Background: an optimization exercise with open tools, aiming at small area. Do not read the settings as production practice.
Where RTL was checked, it was by simulation tests only, not by an equivalence proof against the original.
Some runs may be left out. An edit can pass the tests and still lose a function that they never use.
Function not checked in run 10: the RTL went through the layout flow alone.
The flow treats the clock pin as an ideal source, which a real chip does not have.
No activity file was given, so power comes from the tool's default toggle rates.

### Clock distribution, run 1

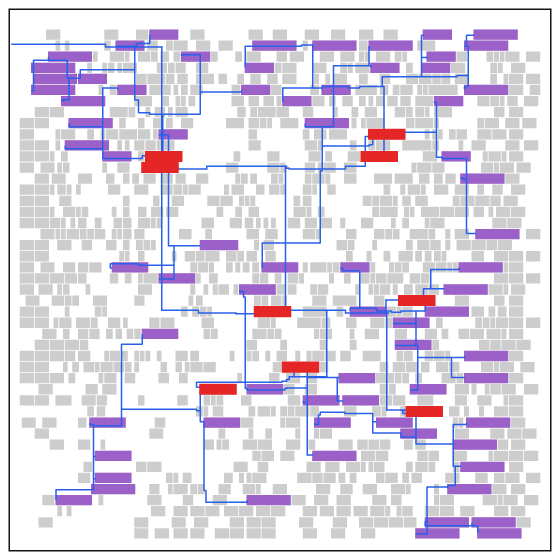
### Signal wires on met4, run 1

Supply wires on this layer in grey. Cells faint in the background.
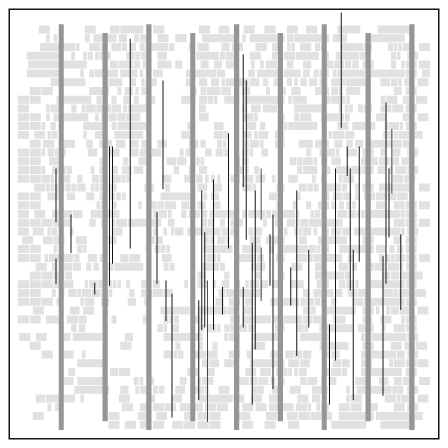
### A small window of the routed layout, run 1

Window x 41 to 91, y 41 to 91 µm. Cells in grey, sequential cells in the stronger grey; small squares are vias.
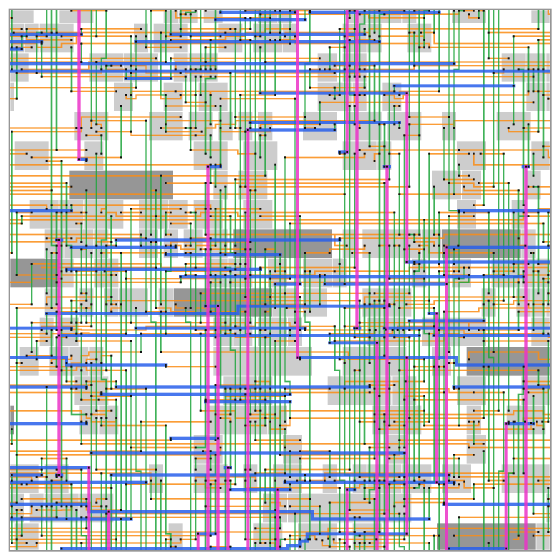
**flow/config.mk**
```make
export PLATFORM = sky130hd
export DESIGN_NAME = UDP_Packet_Sender
export DESIGN_NICKNAME = UDP_Packet_Sender
export VERILOG_FILES = /design/flow/design.v
export SDC_FILE = /design/flow/constraint.sdc
export NUM_CORES = 4
export LEC_CHECK = 0
export CAP_MARGIN = 20
export CORE_MARGIN = 2
export CORE_UTILIZATION = 40
export PLACE_DENSITY = 0.6
export SLEW_MARGIN = 20
```
**flow/constraint.sdc**
```tcl
create_clock -name core_clock -period 6.0 [get_ports {clk}]
set_input_delay 1.2000 -clock core_clock [delete_from_list [all_inputs] [get_ports {clk}]]
set_output_delay 1.2000 -clock core_clock [all_outputs]
set_load 0.01 [all_outputs]
```
**flow/run.sh**
```bash
#!/bin/bash
# synth_recipe.tcl (not shown) runs the flow's synth.tcl, then flattens the netlist and writes it again
# the make line also repeats each setting of config.mk as NAME=value (left out here)
make -C /OpenROAD-flow-scripts/flow DESIGN_CONFIG=/design/flow/config.mk WORK_HOME=/design/flow/orfs CLKGATE_MAP_FILE= SYNTH_SCRIPT=/design/flow/synth_recipe.tcl finish
```
**flow/design.v**
```verilog
`timescale 1ns / 1ps
module UDP_Packet_Sender(
    clk,rst,
    SRC_PORT,
    DST_PORT,
    DST_MAC,
    Dst_IP,Local_IP,
    StartUDPSend,
    UserDaPacketLen,
    UserDaFifoRd,
    UserDaFifoDout,
    Mac_tx_data,
    Mac_tx_mod,
    Mac_tx_sop,
    Mac_tx_eop,
    Mac_tx_wren,
    Mac_tx_rdy);
input               clk,rst;
input       [15:0]  SRC_PORT,DST_PORT;
input       [47:0]  DST_MAC;
input       [31:0]  Dst_IP,Local_IP;
input               StartUDPSend;
input       [15:0]  UserDaPacketLen;
output reg          UserDaFifoRd;
input       [31:0]  UserDaFifoDout;
output      [31:0]  Mac_tx_data;
output      [1:0]   Mac_tx_mod;
output              Mac_tx_sop;
output              Mac_tx_eop;
output reg          Mac_tx_wren;
input               Mac_tx_rdy;
localparam [3:0] INIT  = 4'd0;
localparam [3:0] SP1   = 4'd1;
localparam [3:0] SP2   = 4'd2;
localparam [3:0] SP3   = 4'd3;
localparam [3:0] SP4   = 4'd4;
localparam [3:0] SP5   = 4'd5;
localparam [3:0] SP6   = 4'd6;
localparam [3:0] SP7   = 4'd7;
localparam [3:0] SP8   = 4'd8;
localparam [3:0] SP9   = 4'd9;
localparam [3:0] SP10A = 4'd10;   
localparam [3:0] SP10B = 4'd11;   
localparam [3:0] SPN2  = 4'd12;   
localparam [3:0] SPN1  = 4'd13;   
localparam [15:0] CKS_K = 16'h0512;
reg  [3:0]  state;
reg  [15:0] IP_IDENTIFICATION;
reg  [15:0] acc;
reg         acc_c;
reg  [31:0] dreg;
reg         FifoRdStoped;
wire rdy  = Mac_tx_rdy;
wire go   = (state == INIT) & StartUDPSend & rdy;
wire pay  = (state == SP9) | (state == SP10A) | (state == SP10B) | (state == SPN2) | (state == SPN1);
wire inspn = (state == SPN2) | (state == SPN1);
wire more = ~acc[15];            
wire [15:0] udp_length      = UserDaPacketLen + 16'd8;
wire [15:0] ip_total_length = UserDaPacketLen + 16'd28;
reg  [15:0] add_a, add_x;
reg         add_ci;
always @(*) begin
    add_a  = acc;
    add_x  = 16'h0;
    add_ci = acc_c;
    case (state)
        INIT: begin add_a = CKS_K; add_x = ip_total_length; add_ci = 1'b0; end
        SP1:  if (rdy) add_x = IP_IDENTIFICATION;
        SP2:  if (rdy) add_x = Local_IP[31:16];
        SP3:  if (rdy) add_x = Local_IP[15:0];
        SP4:  if (rdy) add_x = Dst_IP[31:16];
        SP5:  if (rdy) add_x = Dst_IP[15:0];
        SP6:  ;
        SP7, SP8: begin
            add_a  = 16'hffff;
            add_x  = {2'b00, UserDaPacketLen[15:2]};
            add_ci = |UserDaPacketLen[1:0];
        end
        default: begin
            add_x  = (pay & rdy) ? 16'hffff : 16'h0;
            add_ci = 1'b0;
        end
    endcase
end
always @(posedge clk)
    {acc_c, acc} <= {1'b0, add_a} + {1'b0, add_x} + {16'h0, add_ci};
reg [3:0] next_state;
always @(*) begin
    next_state = state;
    case (state)
        INIT:  if (go) next_state = SP1;
        SP1:   if (rdy) next_state = SP2;
        SP2:   if (rdy) next_state = SP3;
        SP3:   if (rdy) next_state = SP4;
        SP4:   if (rdy) next_state = SP5;
        SP5:   if (rdy) next_state = SP6;
        SP6:   if (rdy) next_state = SP7;
        SP7:   if (rdy) next_state = SP8;
        SP8:   if (rdy) next_state = SP9;
        SP9:   if (rdy) next_state = more ? SP10B : SP10A;
        SP10A: next_state = rdy ? INIT : SP10B;
        SP10B: if (rdy) next_state = more ? SPN2 : SPN1;
        SPN2:  if (rdy) next_state = more ? SPN2 : SPN1;
        SPN1:  if (rdy) next_state = INIT;
        default: next_state = INIT;
    endcase
end
always @(posedge clk or posedge rst)
    if (rst) begin
        state             <= INIT;
        Mac_tx_wren       <= 1'b0;
        UserDaFifoRd      <= 1'b0;
        IP_IDENTIFICATION <= 16'h0;
    end else begin
        state             <= next_state;
        Mac_tx_wren       <= go | (rdy & (state != INIT));
        UserDaFifoRd      <= pay & rdy & more;
        IP_IDENTIFICATION <= IP_IDENTIFICATION + {15'h0, go};
    end
always @(posedge clk)
    FifoRdStoped <= inspn & ~rdy;
reg [31:0] next_word;
always @(*) begin
    case (state)
        INIT:    next_word = {16'h0000, DST_MAC[47:32]};
        SP1:     next_word = DST_MAC[31:0];
        SP2:     next_word = 48'h5c_63_bf_41_6c_6a >> 16;
        SP3:     next_word = {16'h6c6a, 16'h0800};
        SP4:     next_word = {4'h4, 4'h5, 8'h0, ip_total_length};
        SP5:     next_word = {IP_IDENTIFICATION, 3'h2, 13'h0};
        SP6:     next_word = {8'h80, 8'h11, 16'h0000};
        SP7:     next_word = Local_IP;
        SP8:     next_word = Dst_IP;
        SP9:     next_word = {SRC_PORT, DST_PORT};
        SP10A, SP10B: next_word = {udp_length, 16'h0000};
        default: next_word = UserDaFifoDout;
    endcase
end
always @(posedge clk)
    if (!FifoRdStoped)
        dreg <= next_word;
assign Mac_tx_data = {dreg[31:16], (state == SP7) ? ~acc : dreg[15:0]};
assign Mac_tx_sop  = (state == SP1);
assign Mac_tx_eop  = (state == INIT);
assign Mac_tx_mod  = (state == INIT) ? {UserDaPacketLen[1] ^ UserDaPacketLen[0], UserDaPacketLen[0]} : 2'b00;
endmodule
```
==> results.yml, run 1 <==
power_and_ir_drop:
  p_clk_mw: 0.511
  ir_drop_uv: 250
  intPower_mw: 2.44
  swShare_pct: 48.1
  power.density_mw_per_mm2: 510
  leakage_nw: 3.54
  p_comb_share_pct: 69.3
  seqPwrFrac_pct: 19.9
  p_sw_mw: 2.26
  pg_seq_mw: 0.933
setup_path:
  crit_buf_inv: 3
  path_class: "register to register"
  endpoint_kind: "register"
  path_depth: 16
  startpoint_type: "register"
  critPathArrivalTime_ns: 4.91
  cp_common_cell: "fa_1"
  slowest_delay_ns: 0.74
layout:
  fin_nets: 1237
  area_growth_pct: 39.4
  final_area_mm2: 0.00921
  antenna_cells: 0
  instances_no_fill: 1238
  drive_gt1_share_pct: 5.58
  layout.cells.most_common_list: "clkdlybuf4s50_1 (233), nand2_1 (94), nor2_1 (79)"
  layout_commonest_cell: "clkdlybuf4s50_1"
  fillCellCount: 1546
sta:
  tns_ns: 0
  setup_violations: 0
  rsz0062_at_grt: "no"
  timing_hold_violations_final: 0
  period_needed_ns: 4.67
  post-route-period-util_pct: 77.9
  max_freq_mhz: 214
  drv_slew: 0
yosys:
  synth_nets: 1054
  synth_area_per_cell_um2: 7.92
  ys_async_sr_fraction_pct: 30.6
  synth_warnings: 1
  synth_area_mm2: 0.00661
  ys_ff_latch: 72
  synth_xor_area_share_pct: 6.63
  synth_edf_count: 32
  synth_ff_type: "edfxtp_1"
  synthSimpleGateAreaFrac_pct: 18.3
  synthMuxAreaShare_pct: 1.23
  synthAdderAreaFrac_pct: 4.93
  synthCells: 834
  synth_top_family_by_area: "compound AO/OA/AOI/OAI gates"
detailed_routing:
  dr.pass1.iters: 7
  antenna_left: 0
  route.detailed.drc: 0
clock_network:
  cts_hold_buf: 0
  root_buffer: "clkbuf_16"
  path_clk_slew_ns: 0.06
  clockBufferDepth: 2
  htreeDepth: 3
  cts_setup_buffers: 0
  cts_buffers: 9
  numClockSinks: 72
floorplan:
  dieArea_mm2: 0.0176
  initial_core_util_pct: 41.3
  rows: 46
  core_mm2: 0.0160
placed_design:
  place_ws_ns: 1.20
  place_area_mm2: 0.00895
  port_buffers: 233
  place_congestion: 0.987
  dpl.hpwl_um: 23300
hold_path:
  whs_path_depth: 1
global_routing:
  grt_remaining_overflow: 0
  grt_max_degree: 52
  grt_pass1_wl_um: 46900
  antenna_found_initial: 0
  grt_use_total_pct: 34.8
status:
  status: "no timing/DRC/antenna violations"
run:
  cap_violations: 0
Notes on 'Clock distribution' above:
Red is clock drivers, count 9. Blue is clock wires, length 1340 µm. Purple is flip-flops, count 72.
There are 10 routed clock nets. Position of the flops: widely spread.
clk_skew: 0.0111 ns
worst-skew pair later-pin latency: 0.35 ns

Notes on 'Signal wires on met4' above:
The longest straight run is 64.6 µm. 37 nets have wire on it. The layer holds 4.3% of the routed length.
routed via count: 7891
WL final: 31000 µm

Notes on 'A small window of the routed layout' above:
Green is metal 2. Orange is metal 1. Blue is metal 3. Magenta is metal 4.
163 logic cells have their middle in the window. Most frequent: nand2_1 (25), nor2_1 (15), buf_4 (13). Sequential cells in the window: 6. Netlist names of flops here include `state` (3), `IP_IDENTIFICATION` (2).

run 1: state kept, by name, summed over array words and instances, names as in the netlist:
name and count:
Mac_tx_wren 1, acc 16, acc_c 1, IP_IDENTIFICATION 16
state 4, dreg 32, FifoRdStoped 1, UserDaFifoRd 1
run 1: cell usage after synthesis, drive strengths merged (3+ instances only):
cell,number,area (µm²)
or3,5,31.3
and3,11,68.8
o221ai,3,26.3
a22o,11,96.3
and2,3,18.8
dfrtp,22,551
nand4,9,56.3
o21ai,65,325
nand2,96,363
mux2i,7,70.1
nor3,18,123
o2111ai,3,26.3
o22ai,10,62.6
o31ai,3,22.5
a222oi,16,160
xnor2,32,280
xor2,18,158
nor2b,6,40.0
clkbuf,29,110
o211ai,6,45.0
nand2b,7,46.3
a21oi,57,289
o41ai,3,26.3
a41oi,11,96.3
a21o,18,135
dfxtp,18,360
nand3,22,110
edfxtp,32,961
ha,22,275
a221oi,22,199
a31oi,11,68.8
nor2,83,332
buf,54,328
inv,18,67.6
a22oi,54,405
o21a,4,30.0
run 1: through the flow:
stage          hold slack (ns)  util (%)  power [mW]
3_3_place_gp             0.506      55.9        4.05
3_5_place_dp             0.520      55.9        4.13
4_1_cts                  0.528      57.6        4.65
2_1_floorplan            0.464         -        3.08
6_report                 0.525      57.6        4.70
5_1_grt                  0.552      57.6        5.00
run 1: worst paths after layout:
kind / from / to
min in group asynchronous: rst / IP_IDENTIFICATION[12]$_DFF_PP0_
worst min register to register: IP_IDENTIFICATION[15]$_DFF_PP0_ / IP_IDENTIFICATION[15]$_DFF_PP0_
worst max register to register: state[2]$_DFFE_PP0P_ / acc[14]$_DFF_P_
worst max-delay path: state[2]$_DFFE_PP0P_ / acc[14]$_DFF_P_
max in group asynchronous: rst / state[0]$_DFFE_PP0P_
worst min-delay path: IP_IDENTIFICATION[15]$_DFF_PP0_ / IP_IDENTIFICATION[15]$_DFF_PP0_
run 1: routing by layer:
metal	up-vias	share of wire [%]	global-route usage (%)
met5	-	0	0
met4	0	4.3	15.1
met3	89	10	7.59
met2	557	46	56.3
met1	3743	39	44.9
li1	3502	-	-
run 1: cell type report:
class                   instances  area, µm²  share of cell area [%]
multi-input cells             661       4240                    46.1
clock buffers                  12        236                    2.57
repair buffers                255       2500                    27.1
inverters                      18       67.6                   0.734
flip-flops and latches         72       1870                    20.3
clock inverters                 4       22.5                   0.245
well taps                     216        270                    2.93
==> inputs of run 2 (changes only) <==
--- a/flow/design.v
+++ b/flow/design.v
@@ -83,6 +83,9 @@
     endcase
 end
+wire [15:0] add_sum;
+wire        add_co;
+assign {add_co, add_sum} = {1'b0, add_a} + {1'b0, add_x} + {16'h0, add_ci};
 always @(posedge clk)
-    {acc_c, acc} <= {1'b0, add_a} + {1'b0, add_x} + {16'h0, add_ci};
+    {acc_c, acc} <= {add_co, add_sum};
 reg [3:0] next_state;
 always @(*) begin
@@ -129,5 +132,5 @@
         SP4:     next_word = {4'h4, 4'h5, 8'h0, ip_total_length};
         SP5:     next_word = {IP_IDENTIFICATION, 3'h2, 13'h0};
-        SP6:     next_word = {8'h80, 8'h11, 16'h0000};
+        SP6:     next_word = {8'h80, 8'h11, ~add_sum};
         SP7:     next_word = Local_IP;
         SP8:     next_word = Dst_IP;
@@ -138,7 +141,6 @@
 end
 always @(posedge clk)
-    if (!FifoRdStoped)
-        dreg <= next_word;
-assign Mac_tx_data = {dreg[31:16], (state == SP7) ? ~acc : dreg[15:0]};
+    dreg <= (next_word & {32{~FifoRdStoped}}) | (dreg & {32{FifoRdStoped}});
+assign Mac_tx_data = dreg;
 assign Mac_tx_sop  = (state == SP1);
 assign Mac_tx_eop  = (state == INIT);
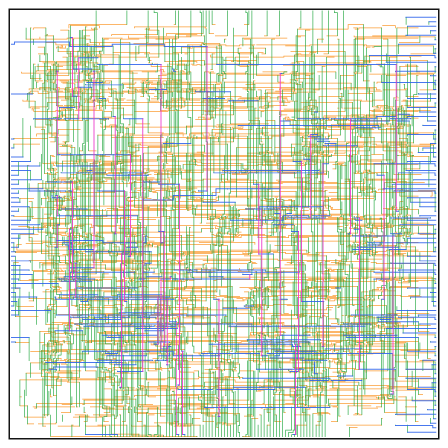
*Signal wires by layer, run 2*
Orange is metal 1, wire length 11900 µm. Green is metal 2, wire length 13600 µm. Blue is metal 3, wire length 2790 µm. Magenta is metal 4, wire length 1310 µm.

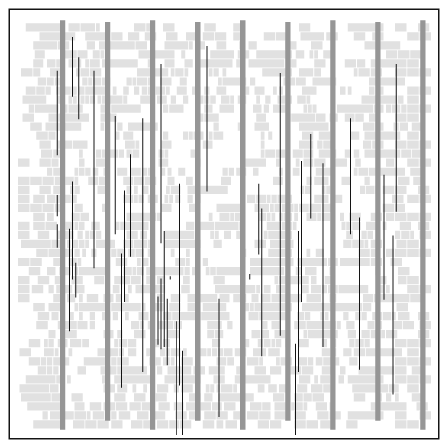
*Signal wires on met4, run 2*
Supply wires on this layer in grey. Cells faint in the background.
The wires run mostly vertical. The longest straight run is 78.9 µm. The layer carries 1310 µm of wire.
routed via count: 7548
WL final: 29600 µm

==> run 2 against run 1 <==
Die area fell by 5.2%. Final area fell by 2.1%. Clock-buffer cell count fell by 2. Flip-flop and latch count did not move. Maximum frequency fell by 8.9%. Largest power group unchanged. Routed wire length fell by 4.3%. Clock skew fell by 0.0037 ns. Synthesized cell count fell by 7.0%. Cell count fell by 3.6%. Via count fell by 4.3%. First-iteration DRC count rose by 19%. Global-route usage rose by 0.93 points.
==> results.yml, run 2 <==
status:
  status: "no timing/DRC/antenna violations"
clock_network:
  root_buffer: "clkbuf_16"
  cts_hold_buf: 0
  cts_setup_buffers: 0
  clock_latency_ns: 0.35
  clockBufferDepth: 2
  cts_buffers: 9
detailed_routing:
  dr_wl_met3_um: 2790
  top_layer_used: "met4"
  met1_length_um: 11900
  route.detailed.drc: 0
  met2_length_um: 13600
floorplan:
  initial_core_util_pct: 41.0
global_routing:
  met1_usage_pct: 46.1
  grt_max_degree: 36
  grt_remaining_overflow: 0
  grt_busiest_layer: "met2"
  gr-usage-met2_pct: 58.5
  antenna_found_initial: 0
  grt_pass1_wl_um: 44500
sta:
  post-route-period-util_pct: 85.5
  max_freq_mhz: 195
  tns_ns: 0
  hold_ws_ns: 0.531
yosys:
  synth_area_mm2: 0.00625
  synth_warnings: 1
  synth_commonest_cells: "nand2_1 (83), nor2_1 (78), a21oi_1 (63)"
  synth.most_common_cell: "nand2_1"
  ys_ff_latch: 72
  synth_edf_count: 32
  synth_ff_type: "edfxtp_1"
  post-synth-top-area-cell: "edfxtp_1"
  synth_area_per_cell_um2: 8.05
layout:
  fillCellCount: 1421
  fin_nets: 1198
  final_area_mm2: 0.00902
  antenna_cells: 0
  layout.cells.most_common_list: "clkdlybuf4s50_1 (233), nand2_1 (83), nor2_1 (78)"
  drive_gt1_share_pct: 5.09
placed_design:
  place_area_mm2: 0.00875
  place_congestion: 0.955
  port_buffers: 233
  dpl.hpwl_um: 22300
setup_path:
  startpoint_type: "input port"
  path_class: "input port to register"
  critPathArrivalTime_ns: 5.21
  endpoint_kind: "register"
power_and_ir_drop:
  ir_drop_uv: 550
run:
  cap_violations: 0
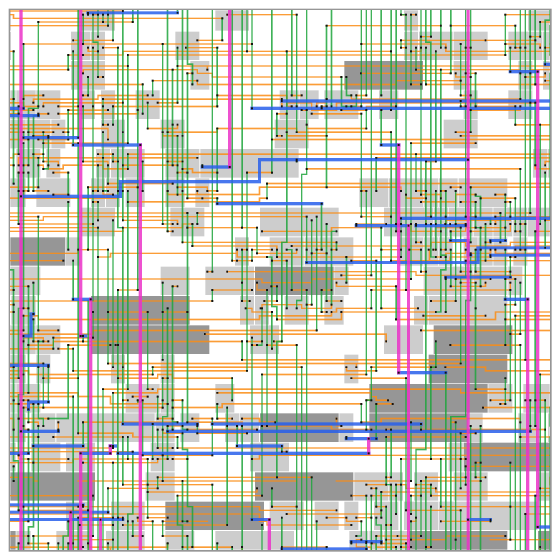
*A small window of the routed layout, run 2*
Window x 39 to 89, y 39 to 89 µm. Cells in grey, sequential cells in the stronger grey; small squares are vias.

==> run 2: changes by cell type after synthesis, sizes merged, moves of 9 or more <==
| cell | delta |
|---|---|
| a21o | -14 |
| buf | -21 |
| nand2 | -12 |
| nand3 | +14 |
| nor3 | -9 |
| o21ai | -30 |
==> run 2: path summary, 6_finish.rpt <==
kind	startpoint	end	slack, ns	cells after the start
setup / recovery	UserDaPacketLen[4]	register	0.87	14
hold / removal	IP_IDENTIFICATION[13]$_DFF_PP0_	IP_IDENTIFICATION[13]$_DFF_PP0_	0.53	1
setup reg to reg	state[1]$_DFFE_PP0P_	register	1.01	15
hold reg to reg	IP_IDENTIFICATION[13]$_DFF_PP0_	IP_IDENTIFICATION[13]$_DFF_PP0_	0.53	1
max in group asynchronous	rst	IP_IDENTIFICATION[2]$_DFF_PP0_	4.01	2
min in group asynchronous	rst	Mac_tx_wren$_DFF_PP0_	1.39	2
==> run 2: critical path, stage by stage <==
cell	delay, ns
clkdlybuf4s50_1	0.61
inv_1	0.12
ha_1	0.21
a21boi_0	0.63
xnor2_1	0.20
a222oi_1	0.34
nor2_1	0.08
ha_1	0.32
o21a_1	0.23
o21a_1	0.17
o21ai_0	0.42
a21oi_1	0.29
o2111ai_1	0.26
o211ai_1	0.13
==> run 2: cell type report <==
class	count	area [µm²]	share of cell area (%)
inverters	16	60.1	0.666
clock inverters	6	36.3	0.402
well taps	211	264	2.93
clock buffers	10	229	2.54
multi-input cells	624	4050	44.9
flip-flops and latches	72	1870	20.8
repair buffers	255	2510	27.8
==> run 2: power breakdown <==
group / switching [mW] / internal (mW)
combinational: 2.33 / 1.57
sequential: 0.119 / 0.817
clock: 0.231 / 0.277
total: 2.68 / 2.66
==> run 2: cells by family (layout without fill, tap and decap cells) <==
logic type	count (synthesis)	count (layout)	synth area share, %
XOR/XNOR	48	48	6.73
buffers and inverters	80	287	5.65
AND/OR/NAND/NOR	268	268	20.7
adder cells (fa/ha/maj)	24	24	5.05
AO/OA/AOI/OAI	279	279	31.1
flip-flops	72	72	30.0
multiplexers	5	5	0.801
==> run 2: per-stage QoR <==
stage / instances / util [%]
4_1_cts: 1194 / 59.1
6_report: 1194 / 59.1
2_1_floorplan: 776 / -
3_5_place_dp: 1178 / 57.4
5_1_grt: 1194 / 59.1
3_3_place_gp: 1178 / 57.4
==> inputs of run 3 (changes only) <==
==> flow/flow/run.sh (new file) <==
#!/bin/bash
set -euo pipefail
export BUFFER_PORTS_ARGS="-buffer_cell sky130_fd_sc_hd__buf_1"
bash standard.sh > standard_make.log 2>&1
==> flow/standard.sh (new file) <==
#!/bin/bash
# synth_recipe.tcl (not shown) runs the flow's synth.tcl, then flattens the netlist and writes it again
# the make line also repeats each setting of config.mk as NAME=value (left out here)
make -C /OpenROAD-flow-scripts/flow DESIGN_CONFIG=/design/flow/config.mk WORK_HOME=/design/flow/orfs CLKGATE_MAP_FILE= SYNTH_SCRIPT=/design/flow/synth_recipe.tcl "${@:-finish}"
removed: flow/run.sh
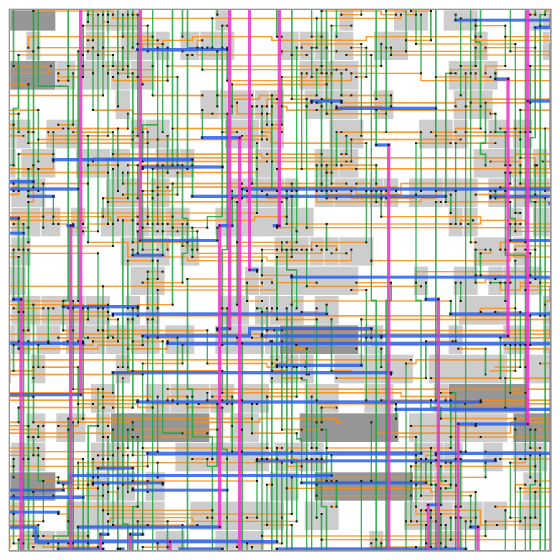
*A small window of the routed layout, run 3*
Window x 39 to 89, y 39 to 89 µm. Cells in grey, sequential cells in the stronger grey; small squares are vias.

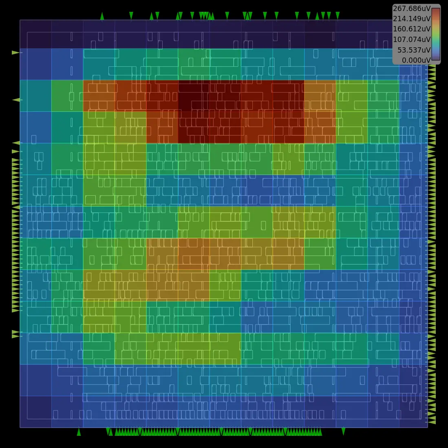
*Static IR drop, run 3*
PwrDens: 672 mW/mm²
internal power: 2.49 mW
Power, Total: 5.09 mW

==> run 3 against run 2 <==
Register-to-register slack gained 0.19 ns. Power shrank 4.6%. Synthesized cell count is the same. First-iteration DRC count shrank 15%. Global-route usage shrank 3.5 points. Synthesized area is the same. Largest power group unchanged. Highest routed layer unchanged.
==> results.yml, run 3 <==
status:
  status: "no timing/DRC/antenna violations"
sta:
  drv_slew: 0
  finalClockSkew_ns: 0.00973
  tns_ns: 0
  rsz0062_at_grt: "no"
  timing_hold_violations_final: 0
  post-route-period-util_pct: 79.9
  period_needed_ns: 4.80
  max_freq_mhz: 209
  setup_violations: 0
  hold_ws_ns: 0.533
setup_path:
  critPathTopFamily: "compound AO/OA/AOI/OAI gates"
  startpoint_type: "register"
  endpoint_kind: "register"
  critPathArrivalTime_ns: 4.88
  crit_buf_inv: 1
  crit_slowest_cell: "inv_2"
  slowest_delay_ns: 0.72
  r2r_slack_ns: 1.20
  path_class: "register to register"
  reg2reg_depth: 12
  cp_common_cell: "nor2_1"
  crit_chain: "nor2_1 -> nand2_2 -> inv_2 -> a222oi_1 -> nor2_1 -> ha_1 -> a211oi_1 -> o211ai_1 -> o21ai_0 -> a21oi_1 -> a32oi_1 -> o31ai_1"
  r2r-start: "state[2]$_DFFE_PP0P_"
placed_design:
  place_congestion: 0.975
  place_area_mm2: 0.00727
  dpl.hpwl_um: 20500
  port_buffers: 233
yosys:
  synth_top_area_share_pct: 15.4
  synth_area_mm2: 0.00625
  synth_area_per_cell_um2: 8.05
  synth_ff_type: "edfxtp_1"
  synthCells: 776
  post-synth-top-area-cell: "edfxtp_1"
  synth.most_common_cell: "nand2_1"
  synth_commonest_cells: "nand2_1 (83), nor2_1 (78), a21oi_1 (63)"
  synth_edf_count: 32
  ys_ff_latch: 72
  synth_nets: 996
  synth_warnings: 1
  synthTopCellsByArea: "edfxtp_1 (15%), dfrtp_1 (8.8%), a22oi_1 (7.0%)"
  ys_async_sr_fraction_pct: 30.6
detailed_routing:
  dr.pass1.iters: 8
  antenna_left: 0
  route.detailed.drc: 0
  wl_per_cell_um: 23.0
clock_network:
  htreeDepth: 3
  clockBufferDepth: 2
  cts_hold_buf: 0
  root_buffer: "clkbuf_16"
  path_clk_slew_ns: 0.06
  clock_latency_ns: 0.36
  cts_setup_buffers: 0
  numClockSinks: 72
hold_path:
  hold-path-endpoint: "IP_IDENTIFICATION[15]$_DFF_PP0_"
  min-delay-start: "IP_IDENTIFICATION[15]$_DFF_PP0_"
  whs_path_depth: 1
layout:
  final_area_mm2: 0.00757
  area_growth_pct: 21.2
  layout_commonest_cell: "buf_1"
  antenna_cells: 0
  fin_nets: 1196
  fillCellCount: 1568
  layout.cells.most_common_list: "buf_1 (233), nand2_1 (83), nor2_1 (78)"
  drive_gt1_share_pct: 4.99
global_routing:
  grt_remaining_overflow: 0
  grt_pass1_vias: 6891
  grt_pass1_wl_um: 39800
  grt_use_total_pct: 32.2
  grt_max_degree: 39
  antenna_found_initial: 0
floorplan:
  initial_core_util_pct: 41.0
  rows: 45
  core_mm2: 0.0153
run:
  cap_violations: 0
power_and_ir_drop:
  leakage_nw: 2.83
  ir_drop_uv: 276
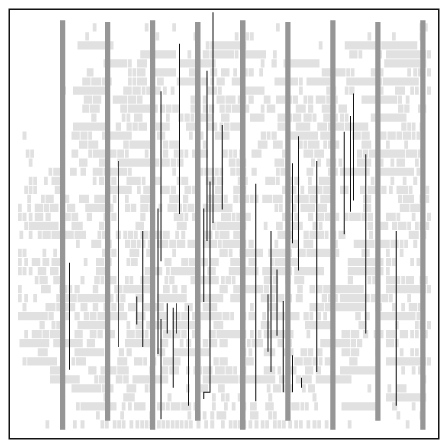
*Signal wires on met4, run 3*
Supply wires on this layer in grey. Cells faint in the background.
The layer holds 4.1% of the routed length. The longest straight run is 65.3 µm. The layer carries 1120 µm of wire. The wires run mostly vertical.
WL final: 27400 µm
routed via count: 7355

[run 3: cell counts after synthesis]
Identical to the previous run, type by type.
[run 3: logic make-up (layout without fill, tap and decap cells)]
logic type | count (synthesis) | in the layout | synth area share (%)
DFF | 72 | 72 | 30.0
xor gates and xnor gates | 48 | 48 | 6.73
and+or+nand+nor | 268 | 268 | 20.7
adders and majority gates | 24 | 24 | 5.05
buffers and inverters | 80 | 285 | 5.65
AOI/OAI and AO/OA | 279 | 279 | 31.1
muxes | 5 | 5 | 0.801
[run 3: worst max path at each step]
stage	from	to	slack, ns	depth (start not counted)
floorplan	UserDaPacketLen[3]	register	1.92	13
global placement	UserDaPacketLen[4]	register	1.28	14
detailed placement	UserDaPacketLen[4]	register	1.15	14
CTS	state[2]$_DFFE_PP0P_	acc[14]$_DFF_P_	1.33	12
global route	state[2]$_DFFE_PP0P_	acc_c$_DFF_P_	0.91	12
finish	state[2]$_DFFE_PP0P_	register	1.20	12
[run 3: area by class of cell]
class                   instances  area [µm²]  area share (%)
well taps                     211         264            3.49
multi-input cells             624        4050            53.4
inverters                      16        60.1           0.793
repair buffers                253        1020            13.5
clock inverters                 6        67.6           0.892
flip-flops and latches         72        1870            24.7
clock buffers                  10         239            3.15
[run 3: layer usage]
layer  share of wire (%)  vias up  track usage (%)
met5                   0        -                0
met4                 4.1        0             13.2
met3                 9.7       67             6.86
met2                  45      469             52.5
met1                  41     3467             41.6
li1                    -     3352                -
[run 3: stage by stage]
stage               util [%]  setup slack, ns  cells
detailed placement      47.6             1.15   1176
finish                  49.6             1.20   1192
global placement        47.6             1.28   1176
floorplan                  -             1.92    776
CTS                     49.6             1.33   1192
global route            49.6            0.911   1192
[run 3: power breakdown]
part | internal, mW | switching [mW]
Combinational | 1.34 | 2.26
Sequential | 0.817 | 0.112
Clock | 0.335 | 0.235
Total | 2.49 | 2.61
--- run 4 (changed files replaced; the others as in run 3) ---
==> flow/design.v <==
`timescale 1ns / 1ps
module UDP_Packet_Sender(
    clk,rst,
    SRC_PORT,
    DST_PORT,
    DST_MAC,
    Dst_IP,Local_IP,
    StartUDPSend,
    UserDaPacketLen,
    UserDaFifoRd,
    UserDaFifoDout,
    Mac_tx_data,
    Mac_tx_mod,
    Mac_tx_sop,
    Mac_tx_eop,
    Mac_tx_wren,
    Mac_tx_rdy);
input               clk,rst;
input       [15:0]  SRC_PORT,DST_PORT;
input       [47:0]  DST_MAC;
input       [31:0]  Dst_IP,Local_IP;
input               StartUDPSend;
input       [15:0]  UserDaPacketLen;
output              UserDaFifoRd;
input       [31:0]  UserDaFifoDout;
output      [31:0]  Mac_tx_data;
output      [1:0]   Mac_tx_mod;
output              Mac_tx_sop;
output              Mac_tx_eop;
output              Mac_tx_wren;
input               Mac_tx_rdy;
localparam [3:0] INIT  = 4'd0;
localparam [3:0] SP1   = 4'd1;
localparam [3:0] SP2   = 4'd2;
localparam [3:0] SP3   = 4'd3;
localparam [3:0] SP4   = 4'd4;
localparam [3:0] SP5   = 4'd5;
localparam [3:0] SP6   = 4'd6;
localparam [3:0] SP7   = 4'd7;
localparam [3:0] SP8   = 4'd8;
localparam [3:0] SP9   = 4'd9;
localparam [3:0] SP10A = 4'd10;   
localparam [3:0] SP10B = 4'd11;   
localparam [3:0] SPN2  = 4'd12;   
localparam [3:0] SPN1  = 4'd13;   
localparam [3:0] DONE  = 4'd14;   
localparam [15:0] CKS_K = 16'h0512;
reg  [3:0]  state;
reg         rdy_q;               
reg  [15:0] IP_IDENTIFICATION;
reg  [15:0] acc;
reg         acc_c;
reg  [31:0] dreg;
wire rdy   = Mac_tx_rdy;
wire s_idle = (state == INIT) | (state == DONE);
wire s_1    = (state == SP1);
wire s_2    = (state == SP2);
wire s_3    = (state == SP3);
wire s_4    = (state == SP4);
wire s_5    = (state == SP5);
wire s_6    = (state == SP6);
wire s_7    = (state == SP7);
wire s_8    = (state == SP8);
wire s_9    = (state == SP9);
wire s_10   = (state == SP10A) | (state == SP10B);
wire s_n    = (state == SPN2) | (state == SPN1);
wire s_ck   = s_1 | s_2 | s_3 | s_4 | s_5 | s_6;    
wire s_ld   = s_7 | s_8;                           
wire s_pay  = s_9 | s_10 | s_n;                    
wire go     = s_idle & StartUDPSend & rdy;
genvar gi;
wire        len_k = ~s_10;
wire [15:0] len_sum;
wire [16:0] l_c;
assign len_sum[1:0] = UserDaPacketLen[1:0];
assign len_sum[2]   = UserDaPacketLen[2] ^ len_k;
assign l_c[3]       = UserDaPacketLen[2] & len_k;
assign len_sum[3]   = ~(UserDaPacketLen[3] ^ l_c[3]);
assign l_c[4]       = UserDaPacketLen[3] | l_c[3];
assign len_sum[4]   = UserDaPacketLen[4] ^ len_k ^ l_c[4];
assign l_c[5]       = (UserDaPacketLen[4] & len_k) | (l_c[4] & (UserDaPacketLen[4] ^ len_k));
generate
    for (gi = 5; gi < 16; gi = gi + 1) begin : g_len
        assign len_sum[gi] = UserDaPacketLen[gi] ^ l_c[gi];
        assign l_c[gi+1]   = UserDaPacketLen[gi] & l_c[gi];
    end
endgenerate
wire [15:0] udp_length      = len_sum;
wire [15:0] ip_total_length = len_sum;
wire len_wrap = (&UserDaPacketLen[15:5]) & (|UserDaPacketLen[4:2]);    
wire s_dec  = rdy_q & (s_10 | s_n);             
wire [15:0] add_a =
      ({16{s_ck | s_pay}} & acc)
    | ({16{s_idle}}       & 16'h052d)
    | ({16{s_ld}}         & 16'hffff);         
wire [15:0] add_x =
      ({16{s_idle | s_ld}} & UserDaPacketLen)
    | ({16{s_1 & rdy_q}}   & IP_IDENTIFICATION)
    | ({16{s_2 & rdy_q}}   & Local_IP[31:16])
    | ({16{s_3 & rdy_q}}   & Local_IP[15:0])
    | ({16{s_4 & rdy_q}}   & Dst_IP[31:16])
    | ({16{s_5 & rdy_q}}   & Dst_IP[15:0])
    | {{14{s_pay}}, {2{s_pay & ~s_dec}}};
wire        add_ci = (s_ck & acc_c) | (s_pay & ~s_dec) | (s_idle & ~len_wrap);
wire [15:0] add_sum;
wire [15:0] a_g = add_a & add_x;
wire [15:0] a_p = add_a ^ add_x;
wire [16:0] a_c;
wire [3:0]  b_g, b_p;
assign a_c[0] = add_ci;
generate
    for (gi = 0; gi < 4; gi = gi + 1) begin : g_blk
        assign b_g[gi] = a_g[4*gi+3] | (a_p[4*gi+3] & a_g[4*gi+2]) | (a_p[4*gi+3] & a_p[4*gi+2] & a_g[4*gi+1])
                       | (a_p[4*gi+3] & a_p[4*gi+2] & a_p[4*gi+1] & a_g[4*gi]);
        assign b_p[gi] = &a_p[4*gi+3:4*gi];
        assign a_c[4*gi+4] = b_g[gi] | (b_p[gi] & a_c[4*gi]);
        assign a_c[4*gi+1] = a_g[4*gi]   | (a_p[4*gi]   & a_c[4*gi]);
        assign a_c[4*gi+2] = a_g[4*gi+1] | (a_p[4*gi+1] & a_c[4*gi+1]);
        assign a_c[4*gi+3] = a_g[4*gi+2] | (a_p[4*gi+2] & a_c[4*gi+2]);
    end
endgenerate
assign add_sum = a_p ^ a_c[15:0];
wire acc_c_next = a_c[16] ^ s_ld ^ (s_pay & ~acc_c);
wire more       = ~acc_c & (~s_dec | (|acc[15:2]));    
always @(posedge clk)
    {acc_c, acc} <= {acc_c_next, add_sum};
wire [15:0] id_inc;
wire [16:0] i_c;
assign i_c[0] = go;
generate
    for (gi = 0; gi < 16; gi = gi + 1) begin : g_id
        assign id_inc[gi] = IP_IDENTIFICATION[gi] ^ i_c[gi];
        assign i_c[gi+1]  = IP_IDENTIFICATION[gi] & i_c[gi];
    end
endgenerate
reg [3:0] next_state;
always @(*) begin
    next_state = state;
    case (state)
        INIT, DONE: next_state = go ? SP1 : INIT;
        SP1:   if (rdy) next_state = SP2;
        SP2:   if (rdy) next_state = SP3;
        SP3:   if (rdy) next_state = SP4;
        SP4:   if (rdy) next_state = SP5;
        SP5:   if (rdy) next_state = SP6;
        SP6:   if (rdy) next_state = SP7;
        SP7:   if (rdy) next_state = SP8;
        SP8:   if (rdy) next_state = SP9;
        SP9:   if (rdy) next_state = more ? SP10B : SP10A;
        SP10A: next_state = rdy ? DONE : SP10B;
        SP10B: if (rdy) next_state = more ? SPN2 : SPN1;
        SPN2:  if (rdy) next_state = more ? SPN2 : SPN1;
        SPN1:  if (rdy) next_state = DONE;
        default: next_state = INIT;
    endcase
end
always @(posedge clk or posedge rst)
    if (rst) begin
        state             <= INIT;
        IP_IDENTIFICATION <= 16'h0;
    end else begin
        state             <= next_state;
        IP_IDENTIFICATION <= id_inc;
    end
always @(posedge clk)
    rdy_q <= rdy;
wire s_dl = s_n & rdy_q;
wire s_dh = s_n & ~rdy_q;
wire [31:0] next_word =
      ({32{s_idle}} & {16'h0000, DST_MAC[47:32]})
    | ({32{s_1}}    & DST_MAC[31:0])
    | ({32{s_2}}    & (48'h5c_63_bf_41_6c_6a >> 16))
    | ({32{s_3}}    & {16'h6c6a, 16'h0800})
    | ({32{s_4}}    & {4'h4, 4'h5, 8'h0, ip_total_length})
    | ({32{s_5}}    & {IP_IDENTIFICATION, 3'h2, 13'h0})
    | ({32{s_6}}    & {8'h80, 8'h11, 16'h0000})
    | ({32{s_7}}    & Local_IP)
    | ({32{s_8}}    & Dst_IP)
    | ({32{s_9}}    & {SRC_PORT, DST_PORT})
    | ({32{s_10}}   & {udp_length, 16'h0000})
    | ({32{s_dl}}   & UserDaFifoDout)
    | ({32{s_dh}}   & dreg);
always @(posedge clk)
    dreg <= next_word;
assign Mac_tx_data  = {dreg[31:16], s_7 ? ~acc : dreg[15:0]};
assign Mac_tx_wren  = (state == DONE) | (rdy_q & (state != INIT));
assign UserDaFifoRd = rdy_q & ((state == SP10B) | (state == SPN2));
assign Mac_tx_sop   = s_1;
assign Mac_tx_eop   = (state == DONE);
assign Mac_tx_mod   = (state == DONE) ? {UserDaPacketLen[1] ^ UserDaPacketLen[0], UserDaPacketLen[0]} : 2'b00;
endmodule
==> flow/flow/run.sh <==
#!/bin/bash
# The standard layout (standard.sh), with three changes to how it is made:
#  * synthesis maps logic with an area-oriented ABC script (synth_area.tcl,
#    abc_area.script); everything else in it is the standard synthesis;
#  * every port is still buffered, with the smallest buffer (buf_1);
#  * CTS builds the clock tree from clkbuf_4 without dummy loads.
set -euo pipefail
F=$PWD/flow
export FLOW_ABC_SCRIPT=$F/abc_area.script
export BUFFER_PORTS_ARGS="-buffer_cell sky130_fd_sc_hd__buf_1"
export CTS_ARGS="-sink_clustering_enable -repair_clock_nets -dont_use_dummy_load -buf_list sky130_fd_sc_hd__clkbuf_8"
bash standard.sh SYNTH_SCRIPT=$F/synth_area.tcl finish > standard_make.log 2>&1
==> flow/flow/abc_area.script <==
strash
&get -n
&fraig -x
&put
scorr
dc2
strash
&get -n
&dch -f
&nf -R 1000
&put
==> flow/flow/synth_area.tcl <==
proc synth {args} { yosys synth -nofsm -noshare {*}$args }
# Same as the standard synthesis, except that the technology mapping
# (abc) uses an area-oriented script instead of ORFS's speed script.
proc abc {args} {
  set i [lsearch -exact $args -script]
  if {$i >= 0} { set args [lreplace $args [expr {$i + 1}] [expr {$i + 1}] $::env(FLOW_ABC_SCRIPT)] }
  yosys abc {*}$args
}
source $::env(SCRIPTS_DIR)/synth.tcl
# left out here: clear keep_hierarchy, flatten, clean up, hide names made inside functions, write 1_2_yosys.v
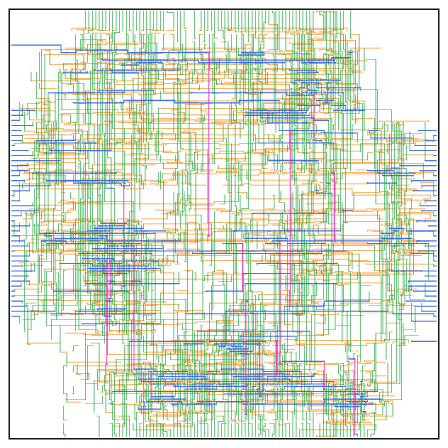
*Signal wires by layer, run 4*
Blue is metal 3, wire length 2540 µm. Green is metal 2, wire length 10100 µm. Orange is metal 1, wire length 8560 µm. Magenta is metal 4, wire length 394 µm.

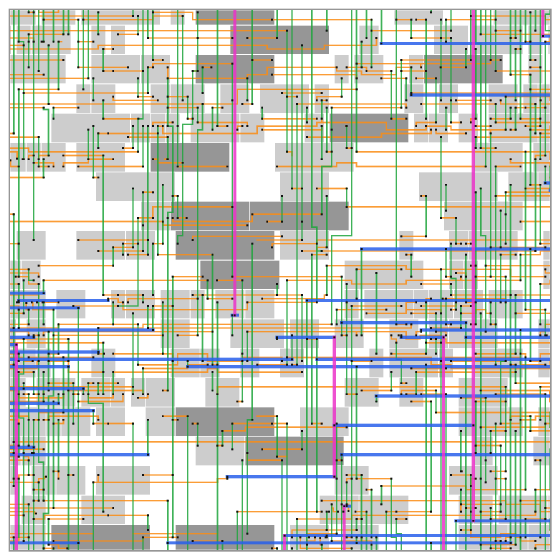
*A small window of the routed layout, run 4*
Window x 33 to 83, y 33 to 83 µm. Cells in grey, sequential cells in the stronger grey; small squares are vias.
Orange is metal 1. Green is metal 2. Magenta is metal 4. Blue is metal 3.
Most frequent: ha_1 (24), nand2_1 (22), buf_4 (14). Sequential cells in the window: 14. 158 logic cells have their middle in the window. Netlist names of flops here include `IP_IDENTIFICATION` (6), `acc` (6).

==> run 4 against run 3 <==
Synthesized cell count decreased by 29%. Maximum frequency decreased by 12%. Critical path depth increased by 9. Die area decreased by 19%. Still clean. Worst hold slack got worse by 0.050 ns. Setup slack got worse by 0.64 ns.
==> results.yml, run 4 <==
layout:
  fin_nets: 1057
  largest_register: "dreg"
  layout.cells.most_common_list: "buf_1 (233), nand2_1 (75), a222oi_1 (65)"
  antenna_cells: 0
  largest_reg_flops: 32
  area_growth_pct: 26.3
  drive_gt1_share_pct: 4.99
  layout_commonest_cell: "buf_1"
placed_design:
  place_ws_ns: 0.601
  port_buffers: 233
  place_congestion: 1.03
  place_area_mm2: 0.00620
  dpl.hpwl_um: 16200
yosys:
  synth_warnings: 1
  ys_ff_latch: 70
  ys_async_sr_fraction_pct: 28.6
  synth.most_common_cell: "nand2_1"
  post-synth-top-area-cell: "dfxtp_1"
  synth_ff_type: "dfxtp_1"
  synth_nets: 804
  synth_area_per_cell_um2: 9.09
  synthTopCellsByArea: "dfxtp_1 (20%), a222oi_1 (13%), ha_1 (11%)"
  synth_commonest_cells: "nand2_1 (75), a222oi_1 (65), dfxtp_1 (50)"
  synth_area_mm2: 0.00501
  synth_top_area_share_pct: 20.0
detailed_routing:
  antenna_left: 0
  finalWirelength_um: 21600
  route.detailed.drc: 0
  dr.pass1.iters: 9
setup_path:
  crit_buf_inv: 2
  crit_chain: "buf_4 -> and2_0 -> clkinv_1 -> o21ai_0 -> nand2_1 -> a222oi_1 -> nand3_1 -> ha_1 -> a21o_1 -> a21oi_1 -> nor2b_1 -> o21ai_0 -> nand2b_1 -> a21oi_1 -> o21ai_0 -> nand3_1 -> o211ai_1 -> fa_1 -> fa_1 -> fa_1 -> xor2_1"
  crit_slowest_cell: "dfrtp_1"
  reg2reg_depth: 21
  r2r-start: "state[1]$_DFFE_PP0P_"
  critPathArrivalTime_ns: 5.68
  r2r_slack_ns: 0.56
  startpoint_type: "register"
  path_class: "register to register"
  endpoint_kind: "register"
floorplan:
  dieArea_mm2: 0.0134
  initial_core_util_pct: 41.4
  rows: 40
  ios: 234
  core_mm2: 0.0121
  die_x_um: 116
clock_network:
  htreeDepth: 3
  cts_buffers: 9
  path_clk_slew_ns: 0.07
  clock_latency_ns: 0.37
  cts_hold_buf: 0
  root_buffer: "clkbuf_8"
run:
  cap_violations: 0
sta:
  tns_ns: 0
  rsz0062_at_grt: "no"
  timing_hold_violations_final: 0
  setup_slack_ns: 0.559
  max_freq_mhz: 184
  period_needed_ns: 5.44
  finalClockSkew_ns: 0.0171
  setup_violations: 0
power_and_ir_drop:
  ir_drop_uv: 218
  leakage_nw: 2.64
global_routing:
  grt_remaining_overflow: 0
  grt_max_degree: 35
  grt_pass1_vias: 5935
  grt_use_total_pct: 31.9
hold_path:
  whs_path_depth: 2
  hold_class: "register to register"
status:
  status: "no timing/DRC/antenna violations"
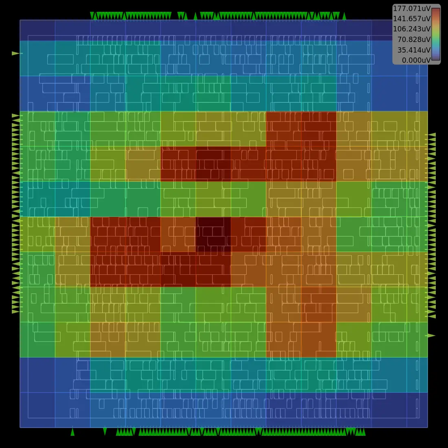
*Static IR drop, run 4*
PwrDens: 555 mW/mm²
Switch Pwr: 1.73 mW
internal power: 1.78 mW
Power, Total: 3.52 mW

[run 4: cells by family (layout without fill, tap and decap cells)]
| kind of cell | after synthesis | after routing | share of synthesized area, % |
|---|---|---|---|
| AO/OA/AOI/OAI | 193 | 193 | 31.0 |
| XOR/XNOR | 8 | 8 | 1.40 |
| adder cells (fa/ha/maj) | 57 | 57 | 16.2 |
| buffers and inverters | 38 | 289 | 4.05 |
| flip-flops | 70 | 70 | 30.0 |
| multiplexers | 1 | 1 | 0.225 |
| AND/OR/NAND/NOR | 184 | 184 | 17.2 |
[run 4: layer usage]
layer / share of wire [%] / wire (µm) / global-route usage, %
met2: 47 / 10100 / 51.8
met5: 0 / 0 / 0
met3: 12 / 2540 / 7.95
met4: 1.8 / 393 / 7.78
met1: 40 / 8560 / 42.8
[run 4: where the power goes]
| group | leakage, nW | internal, mW | switching [mW] |
|---|---|---|---|
| clock network | 0.0647 | 0.134 | 0.170 |
| logic | 1.89 | 0.951 | 1.40 |
| registers | 0.687 | 0.697 | 0.164 |
| total | 2.64 | 1.78 | 1.73 |
[run 4: timing repair]
action / CTS / global route
setup endpoints to repair: 0 / 1
resized for setup: 0 / 1
buffers inserted: 0 / 0
[run 4: area by class of cell]
type	instances	area, µm²
clock buffers	9	124
fillers	1215	5780
inverters	22	82.6
multi-input cells	443	3350
flip-flops and latches	70	1500
well taps	168	210
repair buffers	258	1060
[run 4: worst max path at each step]
stage / startpoint / endpoint / cells after the start
after floorplan: state[2]$_DFFE_PP0P_ / acc[15]$_DFF_P_ / 20
after global placement: state[3]$_DFFE_PP0P_ / acc[15]$_DFF_P_ / 23
after detailed placement: state[3]$_DFFE_PP0P_ / acc[15]$_DFF_P_ / 21
after CTS: state[3]$_DFFE_PP0P_ / acc[15]$_DFF_P_ / 21
after global routing: state[1]$_DFFE_PP0P_ / acc[15]$_DFF_P_ / 21
final: state[1]$_DFFE_PP0P_ / acc[15]$_DFF_P_ / 21
[run 4: metrics by stage]
stage	power [mW]	utilization, %	cells	hold slack, ns
after floorplan	2.45	-	551	0.439
after global placement	3.12	51.2	961	0.453
after detailed placement	3.18	51.2	961	0.460
after CTS	3.50	52.3	970	0.476
after global routing	3.86	52.3	970	0.506
final	3.52	52.3	970	0.483
==> inputs of run 5 (changes only) <==
--- a/flow/flow/run.sh
+++ b/flow/flow/run.sh
@@ -4,5 +4,5 @@
 #    abc_area.script); everything else in it is the standard synthesis;
 #  * every port is still buffered, with the smallest buffer (buf_1);
-#  * CTS builds the clock tree from clkbuf_4 without dummy loads.
+#  * CTS builds the clock tree from clkbuf_8 without dummy loads.
 set -euo pipefail
 F=$PWD/flow
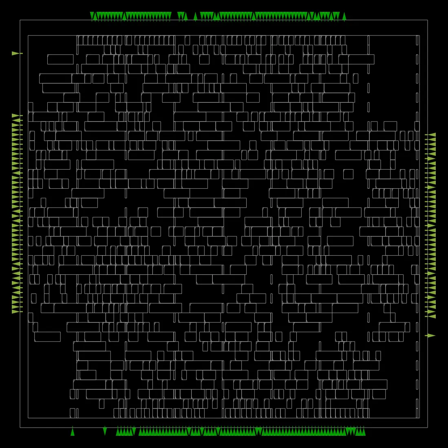
*Cell outlines without signal wires, run 5*
num sequential: 70
filler instances: 1215

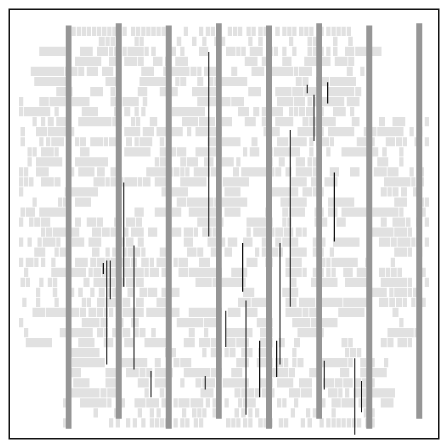
*Signal wires on met4, run 5*
Supply wires on this layer in grey. Cells faint in the background.
The wires run mostly vertical. The layer carries 394 µm of wire.
routed via count: 6192
WL final: 21600 µm

==> run 5 against run 4 <==
Still clean on timing, DRC and antenna. Final area did not move. Clock power hardly changed. Via count unchanged. Routed wire length is the same. Critical path depth is the same. Synthesized area is the same. First-iteration DRC count unchanged. Global-route usage is the same. Combinational power is essentially flat. Cell count is the same. Core utilization unchanged. Sequential power about the same. Critical path type unchanged. Largest power group unchanged.
==> results.yml, run 5 <==
sta:
  tns_ns: 0
  period_needed_ns: 5.44
  max_freq_mhz: 184
  rsz0062_at_grt: "no"
  drv_slew: 0
  timing_hold_violations_final: 0
  setup_violations: 0
  post-route-period-util_pct: 90.7
setup_path:
  slowest_delay_ns: 0.60
  crit_slowest_cell: "dfrtp_1"
  reg2reg_depth: 21
  r2r_slack_ns: 0.56
  r2r-start: "state[1]$_DFFE_PP0P_"
  startpoint_type: "register"
  critPathArrivalTime_ns: 5.68
  path_class: "register to register"
  crit_buf_inv: 2
  endpoint_kind: "register"
  crit_chain: "buf_4 -> and2_0 -> clkinv_1 -> o21ai_0 -> nand2_1 -> a222oi_1 -> nand3_1 -> ha_1 -> a21o_1 -> a21oi_1 -> nor2b_1 -> o21ai_0 -> nand2b_1 -> a21oi_1 -> o21ai_0 -> nand3_1 -> o211ai_1 -> fa_1 -> fa_1 -> fa_1 -> xor2_1"
  critPathTopFamily: "adder cells"
  r2r-end: "acc[15]$_DFF_P_"
layout:
  drive_gt1_share_pct: 4.99
  layout.cells.most_common_list: "buf_1 (233), nand2_1 (75), a222oi_1 (65)"
  largest_register: "dreg"
  layout_commonest_cell: "buf_1"
  fin_nets: 1057
  instances_no_fill: 970
  area_growth_pct: 26.3
  antenna_cells: 0
  largest_reg_flops: 32
floorplan:
  initial_core_util_pct: 41.4
  core_mm2: 0.0121
  rows: 40
  dieArea_mm2: 0.0134
  die_x_um: 116
  ios: 234
yosys:
  synthCells: 551
  ys_ff_latch: 70
  synth_top_area_share_pct: 20.0
  synth_warnings: 1
  synth_edf_count: 0
  synth.most_common_cell: "nand2_1"
  synth_commonest_cells: "nand2_1 (75), a222oi_1 (65), dfxtp_1 (50)"
  synth_nets: 804
  ys_async_sr_fraction_pct: 28.6
  synth_area_per_cell_um2: 9.09
  post-synth-top-area-cell: "dfxtp_1"
  synth_ff_type: "dfxtp_1"
  synth_area_mm2: 0.00501
  synthTopCellsByArea: "dfxtp_1 (20%), a222oi_1 (13%), ha_1 (11%)"
clock_network:
  clockBufferDepth: 2
  cts_hold_buf: 0
  path_clk_slew_ns: 0.07
  ctsResizeCount: 0
  cts_buffers: 9
  root_buffer: "clkbuf_8"
  cts_setup_buffers: 0
  numClockSinks: 70
global_routing:
  grt_pass1_vias: 5935
  antenna_found_initial: 0
  grt_max_degree: 35
  grt_use_total_pct: 31.9
  grt_remaining_overflow: 0
detailed_routing:
  wl_per_cell_um: 22.3
  dr.pass1.iters: 9
  route.detailed.drc: 0
placed_design:
  dpl.hpwl_um: 16200
  place_area_mm2: 0.00620
  port_buffers: 233
  dp_cells: 961
power_and_ir_drop:
  intPower_mw: 1.78
  power.density_mw_per_mm2: 555
  total_power_mw: 3.52
  p_comb_share_pct: 66.9
  swShare_pct: 49.3
  ir_drop_uv: 218
  p_sw_mw: 1.73
  seqPwrFrac_pct: 24.5
hold_path:
  whs_path_depth: 2
  min-delay-start: "dreg[12]$_DFF_P_"
  hold-path-endpoint: "dreg[12]$_DFF_P_"
  hold_class: "register to register"
status:
  status: "no timing/DRC/antenna violations"
run:
  cap_violations: 0
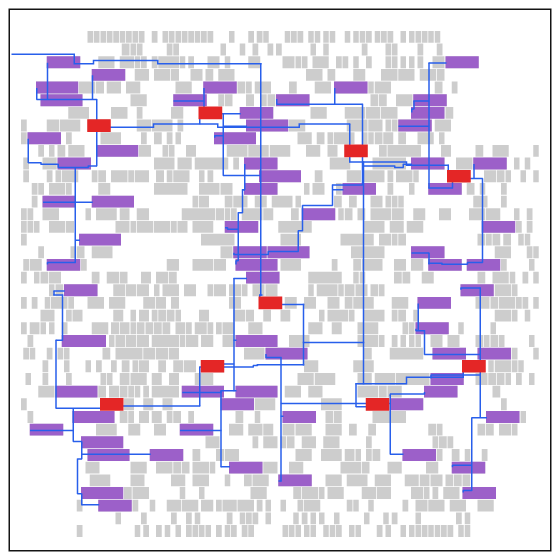
*Clock distribution, run 5*
Blue is clock wires, length 1080 µm. Purple is flip-flops, count 70. Red is clock drivers, count 9.
There are 10 routed clock nets. Position of the flops: widely spread.
clk_skew: 0.0171 ns
worst-skew pair later-pin latency: 0.37 ns
Clock Power: 0.304 mW
clock share of power: 8.7%

## run 5: how the worst max path moves through the flow
stage / from / end / cells after the start
2_1_floorplan: state[2]$_DFFE_PP0P_ / acc[15]$_DFF_P_ / 20
3_3_place_gp: state[3]$_DFFE_PP0P_ / acc[15]$_DFF_P_ / 23
3_5_place_dp: state[3]$_DFFE_PP0P_ / acc[15]$_DFF_P_ / 21
4_1_cts: state[3]$_DFFE_PP0P_ / acc[15]$_DFF_P_ / 21
5_1_grt: state[1]$_DFFE_PP0P_ / acc[15]$_DFF_P_ / 21
6_report: state[1]$_DFFE_PP0P_ / acc[15]$_DFF_P_ / 21
## run 5: cell type report
type                            count  area, µm²
Fill cell                        1215       5780
Multi-Input combinational cell    443       3350
Sequential cell                    70       1500
Timing Repair Buffer              258       1060
Tap cell                          168        210
Clock buffer                        9        124
Inverter                           22       82.6
## run 5: cell families after synthesis
logic type | share of synthesized area [%]
compound gates | 31.0
simple gates | 17.2
flops | 30.0
fa+ha+maj | 16.2
buf+inv | 4.05
xor+xnor | 1.40
mux | 0.225
## run 5: through the flow
| step | setup WS (ns) | hold slack (ns) |
|---|---|---|
| global placement | 0.705 | 0.453 |
| detailed placement | 0.601 | 0.460 |
| floorplan | 0.157 | 0.439 |
| CTS | 0.553 | 0.476 |
| finish | 0.559 | 0.483 |
| global route | 0.0460 | 0.506 |
## run 5: layer usage
layer	vias up	share of wire, %	track usage [%]	wire (µm)
li1	2764	-	-	-
met5	-	0	0	0
met3	47	12	7.95	2540
met2	462	47	51.8	10100
met4	0	1.8	7.78	393
met1	2919	40	42.8	8560
## run 5: power groups by stage
stage / Clock (mW) / Combinational, mW / Sequential (mW)
3_3_place_gp: 0 / 2.26 / 0.860
5_1_grt: 0.334 / 2.65 / 0.881
4_1_cts: 0.313 / 2.33 / 0.856
2_1_floorplan: 0 / 1.64 / 0.805
6_report: 0.304 / 2.35 / 0.860
3_5_place_dp: 0 / 2.32 / 0.865
## run 5: tightest hold or removal path: stages (launching register included)
cell and delay [ns]:
dfxtp_1 0.33, a21oi_1 0.06, nand3_1 0.06
==> inputs of run 6 (changes only) <==
==> flow/flow/run.sh (replaced) <==
#!/bin/bash
# The standard layout (standard.sh), with three changes to how it is made:
#  * synthesis maps logic with an area-oriented ABC script (synth_area.tcl,
#    abc_area.script); everything else in it is the standard synthesis;
#  * every port is still buffered, with the smallest buffer (buf_1);
#  * CTS builds the clock tree from clkbuf_4 without dummy loads.
set -euo pipefail
F=$PWD/flow
export FLOW_ABC_SCRIPT=$F/abc_area.script
export BUFFER_PORTS_ARGS="-buffer_cell sky130_fd_sc_hd__buf_1"
export CTS_ARGS="-sink_clustering_enable -repair_clock_nets -dont_use_dummy_load -buf_list sky130_fd_sc_hd__clkbuf_4 -sink_clustering_size 8"
bash standard.sh SYNTH_SCRIPT=$F/synth_area.tcl finish > standard_make.log 2>&1
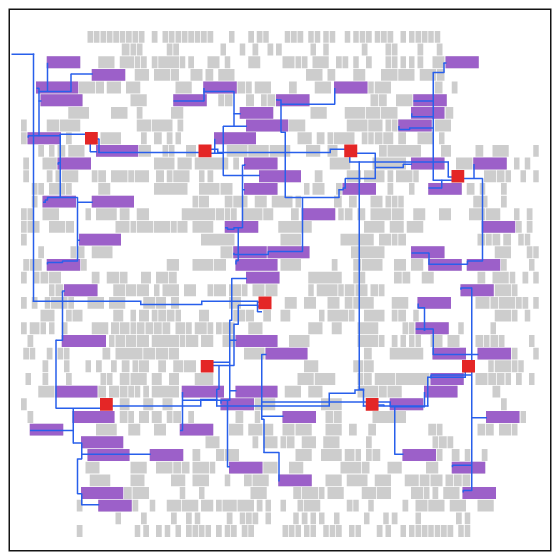
*Clock distribution, run 6*
Red is clock drivers, count 9. Blue is clock wires, length 1110 µm. Purple is flip-flops, count 70.
Position of the flops: widely spread.
clock share of power: 6.8%
clk_skew: 0.0252 ns
Clock Power: 0.234 mW
worst-skew pair later-pin latency: 0.47 ns

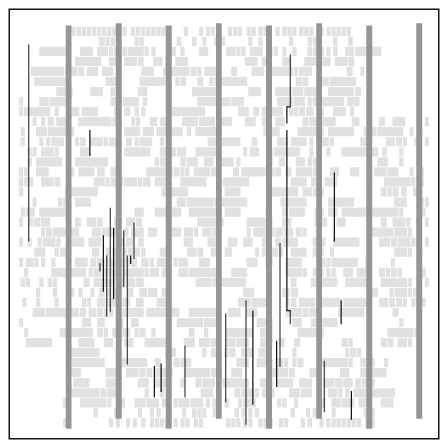
*Signal wires on met4, run 6*
Supply wires on this layer in grey. Cells faint in the background.
The wires run mostly vertical. The layer carries 471 µm of wire.

==> run 6 against run 5 <==
Die area did not move. Core utilization shrank 0.44 points. Maximum frequency about the same. Combinational power barely moved. Non-clock buffer count did not move. Critical endpoint unchanged. Highest routed layer unchanged. Clock power fell by 23%. Synthesized cell count unchanged.
==> results.yml, run 6 <==
power_and_ir_drop:
  leakage_nw: 2.62
  power.density_mw_per_mm2: 549
  p_comb_share_pct: 68.3
  seqPwrFrac_pct: 24.9
  ir_drop_uv: 220
  intPower_mw: 1.72
setup_path:
  crit_end: "acc[15]$_DFF_P_"
  crit_path_start: "state[1]$_DFFE_PP0P_"
  crit_slowest_cell: "dfrtp_1"
  path_class: "register to register"
  slowest_delay_ns: 0.61
  critPathArrivalTime_ns: 5.78
  r2r-end: "acc[15]$_DFF_P_"
  r2r-start: "state[1]$_DFFE_PP0P_"
  crit_buf_inv: 2
  r2r_slack_ns: 0.56
  crit_chain: "buf_4 -> and2_0 -> clkinv_1 -> o21ai_0 -> nand2_1 -> a222oi_1 -> nand3_1 -> ha_1 -> a21o_1 -> a21oi_1 -> nor2b_1 -> o21ai_0 -> nand2b_1 -> a21oi_1 -> o21ai_0 -> nand3_1 -> o211ai_1 -> fa_1 -> fa_1 -> fa_1 -> xor2_1"
clock_network:
  cts_buffers: 9
  cts_setup_buffers: 0
  numClockSinks: 70
  clockBufferDepth: 2
  path_clk_slew_ns: 0.10
  ctsResizeCount: 0
  htreeDepth: 3
  cts_hold_buf: 0
detailed_routing:
  dr.pass1.iters: 10
  antenna_left: 0
  route.detailed.drc: 0
  wl_per_cell_um: 22.3
  vias: 6258
floorplan:
  dieArea_mm2: 0.0134
  ios: 234
  core_mm2: 0.0121
yosys:
  synth_commonest_cells: "nand2_1 (75), a222oi_1 (65), dfxtp_1 (50)"
  synth.most_common_cell: "nand2_1"
  synth_top_area_share_pct: 20.0
  synth_edf_count: 0
  synth_area_per_cell_um2: 9.09
  synth_area_mm2: 0.00501
  synth_ff_type: "dfxtp_1"
  ys_async_sr_fraction_pct: 28.6
  post-synth-top-area-cell: "dfxtp_1"
layout:
  largest_register: "dreg"
  fin_nets: 1057
  layout.cells.most_common_list: "buf_1 (233), nand2_1 (75), a222oi_1 (65)"
  layout_commonest_cell: "buf_1"
  drive_gt1_share_pct: 4.99
sta:
  post-route-period-util_pct: 90.6
  timing_hold_violations_final: 0
  hold_ws_ns: 0.485
  max_freq_mhz: 184
  setup_slack_ns: 0.562
  setup_violations: 0
  tns_ns: 0
placed_design:
  port_buffers: 233
  place_congestion: 1.03
run:
  cap_violations: 0
status:
  status: "no timing/DRC/antenna violations"
global_routing:
  grt_remaining_overflow: 0
  grt_max_degree: 35
  antenna_found_initial: 1
  grt_pass1_vias: 5962
hold_path:
  whs_path_depth: 2
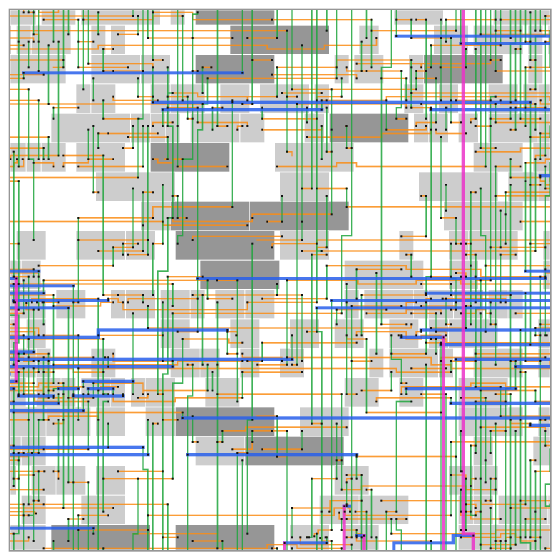
*A small window of the routed layout, run 6*
Window x 33 to 83, y 33 to 83 µm. Cells in grey, sequential cells in the stronger grey; small squares are vias.
Magenta is metal 4. Green is metal 2. Blue is metal 3. Orange is metal 1.
Most frequent: ha_1 (24), nand2_1 (22), buf_4 (14). Sequential cells in the window: 14. 158 logic cells have their middle in the window. Netlist names of flops here include `IP_IDENTIFICATION` (6), `acc` (6).

==> run 6: kinds of logic after synthesis <==
logic type	share of synthesized area (%)
AO/OA/AOI/OAI	31.0
XOR/XNOR	1.40
adder cells (fa/ha/maj)	16.2
buffers and inverters	4.05
flip-flops	30.0
multiplexers	0.225
AND/OR/NAND/NOR	17.2
==> run 6: power groups by stage <==
stage | Sequential (mW) | Combinational, mW | Clock [mW]
final | 0.858 | 2.35 | 0.234
after floorplan | 0.805 | 1.64 | 0
after global routing | 0.881 | 2.65 | 0.258
after CTS | 0.855 | 2.33 | 0.239
after global placement | 0.860 | 2.26 | 0
after detailed placement | 0.865 | 2.32 | 0
==> run 6: area by class of cell <==
cell class	count	share of cell area [%]
multi-input cells	443	53.3
clock buffers	9	1.08
flip-flops and latches	70	23.9
inverters	22	1.32
diodes	1	0.0399
well taps	168	3.35
repair buffers	258	16.9
==> run 6: per-layer routing <==
layer	up-vias	GRT usage [%]	routed length, µm
li1	2769	-	-
met1	2964	42.1	8480
met2	471	51.2	10100
met3	54	8.58	2590
met4	0	8.89	471
met5	-	0	0
==> run 6: how the worst min path moves through the flow <==
stage	startpoint	endpoint	slack, ns
5_1_grt	dreg[12]$_DFF_P_	dreg[12]$_DFF_P_	0.52
6_report	dreg[12]$_DFF_P_	dreg[12]$_DFF_P_	0.49
3_3_place_gp	dreg[10]$_DFF_P_	dreg[10]$_DFF_P_	0.45
4_1_cts	dreg[12]$_DFF_P_	dreg[12]$_DFF_P_	0.48
2_1_floorplan	dreg[10]$_DFF_P_	dreg[10]$_DFF_P_	0.44
3_5_place_dp	dreg[12]$_DFF_P_	dreg[12]$_DFF_P_	0.46
==> run 6: through the flow <==
stage	power (mW)	utilization [%]	std cells
after floorplan	2.45	-	551
after global placement	3.12	51.2	961
after detailed placement	3.18	51.2	961
after CTS	3.42	51.8	970
after global routing	3.79	51.8	971
final	3.45	51.8	971
==> run 6: tightest hold or removal path, delay by kind of cell (launching register included) <==
kind             cells  cell delay, ns
flip-flops           1            0.34
AND/OR/NAND/NOR      1            0.06
AO/OA/AOI/OAI        1            0.06
==> inputs of run 7 (changes only) <==
--- a/flow/flow/run.sh
+++ b/flow/flow/run.sh
@@ -4,5 +4,5 @@
 #    abc_area.script); everything else in it is the standard synthesis;
 #  * every port is still buffered, with the smallest buffer (buf_1);
-#  * CTS builds the clock tree from clkbuf_4 without dummy loads.
+#  * CTS builds the clock tree from clkbuf_4 (clusters of at most 8 sinks) without dummy loads.
 set -euo pipefail
 F=$PWD/flow
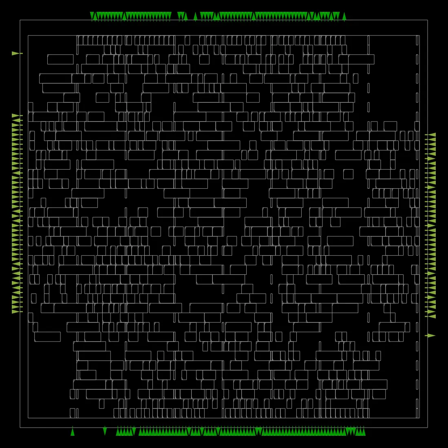
*Cell outlines without signal wires, run 7*
Tapcells: 168
fraction of area in registers: 23.9%

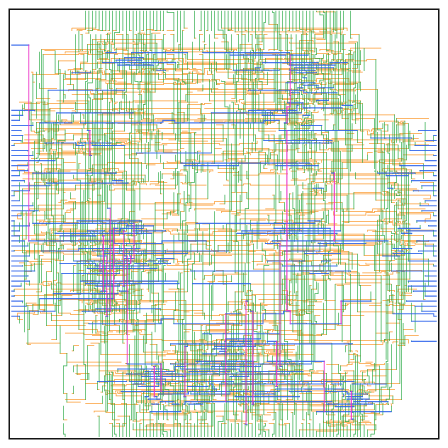
*Signal wires by layer, run 7*
Orange is metal 1, wire length 8480 µm. Magenta is metal 4, wire length 471 µm. Green is metal 2, wire length 10100 µm. Blue is metal 3, wire length 2590 µm.
GR Util All Layers: 31.7%
Wirelength per Cell: 22.3 µm
routed via count: 6258
WL final: 21700 µm

==> run 7 against run 6 <==
Clock-buffer cell count did not move. Critical path type unchanged. Still clean on timing, DRC and antenna. Synthesized area did not move. Routed wire length did not move. Via count did not move. Register-to-register slack barely moved. Global-route usage did not move.
==> results.yml, run 7 <==
yosys:
  post-synth-top-area-cell: "dfxtp_1"
  synthTopCellsByArea: "dfxtp_1 (20%), a222oi_1 (13%), ha_1 (11%)"
  synth_ff_type: "dfxtp_1"
  seq_area_frac_synth_pct: 30.0
  synth_edf_count: 0
  synth_nets: 804
  synth_area_per_cell_um2: 9.09
  synth_warnings: 1
  synth.most_common_cell: "nand2_1"
  synth_top_area_share_pct: 20.0
  synthCells: 551
  synth_area_mm2: 0.00501
  synth_commonest_cells: "nand2_1 (75), a222oi_1 (65), dfxtp_1 (50)"
  ys_ff_latch: 70
  ys_async_sr_fraction_pct: 28.6
clock_network:
  path_clk_slew_ns: 0.10
  cts_setup_buffers: 0
  numClockSinks: 70
  clock_latency_ns: 0.47
  clockBufferDepth: 2
  htreeDepth: 3
  cts_tree: "done"
  cts_buffers: 9
  root_buffer: "clkbuf_4"
sta:
  post-route-period-util_pct: 90.6
  maxSlewHeadroom_pct: 40.5
  setup_violations: 0
  tns_ns: 0
  hold_ws_ns: 0.485
  timing_hold_violations_final: 0
  finalClockSkew_ns: 0.0252
  drv_slew: 0
  max_freq_mhz: 184
  period_needed_ns: 5.44
  rsz0062_at_grt: "no"
  worst_pin_slew_ns: 0.888
layout:
  largest_reg_flops: 32
  layout_commonest_cell: "buf_1"
  area_growth_pct: 25.2
  utilization_pct: 51.8
  largest_register: "dreg"
  layout.cells.most_common_list: "buf_1 (233), nand2_1 (75), a222oi_1 (65)"
  fillCellCount: 1230
  fin_nets: 1057
  drive_gt1_share_pct: 4.99
global_routing:
  grt_remaining_overflow: 0
  antenna_found_initial: 1
  grt_pass1_vias: 5962
  grt_pass1_wl_um: 32200
  grt_max_degree: 35
floorplan:
  rows: 40
  dieArea_mm2: 0.0134
  die_h_um: 116
  core_mm2: 0.0121
  ios: 234
  initial_core_util_pct: 41.4
  die_x_um: 116
hold_path:
  hold-path-endpoint: "dreg[12]$_DFF_P_"
  whs_path_depth: 2
  hold_class: "register to register"
  min-delay-start: "dreg[12]$_DFF_P_"
power_and_ir_drop:
  leakage_nw: 2.62
  ir_drop_uv: 220
detailed_routing:
  dr.pass1.iters: 10
  via_per_inst: 6.44
  route.detailed.drc: 0
  antenna_left: 0
setup_path:
  critPathArrivalTime_ns: 5.78
  crit_chain: "buf_4 -> and2_0 -> clkinv_1 -> o21ai_0 -> nand2_1 -> a222oi_1 -> nand3_1 -> ha_1 -> a21o_1 -> a21oi_1 -> nor2b_1 -> o21ai_0 -> nand2b_1 -> a21oi_1 -> o21ai_0 -> nand3_1 -> o211ai_1 -> fa_1 -> fa_1 -> fa_1 -> xor2_1"
  crit_path_start: "state[1]$_DFFE_PP0P_"
  endpoint_kind: "register"
  r2r_slack_ns: 0.56
  path_class: "register to register"
  reg2reg_depth: 21
  r2r-end: "acc[15]$_DFF_P_"
  slowest_delay_ns: 0.61
  startpoint_type: "register"
  crit_end: "acc[15]$_DFF_P_"
  crit_slowest_cell: "dfrtp_1"
  r2r-start: "state[1]$_DFFE_PP0P_"
status:
  status: "no timing/DRC/antenna violations"
placed_design:
  dpl.hpwl_um: 16200
  port_buffers: 233
  place_congestion: 1.03
run:
  cap_violations: 0
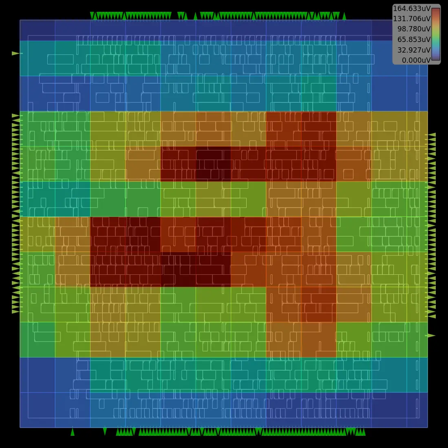
*Static IR drop, run 7*
PwrDens: 549 mW/mm²
internal power: 1.72 mW
Switch Pwr: 1.73 mW

==> run 7: cells by family (layout without fill, tap and decap cells) <==
kind of cell / after synthesis / count (layout) / synth area share [%]
flip-flops: 70 / 70 / 30.0
AO/OA/AOI/OAI: 193 / 193 / 31.0
adder cells (fa/ha/maj): 57 / 57 / 16.2
XOR/XNOR: 8 / 8 / 1.40
multiplexers: 1 / 1 / 0.225
other: 0 / 1 / 0
buffers and inverters: 38 / 289 / 4.05
AND/OR/NAND/NOR: 184 / 184 / 17.2
==> run 7: per-stage QoR <==
| stage | area, µm² | worst slack (ns) | instances | power (mW) |
|---|---|---|---|---|
| after global routing | 6280 | 0.0286 | 971 | 3.79 |
| after CTS | 6270 | 0.537 | 970 | 3.42 |
| after global placement | 6200 | 0.705 | 961 | 3.12 |
| after detailed placement | 6200 | 0.601 | 961 | 3.18 |
| after floorplan | 5020 | 0.157 | 551 | 2.45 |
| final | 6280 | 0.562 | 971 | 3.45 |
==> run 7: critical path, delay by kind of cell (launching register included) <==
kind / cells / cell delay (ns)
and+or+nand+nor: 6 / 0.97
adders and majority gates: 4 / 1.74
xor gates and xnor gates: 1 / 0.17
buffers and inverters: 2 / 0.43
DFF: 1 / 0.61
AOI/OAI and AO/OA: 8 / 1.41
==> run 7: area by class of cell <==
type / count / area (µm²) / share of cell area, %
well taps: 168 / 210 / 3.35
clock buffers: 9 / 67.6 / 1.08
inverters: 22 / 82.6 / 1.32
repair buffers: 258 / 1060 / 16.9
multi-input cells: 443 / 3350 / 53.3
diodes: 1 / 2.50 / 0.0399
flip-flops and latches: 70 / 1500 / 23.9
==> run 7: timing repair <==
item | CTS | global route
gates resized for setup | 0 | 1
setup endpoints to repair | 0 | 1
hold buffers | 0 | 0
==> run 7: layer usage <==
metal | track usage [%] | part of all wire (%) | up-vias
li1 | - | - | 2769
met1 | 42.1 | 39 | 2964
met2 | 51.2 | 47 | 471
met3 | 8.58 | 12 | 54
met4 | 8.89 | 2.2 | 0
met5 | 0 | 0 | -
==> run 7: power breakdown <==
part | internal (mW) | leakage (nW) | total, mW | switching, mW
clock network | 0.0694 | 0.0414 | 0.234 | 0.165
logic | 0.951 | 1.89 | 2.35 | 1.40
registers | 0.695 | 0.687 | 0.858 | 0.163
==> inputs of run 8 (changes only) <==
==> flow/flow/run.sh (replaced) <==
#!/bin/bash
# The standard layout (standard.sh), with these changes to how it is made:
#  * synthesis maps logic with an area-oriented ABC script (synth_area.tcl,
#    abc_area.script); everything else in it is the standard synthesis;
#  * every port is still buffered, with the smallest buffer (buf_1);
#  * CTS builds the clock tree from clkbuf_4 without dummy loads; after CTS,
#    leaf buffers driving more than 8 clock pins become clkbuf_8
#    (clk_resize.tcl), then the standard flow continues to the end.
set -euo pipefail
F=$PWD/flow
export FLOW_ABC_SCRIPT=$F/abc_area.script
export BUFFER_PORTS_ARGS="-buffer_cell sky130_fd_sc_hd__buf_1"
export CTS_ARGS="-sink_clustering_enable -repair_clock_nets -dont_use_dummy_load -buf_list sky130_fd_sc_hd__clkbuf_4"
bash standard.sh SYNTH_SCRIPT=$F/synth_area.tcl cts > standard_make_cts.log 2>&1
R=$PWD/orfs/results/sky130hd/UDP_Packet_Sender/base
LIB_FILE=$FLOW_HOME/platforms/sky130hd/lib/sky130_fd_sc_hd__tt_025C_1v80.lib ODB_IN=$R/4_cts.odb SDC_IN=$R/4_cts.sdc \
  openroad -no_init -exit $F/clk_resize.tcl > clk_resize.log 2>&1
bash standard.sh SYNTH_SCRIPT=$F/synth_area.tcl finish > standard_make.log 2>&1
==> flow/flow/clk_resize.tcl (new file) <==
# After CTS: a clkbuf_4 that drives more than 8 flip-flop clock pins is
# swapped for a clkbuf_8 (same tree, stronger leaf), then placement is legalized.
read_liberty $::env(LIB_FILE)
read_db $::env(ODB_IN)
read_sdc $::env(SDC_IN)
set n 0
foreach inst [[ord::get_db_block] getInsts] {
  if {[[$inst getMaster] getName] ne "sky130_fd_sc_hd__clkbuf_4"} { continue }
  foreach it [$inst getITerms] {
    if {![$it isOutputSignal]} { continue }
    set sinks [expr {[llength [[$it getNet] getITerms]] - 1}]
    if {$sinks > 8} {
      replace_cell [get_cells [$inst getName]] sky130_fd_sc_hd__clkbuf_8
      incr n
    }
  }
}
puts "clk_resize: $n leaf buffers upsized"
detailed_placement
check_placement -verbose
write_db $::env(ODB_IN)
--- a/flow/config.mk
+++ b/flow/config.mk
@@ -8,5 +8,5 @@
 export CAP_MARGIN = 20
 export CORE_MARGIN = 2
-export CORE_UTILIZATION = 40
-export PLACE_DENSITY = 0.6
+export CORE_UTILIZATION = 60
+export PLACE_DENSITY = 0.8
 export SLEW_MARGIN = 20
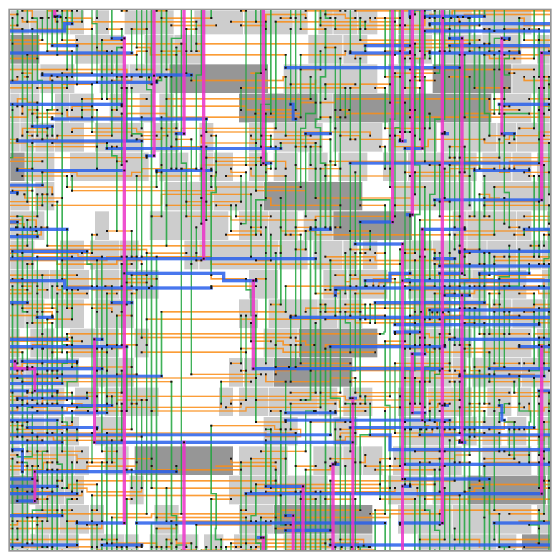
*A small window of the routed layout, run 8*
Window x 23 to 73, y 23 to 73 µm. Cells in grey, sequential cells in the stronger grey; small squares are vias.
Orange is metal 1. Green is metal 2. Blue is metal 3. Magenta is metal 4.
229 logic cells have their middle in the window. Sequential cells in the window: 12. Netlist names of flops here include `acc` (6), `IP_IDENTIFICATION` (4). Most frequent: nand2_1 (33), ha_1 (25), nand3_1 (15).

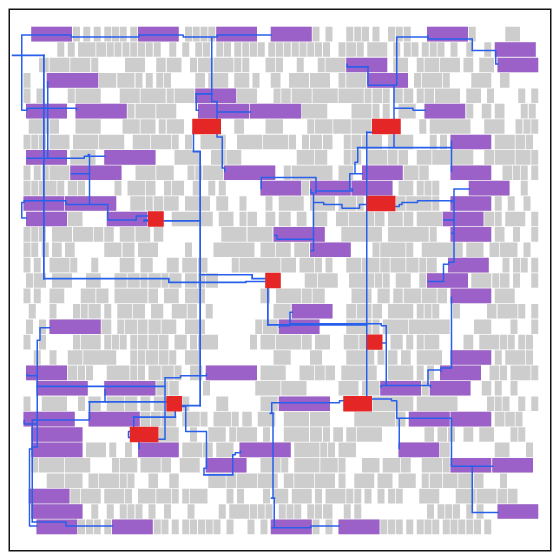
*Clock distribution, run 8*
clk_skew: 0.0337 ns
worst-skew pair later-pin latency: 0.45 ns
Clock Power: 0.273 mW
clock share of power: 7.8%

==> run 8 against run 7 <==
Clock skew is 0.0085 ns higher. Non-clock buffer count is 6 lower. Power grew 1.4%. Maximum frequency fell by 2.0%. Register-to-register slack worse by 0.11 ns. First-iteration DRC count is 17% higher. Highest routed layer unchanged. Synthesized cell count is the same.
==> results.yml, run 8 <==
status:
  status: "no timing/DRC/antenna violations"
yosys:
  synth_top_area_share_pct: 20.0
  synth_top_family_by_area: "compound AO/OA/AOI/OAI gates"
  synthCells: 551
  synthTopCellsByArea: "dfxtp_1 (20%), a222oi_1 (13%), ha_1 (11%)"
  synth_xor_area_share_pct: 1.40
  synth_commonest_cells: "nand2_1 (75), a222oi_1 (65), dfxtp_1 (50)"
  synth_area_mm2: 0.00501
  synth.most_common_cell: "nand2_1"
  synth_edf_count: 0
  post-synth-top-area-cell: "dfxtp_1"
  synth_ff_type: "dfxtp_1"
  synthSimpleGateAreaFrac_pct: 17.2
  synth_nets: 804
  ys_async_sr_fraction_pct: 28.6
  ys_ff_latch: 70
  synth_warnings: 1
  synthMuxAreaShare_pct: 0.225
  synthAdderAreaFrac_pct: 16.2
  seq_area_frac_synth_pct: 30.0
  synth_compound_area_share_pct: 31.0
sta:
  maxSlewHeadroom_pct: 22.7
  drv_slew: 0
  max_freq_mhz: 180
  setup_violations: 0
  tns_ns: 0
  timing_hold_violations_final: 0
  post-route-period-util_pct: 92.5
  hold_ws_ns: 0.479
  rsz0062_at_grt: "no"
  worst_pin_slew_ns: 1.15
detailed_routing:
  route.detailed.drc: 0
  finalWirelength_um: 20800
  via_per_inst: 7.23
  wl_per_cell_um: 23.1
  vias: 6510
  antenna_left: 0
setup_path:
  critPathTopFamily: "adder cells"
  startpoint_type: "register"
  crit_slowest_cell: "dfrtp_1"
  path_class: "register to register"
  crit_path_start: "state[1]$_DFFE_PP0P_"
  slowest_delay_ns: 0.61
  r2r_slack_ns: 0.45
  crit_buf_inv: 0
  endpoint_kind: "register"
  cp_common_cell: "nand3_1"
  critPathArrivalTime_ns: 5.88
  r2r-start: "state[1]$_DFFE_PP0P_"
placed_design:
  dpl.hpwl_um: 15200
  port_buffers: 233
  place_congestion: 1.07
clock_network:
  cts_buffers: 9
  cts_hold_buf: 0
  path_clk_slew_ns: 0.10
  root_buffer: "clkbuf_4"
  clockBufferDepth: 2
  ctsResizeCount: 0
  numClockSinks: 70
  cts_setup_buffers: 0
  htreeDepth: 3
floorplan:
  dieArea_mm2: 0.00910
  die_h_um: 95.4
  die_x_um: 95.4
  ios: 234
  initial_core_util_pct: 61.3
  rows: 33
  core_mm2: 0.00818
power_and_ir_drop:
  power.density_mw_per_mm2: 566
  ir_drop_uv: 342
  leakage_nw: 2.60
  swShare_pct: 50.1
  p_comb_share_pct: 67.5
  seqPwrFrac_pct: 24.7
hold_path:
  min-delay-start: "dreg[12]$_DFF_P_"
  hold_class: "register to register"
layout:
  fin_nets: 1051
  layout_commonest_cell: "buf_1"
  largest_register: "dreg"
  layout.cells.most_common_list: "buf_1 (233), nand2_1 (75), a222oi_1 (65)"
  largest_reg_flops: 32
  drive_gt1_share_pct: 4.27
  fillCellCount: 648
global_routing:
  grt_use_total_pct: 44.8
  grt_pass1_vias: 5953
  grt_max_degree: 35
run:
  cap_violations: 0
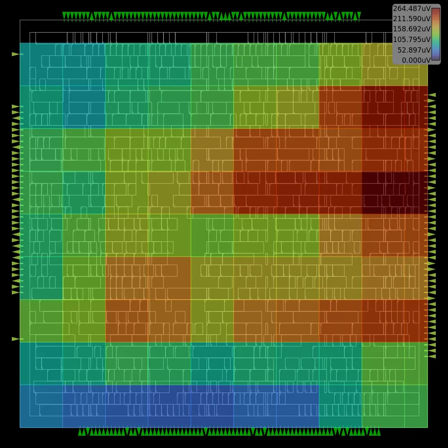
*Static IR drop, run 8*
Switch Pwr: 1.75 mW
Power, Total: 3.50 mW
internal power: 1.75 mW

[run 8: cell count changes in the layout (fill, tap and decap cells not counted), sizes merged]
| cell | change |
|---|---|
| diode | -1 |
| buf | -6 |
[run 8: worst paths after layout]
check / endpoint / depth (start not counted)
max in group asynchronous: IP_IDENTIFICATION[8]$_DFF_PP0_ / 2
min in group asynchronous: IP_IDENTIFICATION[15]$_DFF_PP0_ / 2
max reg2reg: acc[15]$_DFF_P_ / 19
min reg2reg: dreg[12]$_DFF_P_ / 2
max: acc[15]$_DFF_P_ / 19
min: dreg[12]$_DFF_P_ / 2
[run 8: cells by family (layout without fill, tap and decap cells)]
| logic type | count (synthesis) | after routing |
|---|---|---|
| buf+inv | 38 | 283 |
| compound gates | 193 | 193 |
| xor+xnor | 8 | 8 |
| flops | 70 | 70 |
| mux | 1 | 1 |
| simple gates | 184 | 184 |
| fa+ha+maj | 57 | 57 |
[run 8: routing by layer]
| metal | GRT usage (%) | wire length [µm] |
|---|---|---|
| met5 | 0 | 0 |
| met4 | 19.4 | 836 |
| met3 | 9.25 | 3250 |
| met2 | 71.7 | 9480 |
| met1 | 58.8 | 7270 |
[run 8: layout make-up]
class / count / area [µm²] / share of cell area [%]
well taps: 105 / 131 / 2.13
repair buffers: 252 / 1020 / 16.5
inverters: 22 / 82.6 / 1.34
clock buffers: 9 / 98.8 / 1.60
multi-input cells: 443 / 3350 / 54.2
flip-flops and latches: 70 / 1500 / 24.3
[run 8: power groups by stage]
stage | Combinational, mW | Clock (mW) | Sequential (mW)
4_1_cts | 2.30 | 0.231 | 0.853
6_report | 2.36 | 0.273 | 0.864
3_5_place_dp | 2.28 | 0 | 0.862
5_1_grt | 2.60 | 0.290 | 0.880
2_1_floorplan | 1.64 | 0 | 0.805
3_3_place_gp | 2.15 | 0 | 0.855
[run 8: stage by stage]
step	utilization [%]	instances	setup slack (ns)	area (µm²)	power (mW)
after floorplan	-	551	0.157	5020	2.45
after global placement	74.3	892	0.713	6070	3.01
after detailed placement	74.3	892	0.570	6070	3.14
after CTS	75.1	901	0.507	6140	3.38
after global routing	75.6	901	0.158	6180	3.77
final	75.6	901	0.450	6180	3.50
==> inputs of run 9 (changes only) <==
==> flow/flow/abc_area.script (replaced) <==
strash
&get -n
&fraig -x
&put
scorr
dc2
strash
&get -n
&dch -f
&nf -R 1000 -C 32
&put
--- a/flow/config.mk
+++ b/flow/config.mk
@@ -6,7 +6,7 @@
 export NUM_CORES = 4
 export LEC_CHECK = 0
-export CAP_MARGIN = 20
+export CAP_MARGIN = 0
 export CORE_MARGIN = 2
 export CORE_UTILIZATION = 60
 export PLACE_DENSITY = 0.8
-export SLEW_MARGIN = 20
+export SLEW_MARGIN = 0
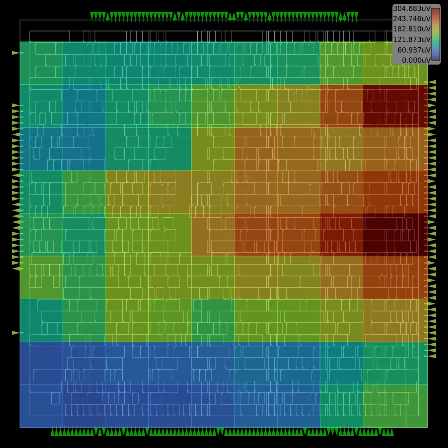
*Static IR drop, run 9*
PwrDens: 572 mW/mm²
Power, Total: 3.51 mW

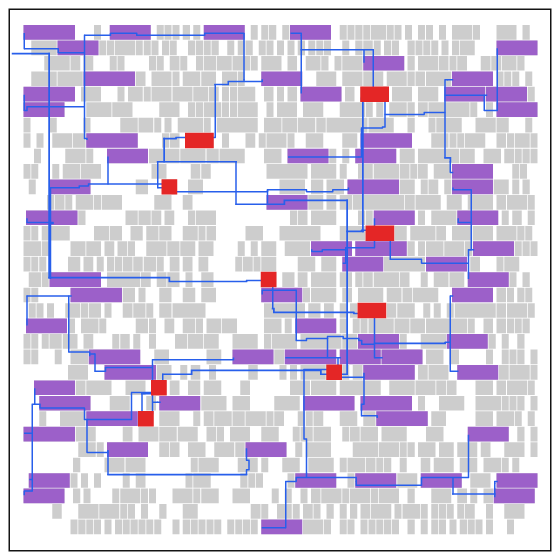
*Clock distribution, run 9*
Red is clock drivers, count 9. Purple is flip-flops, count 70. Blue is clock wires, length 997 µm.
There are 10 routed clock nets.

==> run 9 against run 8 <==
Clock power shrank 2%. Highest routed layer unchanged. Cell count shrank 0.67%. Synthesized area is 0.72% lower. Power up 0.38%. Core utilization decreased by 0.11 points. Flip-flop and latch count unchanged. Routed wire length up 3.0%. Worst hold slack better by 0.017 ns. Critical endpoint unchanged.
==> results.yml, run 9 <==
placed_design:
  place_ws_ns: 0.531
  dpl.hpwl_um: 15600
  port_buffers: 233
  place_congestion: 1.07
clock_network:
  cts_hold_buf: 0
  clockBufferDepth: 2
  root_buffer: "clkbuf_4"
  numClockSinks: 70
  clock_latency_ns: 0.44
  ctsResizeCount: 0
  cts_buffers: 9
  cts_tree: "done"
  path_clk_slew_ns: 0.09
  cts_setup_buffers: 0
  htreeDepth: 3
setup_path:
  crit_slowest_cell: "dfrtp_1"
  crit_chain: "nor2_1 -> and2_0 -> nand2_1 -> o21ai_0 -> nor3_1 -> nand2_1 -> buf_4 -> a21o_1 -> ha_1 -> a21o_1 -> a21oi_1 -> nor2b_1 -> o21ai_0 -> nand2b_1 -> a21oi_1 -> o21ai_0 -> nand3_1 -> o211ai_1 -> fa_1 -> fa_1 -> fa_1 -> xor2_1"
  path_class: "register to register"
  crit_fanout: 16
  slowest_delay_ns: 0.55
  critPathTopFamily: "adder cells"
  critPathArrivalTime_ns: 5.99
  endpoint_kind: "register"
  crit_buf_inv: 1
  critical_path_required_ns: 6.31
  startpoint_type: "register"
floorplan:
  core_mm2: 0.00813
  initial_core_util_pct: 61.2
  ios: 234
  die_x_um: 95.1
  dieArea_mm2: 0.00904
  rows: 33
  die_h_um: 95.1
layout:
  utilization_pct: 75.5
  layout_commonest_cell: "buf_1"
  drive_gt1_share_pct: 4.30
  fillCellCount: 642
  layout.cells.most_common_list: "buf_1 (233), nand2_1 (74), a222oi_1 (69)"
  antenna_cells: 0
  multi_input_area_mm2: 0.00332
  area_growth_pct: 23.4
  largest_register: "dreg"
  largest_reg_flops: 32
  seq_area_mm2: 0.00150
  fin_nets: 1045
hold_path:
  hold_class: "register to register"
sta:
  post-route-period-util_pct: 94.6
  setup_slack_ns: 0.326
  tns_ns: 0
  rsz0062_at_grt: "no"
  period_needed_ns: 5.67
  hold_ws_ns: 0.495
  finalClockSkew_ns: 0.0411
  max_freq_mhz: 176
  setup_violations: 0
  worst_pin_slew_ns: 1.16
  timing_hold_violations_final: 0
  drv_slew: 0
  maxSlewHeadroom_pct: 22.0
yosys:
  synth_nets: 797
  synth_area_mm2: 0.00497
  synth_ff_type: "dfxtp_1"
  synth_edf_count: 0
  synthCells: 544
  synthTopCellsByArea: "dfxtp_1 (20%), a222oi_1 (14%), ha_1 (11%)"
  synth_area_per_cell_um2: 9.14
  ys_ff_latch: 70
  synth_top_area_share_pct: 20.1
  synth.most_common_cell: "nand2_1"
  seq_area_frac_synth_pct: 30.2
  post-synth-top-area-cell: "dfxtp_1"
  ys_async_sr_fraction_pct: 28.6
  yosysUniqueCellTypes: 34
  synth_warnings: 1
  synth_commonest_cells: "nand2_1 (74), a222oi_1 (69), dfxtp_1 (50)"
power_and_ir_drop:
  leakage_nw: 2.58
  ir_drop_uv: 317
status:
  status: "no timing/DRC/antenna violations"
detailed_routing:
  via_per_inst: 7.24
  dr.pass1.iters: 17
  drtIter0Drc: 1423
  route.detailed.drc: 0
  antenna_left: 0
global_routing:
  gr-usage-met2_pct: 70.1
  grt_pass1_vias: 6050
  grt_remaining_overflow: 0
  use_met3_pct: 14.0
  antenna_found_initial: 0
  grt_max_degree: 35
  grt_pass1_wl_um: 31200
  met1_usage_pct: 60.8
  grt_busiest_layer: "met2"
run:
  cap_violations: 0
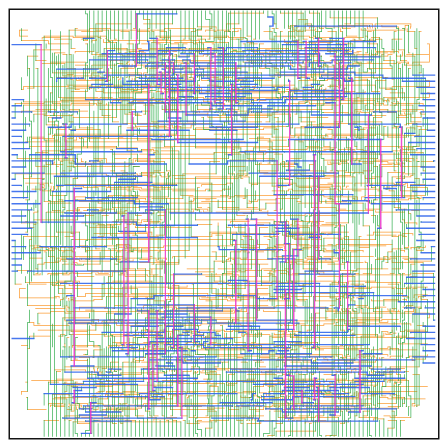
*Signal wires by layer, run 9*
Wirelength per Cell: 24.0 µm
routed via count: 6477
GR Util All Layers: 46.1%
WL final: 21500 µm

## run 9: area by class of cell
| type | count | area share (%) |
|---|---|---|
| clock buffer | 9 | 1.51 |
| inverter | 19 | 1.16 |
| multi-input combinational | 439 | 54.0 |
| sequential | 70 | 24.5 |
| tap | 105 | 2.14 |
| timing repair buffer | 253 | 16.7 |
## run 9: worst paths after layout
kind,end,cells past startpoint,from,slack (ns)
worst max-delay path,acc[15]$_DFF_P_,22,state[2]$_DFFE_PP0P_,0.33
worst min-delay path,dreg[23]$_DFF_P_,2,dreg[23]$_DFF_P_,0.50
worst max register to register,acc[15]$_DFF_P_,22,state[2]$_DFFE_PP0P_,0.33
worst min register to register,dreg[23]$_DFF_P_,2,dreg[23]$_DFF_P_,0.50
max in group asynchronous,IP_IDENTIFICATION[7]$_DFF_PP0_,2,rst,4.76
min in group asynchronous,IP_IDENTIFICATION[14]$_DFF_PP0_,2,rst,0.79
## run 9: power breakdown
part,total [mW],switching [mW],internal [mW]
clock,0.268,0.170,0.0978
sequential,0.874,0.176,0.698
combinational,2.37,1.43,0.935
## run 9: kinds of logic (layout without fill, tap and decap cells)
logic type / after synthesis / after routing / synth area share [%]
and+or+nand+nor: 184 / 184 / 17.3
adders and majority gates: 57 / 57 / 16.3
xor gates and xnor gates: 8 / 8 / 1.41
buffers and inverters: 35 / 281 / 3.85
AOI/OAI and AO/OA: 190 / 190 / 31.0
DFF: 70 / 70 / 30.2
## run 9: per-stage QoR
step           power (mW)  cell area, µm²  std cells
2_1_floorplan        2.42            4980        544
3_3_place_gp         3.00            6050        886
3_5_place_dp         3.14            6050        886
4_1_cts              3.37            6110        895
5_1_grt              3.75            6140        895
6_report             3.51            6140        895
## run 9: metal layers
metal | vias to the layer above | wire [µm] | part of all wire (%)
li1 | 2742 | - | -
met1 | 2921 | 7460 | 35
met2 | 678 | 9500 | 44
met3 | 136 | 3490 | 16
met4 | 0 | 1010 | 4.7
met5 | - | 0 | 0
==> run 10: a larger rewrite; changed files in full <==
removed: flow/flow/run.sh
removed: flow/flow/abc_area.script
removed: flow/flow/clk_resize.tcl
removed: flow/flow/synth_area.tcl
removed: flow/standard.sh
==> flow/design.v <==
`timescale 1ns / 1ps
module UDP_Packet_Sender(
									clk,rst,
									SRC_PORT,
									DST_PORT,
									DST_MAC,
									Dst_IP,Local_IP,
									StartUDPSend,
									UserDaPacketLen,
									UserDaFifoRd,
									UserDaFifoDout,
									Mac_tx_data,
									Mac_tx_mod,
									Mac_tx_sop,
									Mac_tx_eop,
									Mac_tx_wren,
									Mac_tx_rdy);
input								clk,rst;
input				[15:0]		SRC_PORT,DST_PORT;
input				[47:0]		DST_MAC;
input				[31:0]		Dst_IP,Local_IP;
input								StartUDPSend; 
input				[15:0]		UserDaPacketLen; 
output reg						UserDaFifoRd; 
input				[31:0]		UserDaFifoDout; 
output reg		[31:0]		Mac_tx_data; 
output reg		[1:0]			Mac_tx_mod; 
output reg						Mac_tx_sop; 
output reg						Mac_tx_eop; 
output reg						Mac_tx_wren; 
input								Mac_tx_rdy; 
localparam				INIT				  =	0;
localparam				SP0				  =	1;
localparam				SP1				  =	2;
localparam				SP2				  =	3;
localparam				SP3				  =	4;
localparam				SP4				  =	5;
localparam				SP5				  =	6;
localparam				SP6				  =	7;
localparam				SP7				  =	8;
localparam				SP8				  =	9;
localparam				SP9				  =	10;
localparam				SP10				  =	11;
localparam				SP11				  =	12;
localparam				SPn				  =	13;
localparam [15:0]   UDP_CHECKSUM        = 16'h0000;
reg		[3:0]	 state,next_state;
reg		[15:0]	 ByteCnt;
wire    [15:0]  ip_total_length;
wire    [15:0]  udp_length;
wire    [31:0]  ip_word_0;
wire    [31:0]  ip_word_1;
wire    [31:0]  ip_word_2;
wire    [31:0]  ip_word_3;
wire    [31:0]  ip_word_4;
wire    [31:0]  udp_word_0;
wire    [31:0]  udp_word_1;
reg     [16:0]  ip_header_sum_0;
reg     [16:0]  ip_header_sum_1;
reg     [16:0]  ip_header_sum_2;
reg     [16:0]  ip_header_sum_3;
reg     [16:0]  ip_header_sum_4;
reg     [17:0]  ip_header_sum_a;
reg     [17:0]  ip_header_sum_b;
reg     [18:0]  ip_header_sum_c;
reg     [19:0]  ip_header_sum_d;
reg     [19:0]  ip_header_sum_e;
wire    [15:0]  ip_header_carry_sum;
wire    [15:0]  ip_header_checksum;
wire    [31:0]  packet_word_0;
wire    [31:0]  packet_word_1;
wire    [31:0]  packet_word_2;
wire    [31:0]  packet_word_3;
wire    [31:0]  packet_word_4;
wire    [31:0]  packet_word_5;
wire    [31:0]  packet_word_6;
wire    [31:0]  packet_word_7;
wire    [31:0]  packet_word_8;
wire    [31:0]  packet_word_9;
wire    [31:0]  packet_word_10;
wire	  [47:0]	 Dst_MAC,Src_MAC;
reg	  [1:0]	 UserFifoDaRdyNum;
reg	  [15:0]	 LastByteLen;	
reg				 FifoRdStoped;
reg		[15:0]	IP_IDENTIFICATION;
assign udp_length           = UserDaPacketLen + 16'd8;
assign ip_total_length      = udp_length + 16'd20; 
assign ip_header_carry_sum  = (ip_header_sum_e[15:0]) + ({{12{1'b0}}, ip_header_sum_e[19:16]});
assign ip_header_checksum   = ~ip_header_carry_sum;
assign		Dst_MAC=DST_MAC;
assign		Src_MAC=48'h5c_63_bf_41_6c_6a;
assign ip_word_0    = {4'h4, 4'h5, 8'h0, ip_total_length};
assign ip_word_1    = {IP_IDENTIFICATION, 3'h2, 13'h0};
assign ip_word_2    = {8'h80, 8'h11, ip_header_checksum};
assign ip_word_3    = Local_IP;
assign ip_word_4    = Dst_IP;
assign udp_word_0   = {SRC_PORT, DST_PORT};
assign udp_word_1   = {udp_length, UDP_CHECKSUM};
assign packet_word_0    = {16'h0000,Dst_MAC[47:32]};
assign packet_word_1    = Dst_MAC[31:0];
assign packet_word_2    = Src_MAC[47:16];
assign packet_word_3    = {Src_MAC[15:0],16'h0800};
assign packet_word_4    = ip_word_0;
assign packet_word_5    = ip_word_1;
assign packet_word_6    = ip_word_2;
assign packet_word_7    = ip_word_3;
assign packet_word_8    = ip_word_4;
assign packet_word_9    = udp_word_0;
assign packet_word_10   = udp_word_1;
always @ (posedge clk or posedge rst)
begin
    if(rst) begin
        ip_header_sum_0 <= 0;
        ip_header_sum_1 <= 0;
        ip_header_sum_2 <= 0;
        ip_header_sum_3 <= 0;
        ip_header_sum_4 <= 0;
        ip_header_sum_a <= 0;
        ip_header_sum_b <= 0;
        ip_header_sum_c <= 0;
        ip_header_sum_d <= 0;
    end
    else begin
        ip_header_sum_0 <= ip_word_0[31:16] + ip_word_0[15:0];
        ip_header_sum_1 <= ip_word_1[31:16] + ip_word_1[15:0];
        ip_header_sum_2 <= ip_word_2[31:16] + 17'h0;
        ip_header_sum_3 <= ip_word_3[31:16] + ip_word_3[15:0];
        ip_header_sum_4 <= ip_word_4[31:16] + ip_word_4[15:0];
        ip_header_sum_a <= ip_header_sum_0 + ip_header_sum_1;
        ip_header_sum_b <= ip_header_sum_3 + ip_header_sum_4;
        ip_header_sum_c <= ip_header_sum_a + ip_header_sum_b;
        ip_header_sum_d <= ip_header_sum_2 + ip_header_sum_c;
		  ip_header_sum_e<=(ip_header_sum_d[15:0]) + ip_header_sum_d[19:16];
    end
end
always@(*)begin
	next_state=state;
	case(state)
		INIT:
			if(StartUDPSend && Mac_tx_rdy) 
				next_state=SP1;
		SP1:
			if(Mac_tx_rdy)
				next_state=SP2;
		SP2:
			if(Mac_tx_rdy)
				next_state=SP3;
		SP3:
			if(Mac_tx_rdy)
				next_state=SP4;
		SP4:
			if(Mac_tx_rdy)
				next_state=SP5;
		SP5:
			if(Mac_tx_rdy)
				next_state=SP6;
		SP6:
			if(Mac_tx_rdy)
				next_state=SP7;
		SP7:if(Mac_tx_rdy)
				next_state=SP8;
		SP8:if(Mac_tx_rdy)
				next_state=SP9;
		SP9:
			if(Mac_tx_rdy)
				next_state=SP10;
		SP10:
			if(Mac_tx_rdy && UserFifoDaRdyNum==2'b00)
				next_state=INIT;
			else if(Mac_tx_rdy)
				next_state=SPn;
		SPn:
			if(Mac_tx_rdy && UserFifoDaRdyNum==2'b01)
				next_state=INIT;
	endcase
end
always@(posedge clk or posedge rst)
	if(rst)
		state<=INIT;
	else 
		state<=next_state;
always@(posedge clk or posedge rst)
	if(rst)begin
		UserDaFifoRd<=1'b0;
		Mac_tx_data<=32'h0;
		Mac_tx_mod<=2'b00;
		Mac_tx_sop<=1'b0;
		Mac_tx_eop<=1'b0;
		Mac_tx_wren<=1'b0;
		FifoRdStoped<=1'b0;
		UserFifoDaRdyNum<=2'b00;
		IP_IDENTIFICATION<=16'h0;
	end
	else case(state)
		INIT:
			if(StartUDPSend && Mac_tx_rdy)begin
				Mac_tx_data<=packet_word_0;
				IP_IDENTIFICATION<=IP_IDENTIFICATION+1'b1;
				ByteCnt<=UserDaPacketLen; 
				Mac_tx_mod<=2'b00;
				Mac_tx_sop<=1'b1;
				Mac_tx_eop<=1'b0;
				Mac_tx_wren<=1'b1;
				LastByteLen<=16'h0;
			end
			else begin
				Mac_tx_data<=32'h0;
				Mac_tx_mod<=2'b00;
				Mac_tx_sop<=1'b0;
				Mac_tx_eop<=1'b0;
				Mac_tx_wren<=1'b0;
			end
		SP1:
			if( Mac_tx_rdy)begin
				Mac_tx_data<=packet_word_1;
				Mac_tx_mod<=2'b00;
				Mac_tx_sop<=1'b0;
				Mac_tx_eop<=1'b0;
				Mac_tx_wren<=1'b1;
			end
			else begin
				Mac_tx_data<=32'h0;
				Mac_tx_mod<=2'b00;
				Mac_tx_sop<=1'b0;
				Mac_tx_eop<=1'b0;
				Mac_tx_wren<=1'b0;
			end
		SP2:
			if( Mac_tx_rdy)begin
				Mac_tx_data<=packet_word_2;
				Mac_tx_mod<=2'b00;
				Mac_tx_sop<=1'b0;
				Mac_tx_eop<=1'b0;
				Mac_tx_wren<=1'b1;
			end
			else begin
				Mac_tx_data<=32'h0;
				Mac_tx_mod<=2'b00;
				Mac_tx_sop<=1'b0;
				Mac_tx_eop<=1'b0;
				Mac_tx_wren<=1'b0;
			end
		SP3:
			if( Mac_tx_rdy)begin
				Mac_tx_data<=packet_word_3;
				Mac_tx_mod<=2'b00;
				Mac_tx_sop<=1'b0;
				Mac_tx_eop<=1'b0;
				Mac_tx_wren<=1'b1;
			end
			else begin
				Mac_tx_data<=32'h0;
				Mac_tx_mod<=2'b00;
				Mac_tx_sop<=1'b0;
				Mac_tx_eop<=1'b0;
				Mac_tx_wren<=1'b0;
			end
		SP4:
			if( Mac_tx_rdy)begin
				Mac_tx_data<=packet_word_4;
				Mac_tx_mod<=2'b00;
				Mac_tx_sop<=1'b0;
				Mac_tx_eop<=1'b0;
				Mac_tx_wren<=1'b1;
			end
			else begin
				Mac_tx_data<=32'h0;
				Mac_tx_mod<=2'b00;
				Mac_tx_sop<=1'b0;
				Mac_tx_eop<=1'b0;
				Mac_tx_wren<=1'b0;
			end
		SP5:
			if( Mac_tx_rdy)begin
				Mac_tx_data<=packet_word_5;
				Mac_tx_mod<=2'b00;
				Mac_tx_sop<=1'b0;
				Mac_tx_eop<=1'b0;
				Mac_tx_wren<=1'b1;
			end
			else begin
				Mac_tx_data<=32'h0;
				Mac_tx_mod<=2'b00;
				Mac_tx_sop<=1'b0;
				Mac_tx_eop<=1'b0;
				Mac_tx_wren<=1'b0;
			end
		SP6:
			if( Mac_tx_rdy)begin
				Mac_tx_data<=packet_word_6;
				Mac_tx_mod<=2'b00;
				Mac_tx_sop<=1'b0;
				Mac_tx_eop<=1'b0;
				Mac_tx_wren<=1'b1;
			end
			else begin
				Mac_tx_data<=32'h0;
				Mac_tx_mod<=2'b00;
				Mac_tx_sop<=1'b0;
				Mac_tx_eop<=1'b0;
				Mac_tx_wren<=1'b0;
			end
		SP7:
			if( Mac_tx_rdy)begin
				Mac_tx_data<=packet_word_7;
				Mac_tx_mod<=2'b00;
				Mac_tx_sop<=1'b0;
				Mac_tx_eop<=1'b0;
				Mac_tx_wren<=1'b1;
			end
			else begin
				Mac_tx_data<=32'h0;
				Mac_tx_mod<=2'b00;
				Mac_tx_sop<=1'b0;
				Mac_tx_eop<=1'b0;
				Mac_tx_wren<=1'b0;
			end
		SP8:
			if( Mac_tx_rdy)begin
				Mac_tx_data<=packet_word_8;
				Mac_tx_mod<=2'b00;
				Mac_tx_sop<=1'b0;
				Mac_tx_eop<=1'b0;
				Mac_tx_wren<=1'b1;
			end
			else begin
				Mac_tx_data<=32'h0;
				Mac_tx_mod<=2'b00;
				Mac_tx_sop<=1'b0;
				Mac_tx_eop<=1'b0;
				Mac_tx_wren<=1'b0;
			end
		SP9:begin
			if( Mac_tx_rdy)begin
				Mac_tx_data<=packet_word_9;
				Mac_tx_mod<=2'b00;
				Mac_tx_sop<=1'b0;
				Mac_tx_eop<=1'b0;
				Mac_tx_wren<=1'b1;
			end
			else begin
				Mac_tx_data<=32'h0;
				Mac_tx_mod<=2'b00;
				Mac_tx_sop<=1'b0;
				Mac_tx_eop<=1'b0;
				Mac_tx_wren<=1'b0;
			end
			if(Mac_tx_rdy && ByteCnt>16'h0)begin
				UserDaFifoRd<=1'b1;
				UserFifoDaRdyNum<=2'b01;
			end
			else 
				UserFifoDaRdyNum<=2'b00;
			if(ByteCnt>16'h3 && Mac_tx_rdy)
				ByteCnt<=ByteCnt-16'h4;
			else if(Mac_tx_rdy)
				ByteCnt<=16'h0;
			if(Mac_tx_rdy && ByteCnt>16'h0)
				LastByteLen<=ByteCnt;
		end
		SP10:begin
			if( Mac_tx_rdy && UserFifoDaRdyNum==2'b00)begin
				Mac_tx_data<=packet_word_10;
				Mac_tx_mod<=2'b00;
				Mac_tx_sop<=1'b0;
				Mac_tx_eop<=1'b1;
				Mac_tx_wren<=1'b1;
			end
			else if(Mac_tx_rdy)begin
				Mac_tx_data<=packet_word_10;
				Mac_tx_mod<=2'b00;
				Mac_tx_sop<=1'b0;
				Mac_tx_eop<=1'b0;
				Mac_tx_wren<=1'b1;
			end
			else begin
				Mac_tx_data<=32'h0;
				Mac_tx_mod<=2'b00;
				Mac_tx_sop<=1'b0;
				Mac_tx_eop<=1'b0;
				Mac_tx_wren<=1'b0;
			end
			if(Mac_tx_rdy && ByteCnt>16'h0)begin
				UserDaFifoRd<=1'b1;
				UserFifoDaRdyNum<=2'b10;
			end
			else begin
				UserDaFifoRd<=1'b0;
				UserFifoDaRdyNum<=2'b01;
			end
			if(ByteCnt>16'h3 && Mac_tx_rdy)
				ByteCnt<=ByteCnt-16'h4;
			else if(Mac_tx_rdy)
				ByteCnt<=16'h0;
			if(Mac_tx_rdy && ByteCnt>16'h0)
				LastByteLen<=ByteCnt;
		end
		SPn:begin
			if(Mac_tx_rdy && UserFifoDaRdyNum==2'b01)begin
				Mac_tx_data<=FifoRdStoped ? Mac_tx_data : UserDaFifoDout;
				Mac_tx_sop<=1'b0;
				Mac_tx_eop<=1'b1;
				Mac_tx_wren<=1'b1;
				if(LastByteLen==16'h3)
					Mac_tx_mod<=2'b01;
				else if(LastByteLen==16'h2)
					Mac_tx_mod<=2'b10;
				else if(LastByteLen==16'h1)
					Mac_tx_mod<=2'b11;
				else
					Mac_tx_mod<=2'b00;
			end
			else if(Mac_tx_rdy)begin
				Mac_tx_data<= FifoRdStoped ? Mac_tx_data : UserDaFifoDout;
				Mac_tx_mod<=2'b00;
				Mac_tx_sop<=1'b0;
				Mac_tx_eop<=1'b0;
				Mac_tx_wren<=1'b1;
			end
			else if(FifoRdStoped==1'b0) begin
				Mac_tx_data<=UserDaFifoDout;
				Mac_tx_mod<=2'b00;
				Mac_tx_sop<=1'b0;
				Mac_tx_eop<=1'b0;
				Mac_tx_wren<=1'b0;
			end
			if(Mac_tx_rdy && ByteCnt>16'h0)begin
				UserDaFifoRd<=1'b1;
				FifoRdStoped<=1'b0;
				UserFifoDaRdyNum<=2'b10;
			end
			else if(Mac_tx_rdy)begin
				UserDaFifoRd<=1'b0;
				FifoRdStoped<=1'b0;
				UserFifoDaRdyNum<=UserFifoDaRdyNum-1'b1;
			end
			else begin
				UserDaFifoRd<=1'b0;
				FifoRdStoped<=1'b1;
			end
			if(ByteCnt>16'h3 && Mac_tx_rdy)
				ByteCnt<=ByteCnt-16'h4;
			else if(Mac_tx_rdy)
				ByteCnt<=16'h0;
			if(Mac_tx_rdy && ByteCnt>16'h0)
				LastByteLen<=ByteCnt;
		end
	endcase
endmodule	
==> flow/run.sh <==
#!/bin/bash
# synth_recipe.tcl (not shown) runs the flow's synth.tcl, then flattens the netlist and writes it again
# the make line also repeats each setting of config.mk as NAME=value (left out here)
make -C /OpenROAD-flow-scripts/flow DESIGN_CONFIG=/design/flow/config.mk WORK_HOME=/design/flow/orfs CLKGATE_MAP_FILE= SYNTH_SCRIPT=/design/flow/synth_recipe.tcl finish
==> flow/config.mk <==
export PLATFORM = sky130hd
export DESIGN_NAME = UDP_Packet_Sender
export DESIGN_NICKNAME = UDP_Packet_Sender
export VERILOG_FILES = /design/flow/design.v
export SDC_FILE = /design/flow/constraint.sdc
export NUM_CORES = 4
export LEC_CHECK = 0
export CAP_MARGIN = 20
export CORE_MARGIN = 2
export CORE_UTILIZATION = 40
export PLACE_DENSITY = 0.6
export SLEW_MARGIN = 20
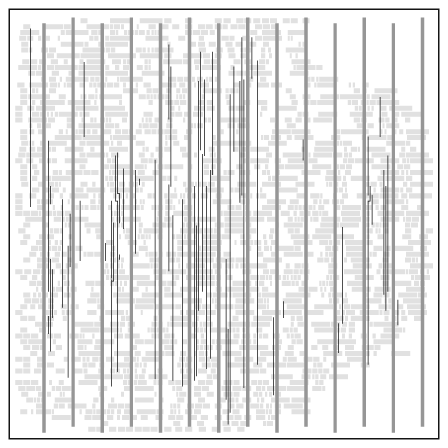
*Signal wires on met4, run 10*
Supply wires on this layer in grey. Cells faint in the background.
WL final: 56200 µm
routed via count: 13189

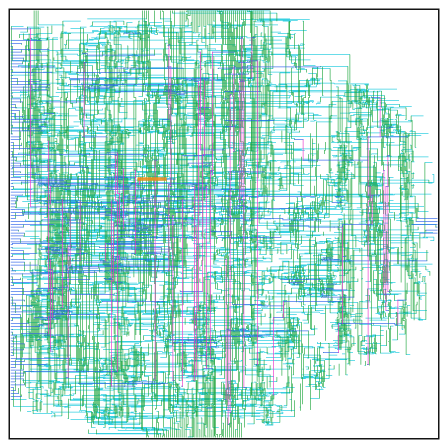
*Signal wires by layer, run 10*
Cyan is metal 1, wire length 23.4 mm. Blue is metal 3, wire length 4030 µm. Green is metal 2, wire length 25.7 mm. Magenta is metal 4, wire length 2980 µm. Orange is metal 5, wire length 12.0 µm.
Wirelength per Cell: 24.3 µm
GR Util All Layers: 28.5%

==> run 10 against run 9 <==
Maximum frequency increased by 55%. Via count increased by 100%. Die area increased to 4.4 times the previous value. Cell count increased to 2.6 times the previous value. Critical endpoint is now Mac_tx_data[12]$_DFFE_PP0P_.
==> results.yml, run 10 <==
yosys:
  synthTopCellsByArea: "dfrtp_1 (34%), edfxtp_1 (9.6%), ha_1 (8.9%)"
  synth_edf_count: 49
  yosysUniqueCellTypes: 86
  synth_ff_type: "dfrtp_1"
  synthCells: 1548
  synth_top_area_share_pct: 33.5
  synth_warnings: 1
  ys_async_sr_fraction_pct: 80.7
  synth.most_common_cell: "dfrtp_1"
  synth_commonest_cells: "dfrtp_1 (205), nand2_1 (122), xnor2_1 (118)"
  synth_area_per_cell_um2: 9.88
  seq_area_frac_synth_pct: 43.2
  synth_area_mm2: 0.0153
  ys_ff_latch: 254
  post-synth-top-area-cell: "dfrtp_1"
layout:
  sh_seq_area_pct: 34.6
  num-nonclk-buffers: 253
  largest_cell_class: "multi-input gates"
  buf_share_pct: 13.1
  layout.cells.most_common_list: "clkdlybuf4s50_1 (233), dfrtp_1 (204), nand2_1 (122)"
  antenna_cells: 0
  area_growth_pct: 24.8
  multi_input_area_share_pct: 42.9
  fin_nets: 2090
  layout_commonest_cell: "clkdlybuf4s50_1"
  largest_register: "Mac_tx_data"
  clockNetworkAreaShare_pct: 4.70
  n_all_inverters: 72
  multi_input_cells: 1169
  num-clock-buffers: 39
  largest_reg_flops: 32
  seq_area_mm2: 0.00660
floorplan:
  ios: 234
  die_x_um: 200
  initial_core_util_pct: 40.6
  core_mm2: 0.0377
  dieArea_mm2: 0.0398
  tapCellCount: 511
  die_h_um: 200
detailed_routing:
  drtIter0Drc: 1338
  dr.pass1.iters: 8
  via_per_inst: 5.71
  antenna_left: 0
global_routing:
  grt_pass1_vias: 13340
  antenna_found_initial: 2
  grt_max_degree: 149
  grt_remaining_overflow: 0
sta:
  post-route-period-util_pct: 61.1
  setup_violations: 0
  period_needed_ns: 3.66
  rsz0062_at_grt: "no"
  worst_pin_slew_ns: 1.01
  timing_hold_violations_final: 0
  tns_ns: 0
  max_freq_mhz: 273
  maxSlewHeadroom_pct: 32.8
  setup_slack_ns: 2.34
placed_design:
  port_buffers: 233
  place_congestion: 0.966
  dpl.hpwl_um: 44600
setup_path:
  crit_fanout: 29
  critical_path_required_ns: 6.44
  r2r-start: "state[3]$_DFFE_PP0P_"
  crit_end: "Mac_tx_data[12]$_DFFE_PP0P_"
  endpoint_kind: "register"
  critPathArrivalTime_ns: 4.10
  crit_path_start: "state[3]$_DFFE_PP0P_"
  r2r-end: "Mac_tx_data[12]$_DFFE_PP0P_"
  reg2reg_depth: 10
  path_class: "register to register"
  startpoint_type: "register"
clock_network:
  numClockSinks: 254
  cts_setup_buffers: 0
  clock_latency_ns: 0.56
  cts_tree: "done"
  ctsResizeCount: 0
  clockBufferDepth: 3
  root_buffer: "clkbuf_16"
  path_clk_slew_ns: 0.06
  cts_hold_buf: 0
  htreeDepth: 1
  cts_buffers: 29
hold_path:
  hold_class: "register to register"
power_and_ir_drop:
  ir_drop_uv: 259
  leakage_nw: 7.92
  total_power_mw: 8.27
  power.density_mw_per_mm2: 433
run:
  cap_violations: 0
status:
  status: "no timing/DRC/antenna violations"
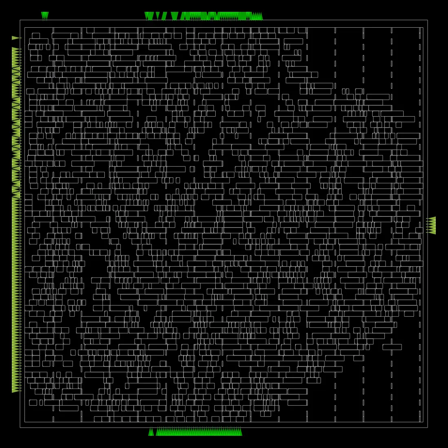
*Cell outlines without signal wires, run 10*
Final Util: 50.7%
Post-Layout Cell Count: 2311
filler instances: 3542
Cell Rows: 71

-- run 10: kinds of logic after synthesis --
logic type                 Yosys count  share of synthesized area, %
adders and majority gates          115                          9.70
DFF                                254                          43.2
muxes                               18                          1.37
xor gates and xnor gates           168                          9.72
other                                1                        0.0245
and+or+nand+nor                    440                          14.4
buffers and inverters              125                          3.40
AOI/OAI and AO/OA                  427                          18.2
-- run 10: layer usage --
| layer | track usage, % | share of wire, % | vias to the layer above | wire length, µm |
|---|---|---|---|---|
| met5 | 0 | 0.020 | - | 11 |
| met3 | 4.66 | 7.2 | 124 | 4030 |
| li1 | - | - | 6081 | - |
| met4 | 13.8 | 5.3 | 2 | 2980 |
| met2 | 46.0 | 46 | 563 | 25700 |
| met1 | 37.2 | 42 | 6419 | 23400 |
-- run 10: where the power goes --
part	switching, mW	internal, mW	leakage [nW]
registers	0.367	2.34	2.96
logic	2.33	1.53	4.52
clock network	0.717	0.993	0.444
total	3.41	4.86	7.92
-- run 10: how the worst min path moves through the flow --
| stage | startpoint | end | slack (ns) | cells past startpoint |
|---|---|---|---|---|
| floorplan | IP_IDENTIFICATION[7]$_DFFE_PP0P_ | ip_header_sum_1[7]$_DFF_PP0_ | 0.37 | 0 |
| global placement | IP_IDENTIFICATION[9]$_DFFE_PP0P_ | ip_header_sum_1[9]$_DFF_PP0_ | 0.44 | 0 |
| detailed placement | IP_IDENTIFICATION[9]$_DFFE_PP0P_ | ip_header_sum_1[9]$_DFF_PP0_ | 0.45 | 0 |
| CTS | IP_IDENTIFICATION[9]$_DFFE_PP0P_ | ip_header_sum_1[9]$_DFF_PP0_ | 0.46 | 0 |
| global route | IP_IDENTIFICATION[9]$_DFFE_PP0P_ | ip_header_sum_1[9]$_DFF_PP0_ | 0.48 | 0 |
| finish | ip_header_sum_c[18]$_DFF_PP0_ | ip_header_sum_d[18]$_DFF_PP0_ | 0.46 | 1 |
-- run 10: critical path, stage by stage (launching register included) --
cell and delay (ns):
dfrtp_1 0.43, inv_1 0.12, ha_1 0.67, inv_1 0.21, o21ai_0 0.69, o21ai_2 0.08
buf_4 0.28, a21oi_1 0.48, nand3_1 0.19, a221oi_1 0.32, nor2_1 0.08
-- run 10: through the flow --
step	hold WS [ns]	area (µm²)
detailed placement	0.446	18200
CTS	0.462	19100
global route	0.479	19100
global placement	0.441	18200
finish	0.455	19100
floorplan	0.373	15300

[afterwards: timing with drivers on the ports]
The results above use ideal ports. As a check the final layouts listed here were re-extracted and re-timed, cells and wires unchanged. Step 1, drivers: a clkbuf_16 drives clk and a buf_2 each remaining input, both assumed. Step 2, shift: input delay + t, output delay - t, t = (earliest + latest rising clock arrival at the registers) / 2. This alone moves slack from input paths to output paths. a / b / c = ideal ports / drivers / drivers and shift; a / b = the first two.
run | t, ns | setup WS [ns] | worst hold slack (ns) | worst slew at a driven data input, ns
run 1 | 0.391 | 1.327 / 1.327 / 1.036 | 0.525 / 0.525 / 0.525 | 0.05
run 2 | 0.391 | 0.868 / 0.854 / 0.463 | 0.531 / 0.531 / 0.531 | 0.08
run 3 | 0.393 | 1.204 / 1.204 / 1.054 | 0.533 / 0.533 / 0.533 | 0.05
run 4 | 0.397 | 0.559 / 0.559 / 0.559 | 0.483 / 0.483 / 0.483 | 0.06
run 5 | 0.397 | 0.559 / 0.559 / 0.559 | 0.483 / 0.483 / 0.483 | 0.06
run 6 | 0.493 | 0.562 / 0.562 / 0.562 | 0.485 / 0.485 / 0.485 | 0.06
run 7 | 0.493 | 0.562 / 0.562 / 0.562 | 0.485 / 0.485 / 0.485 | 0.06
run 8 | 0.461 | 0.450 / 0.450 / 0.450 | 0.479 / 0.479 / 0.479 | 0.05
run 9 | 0.455 | 0.326 / 0.326 / 0.326 | 0.495 / 0.495 / 0.495 | 0.05
run 10 | 0.618 | 2.336 / 2.336 / 1.781 | 0.455 / 0.455 / 0.455 | 0.07
After both steps setup and hold are still met in every run listed. The setup slack of run 10, which loses most, moves by 0.000 ns with the drivers and by -0.555 ns with both steps.
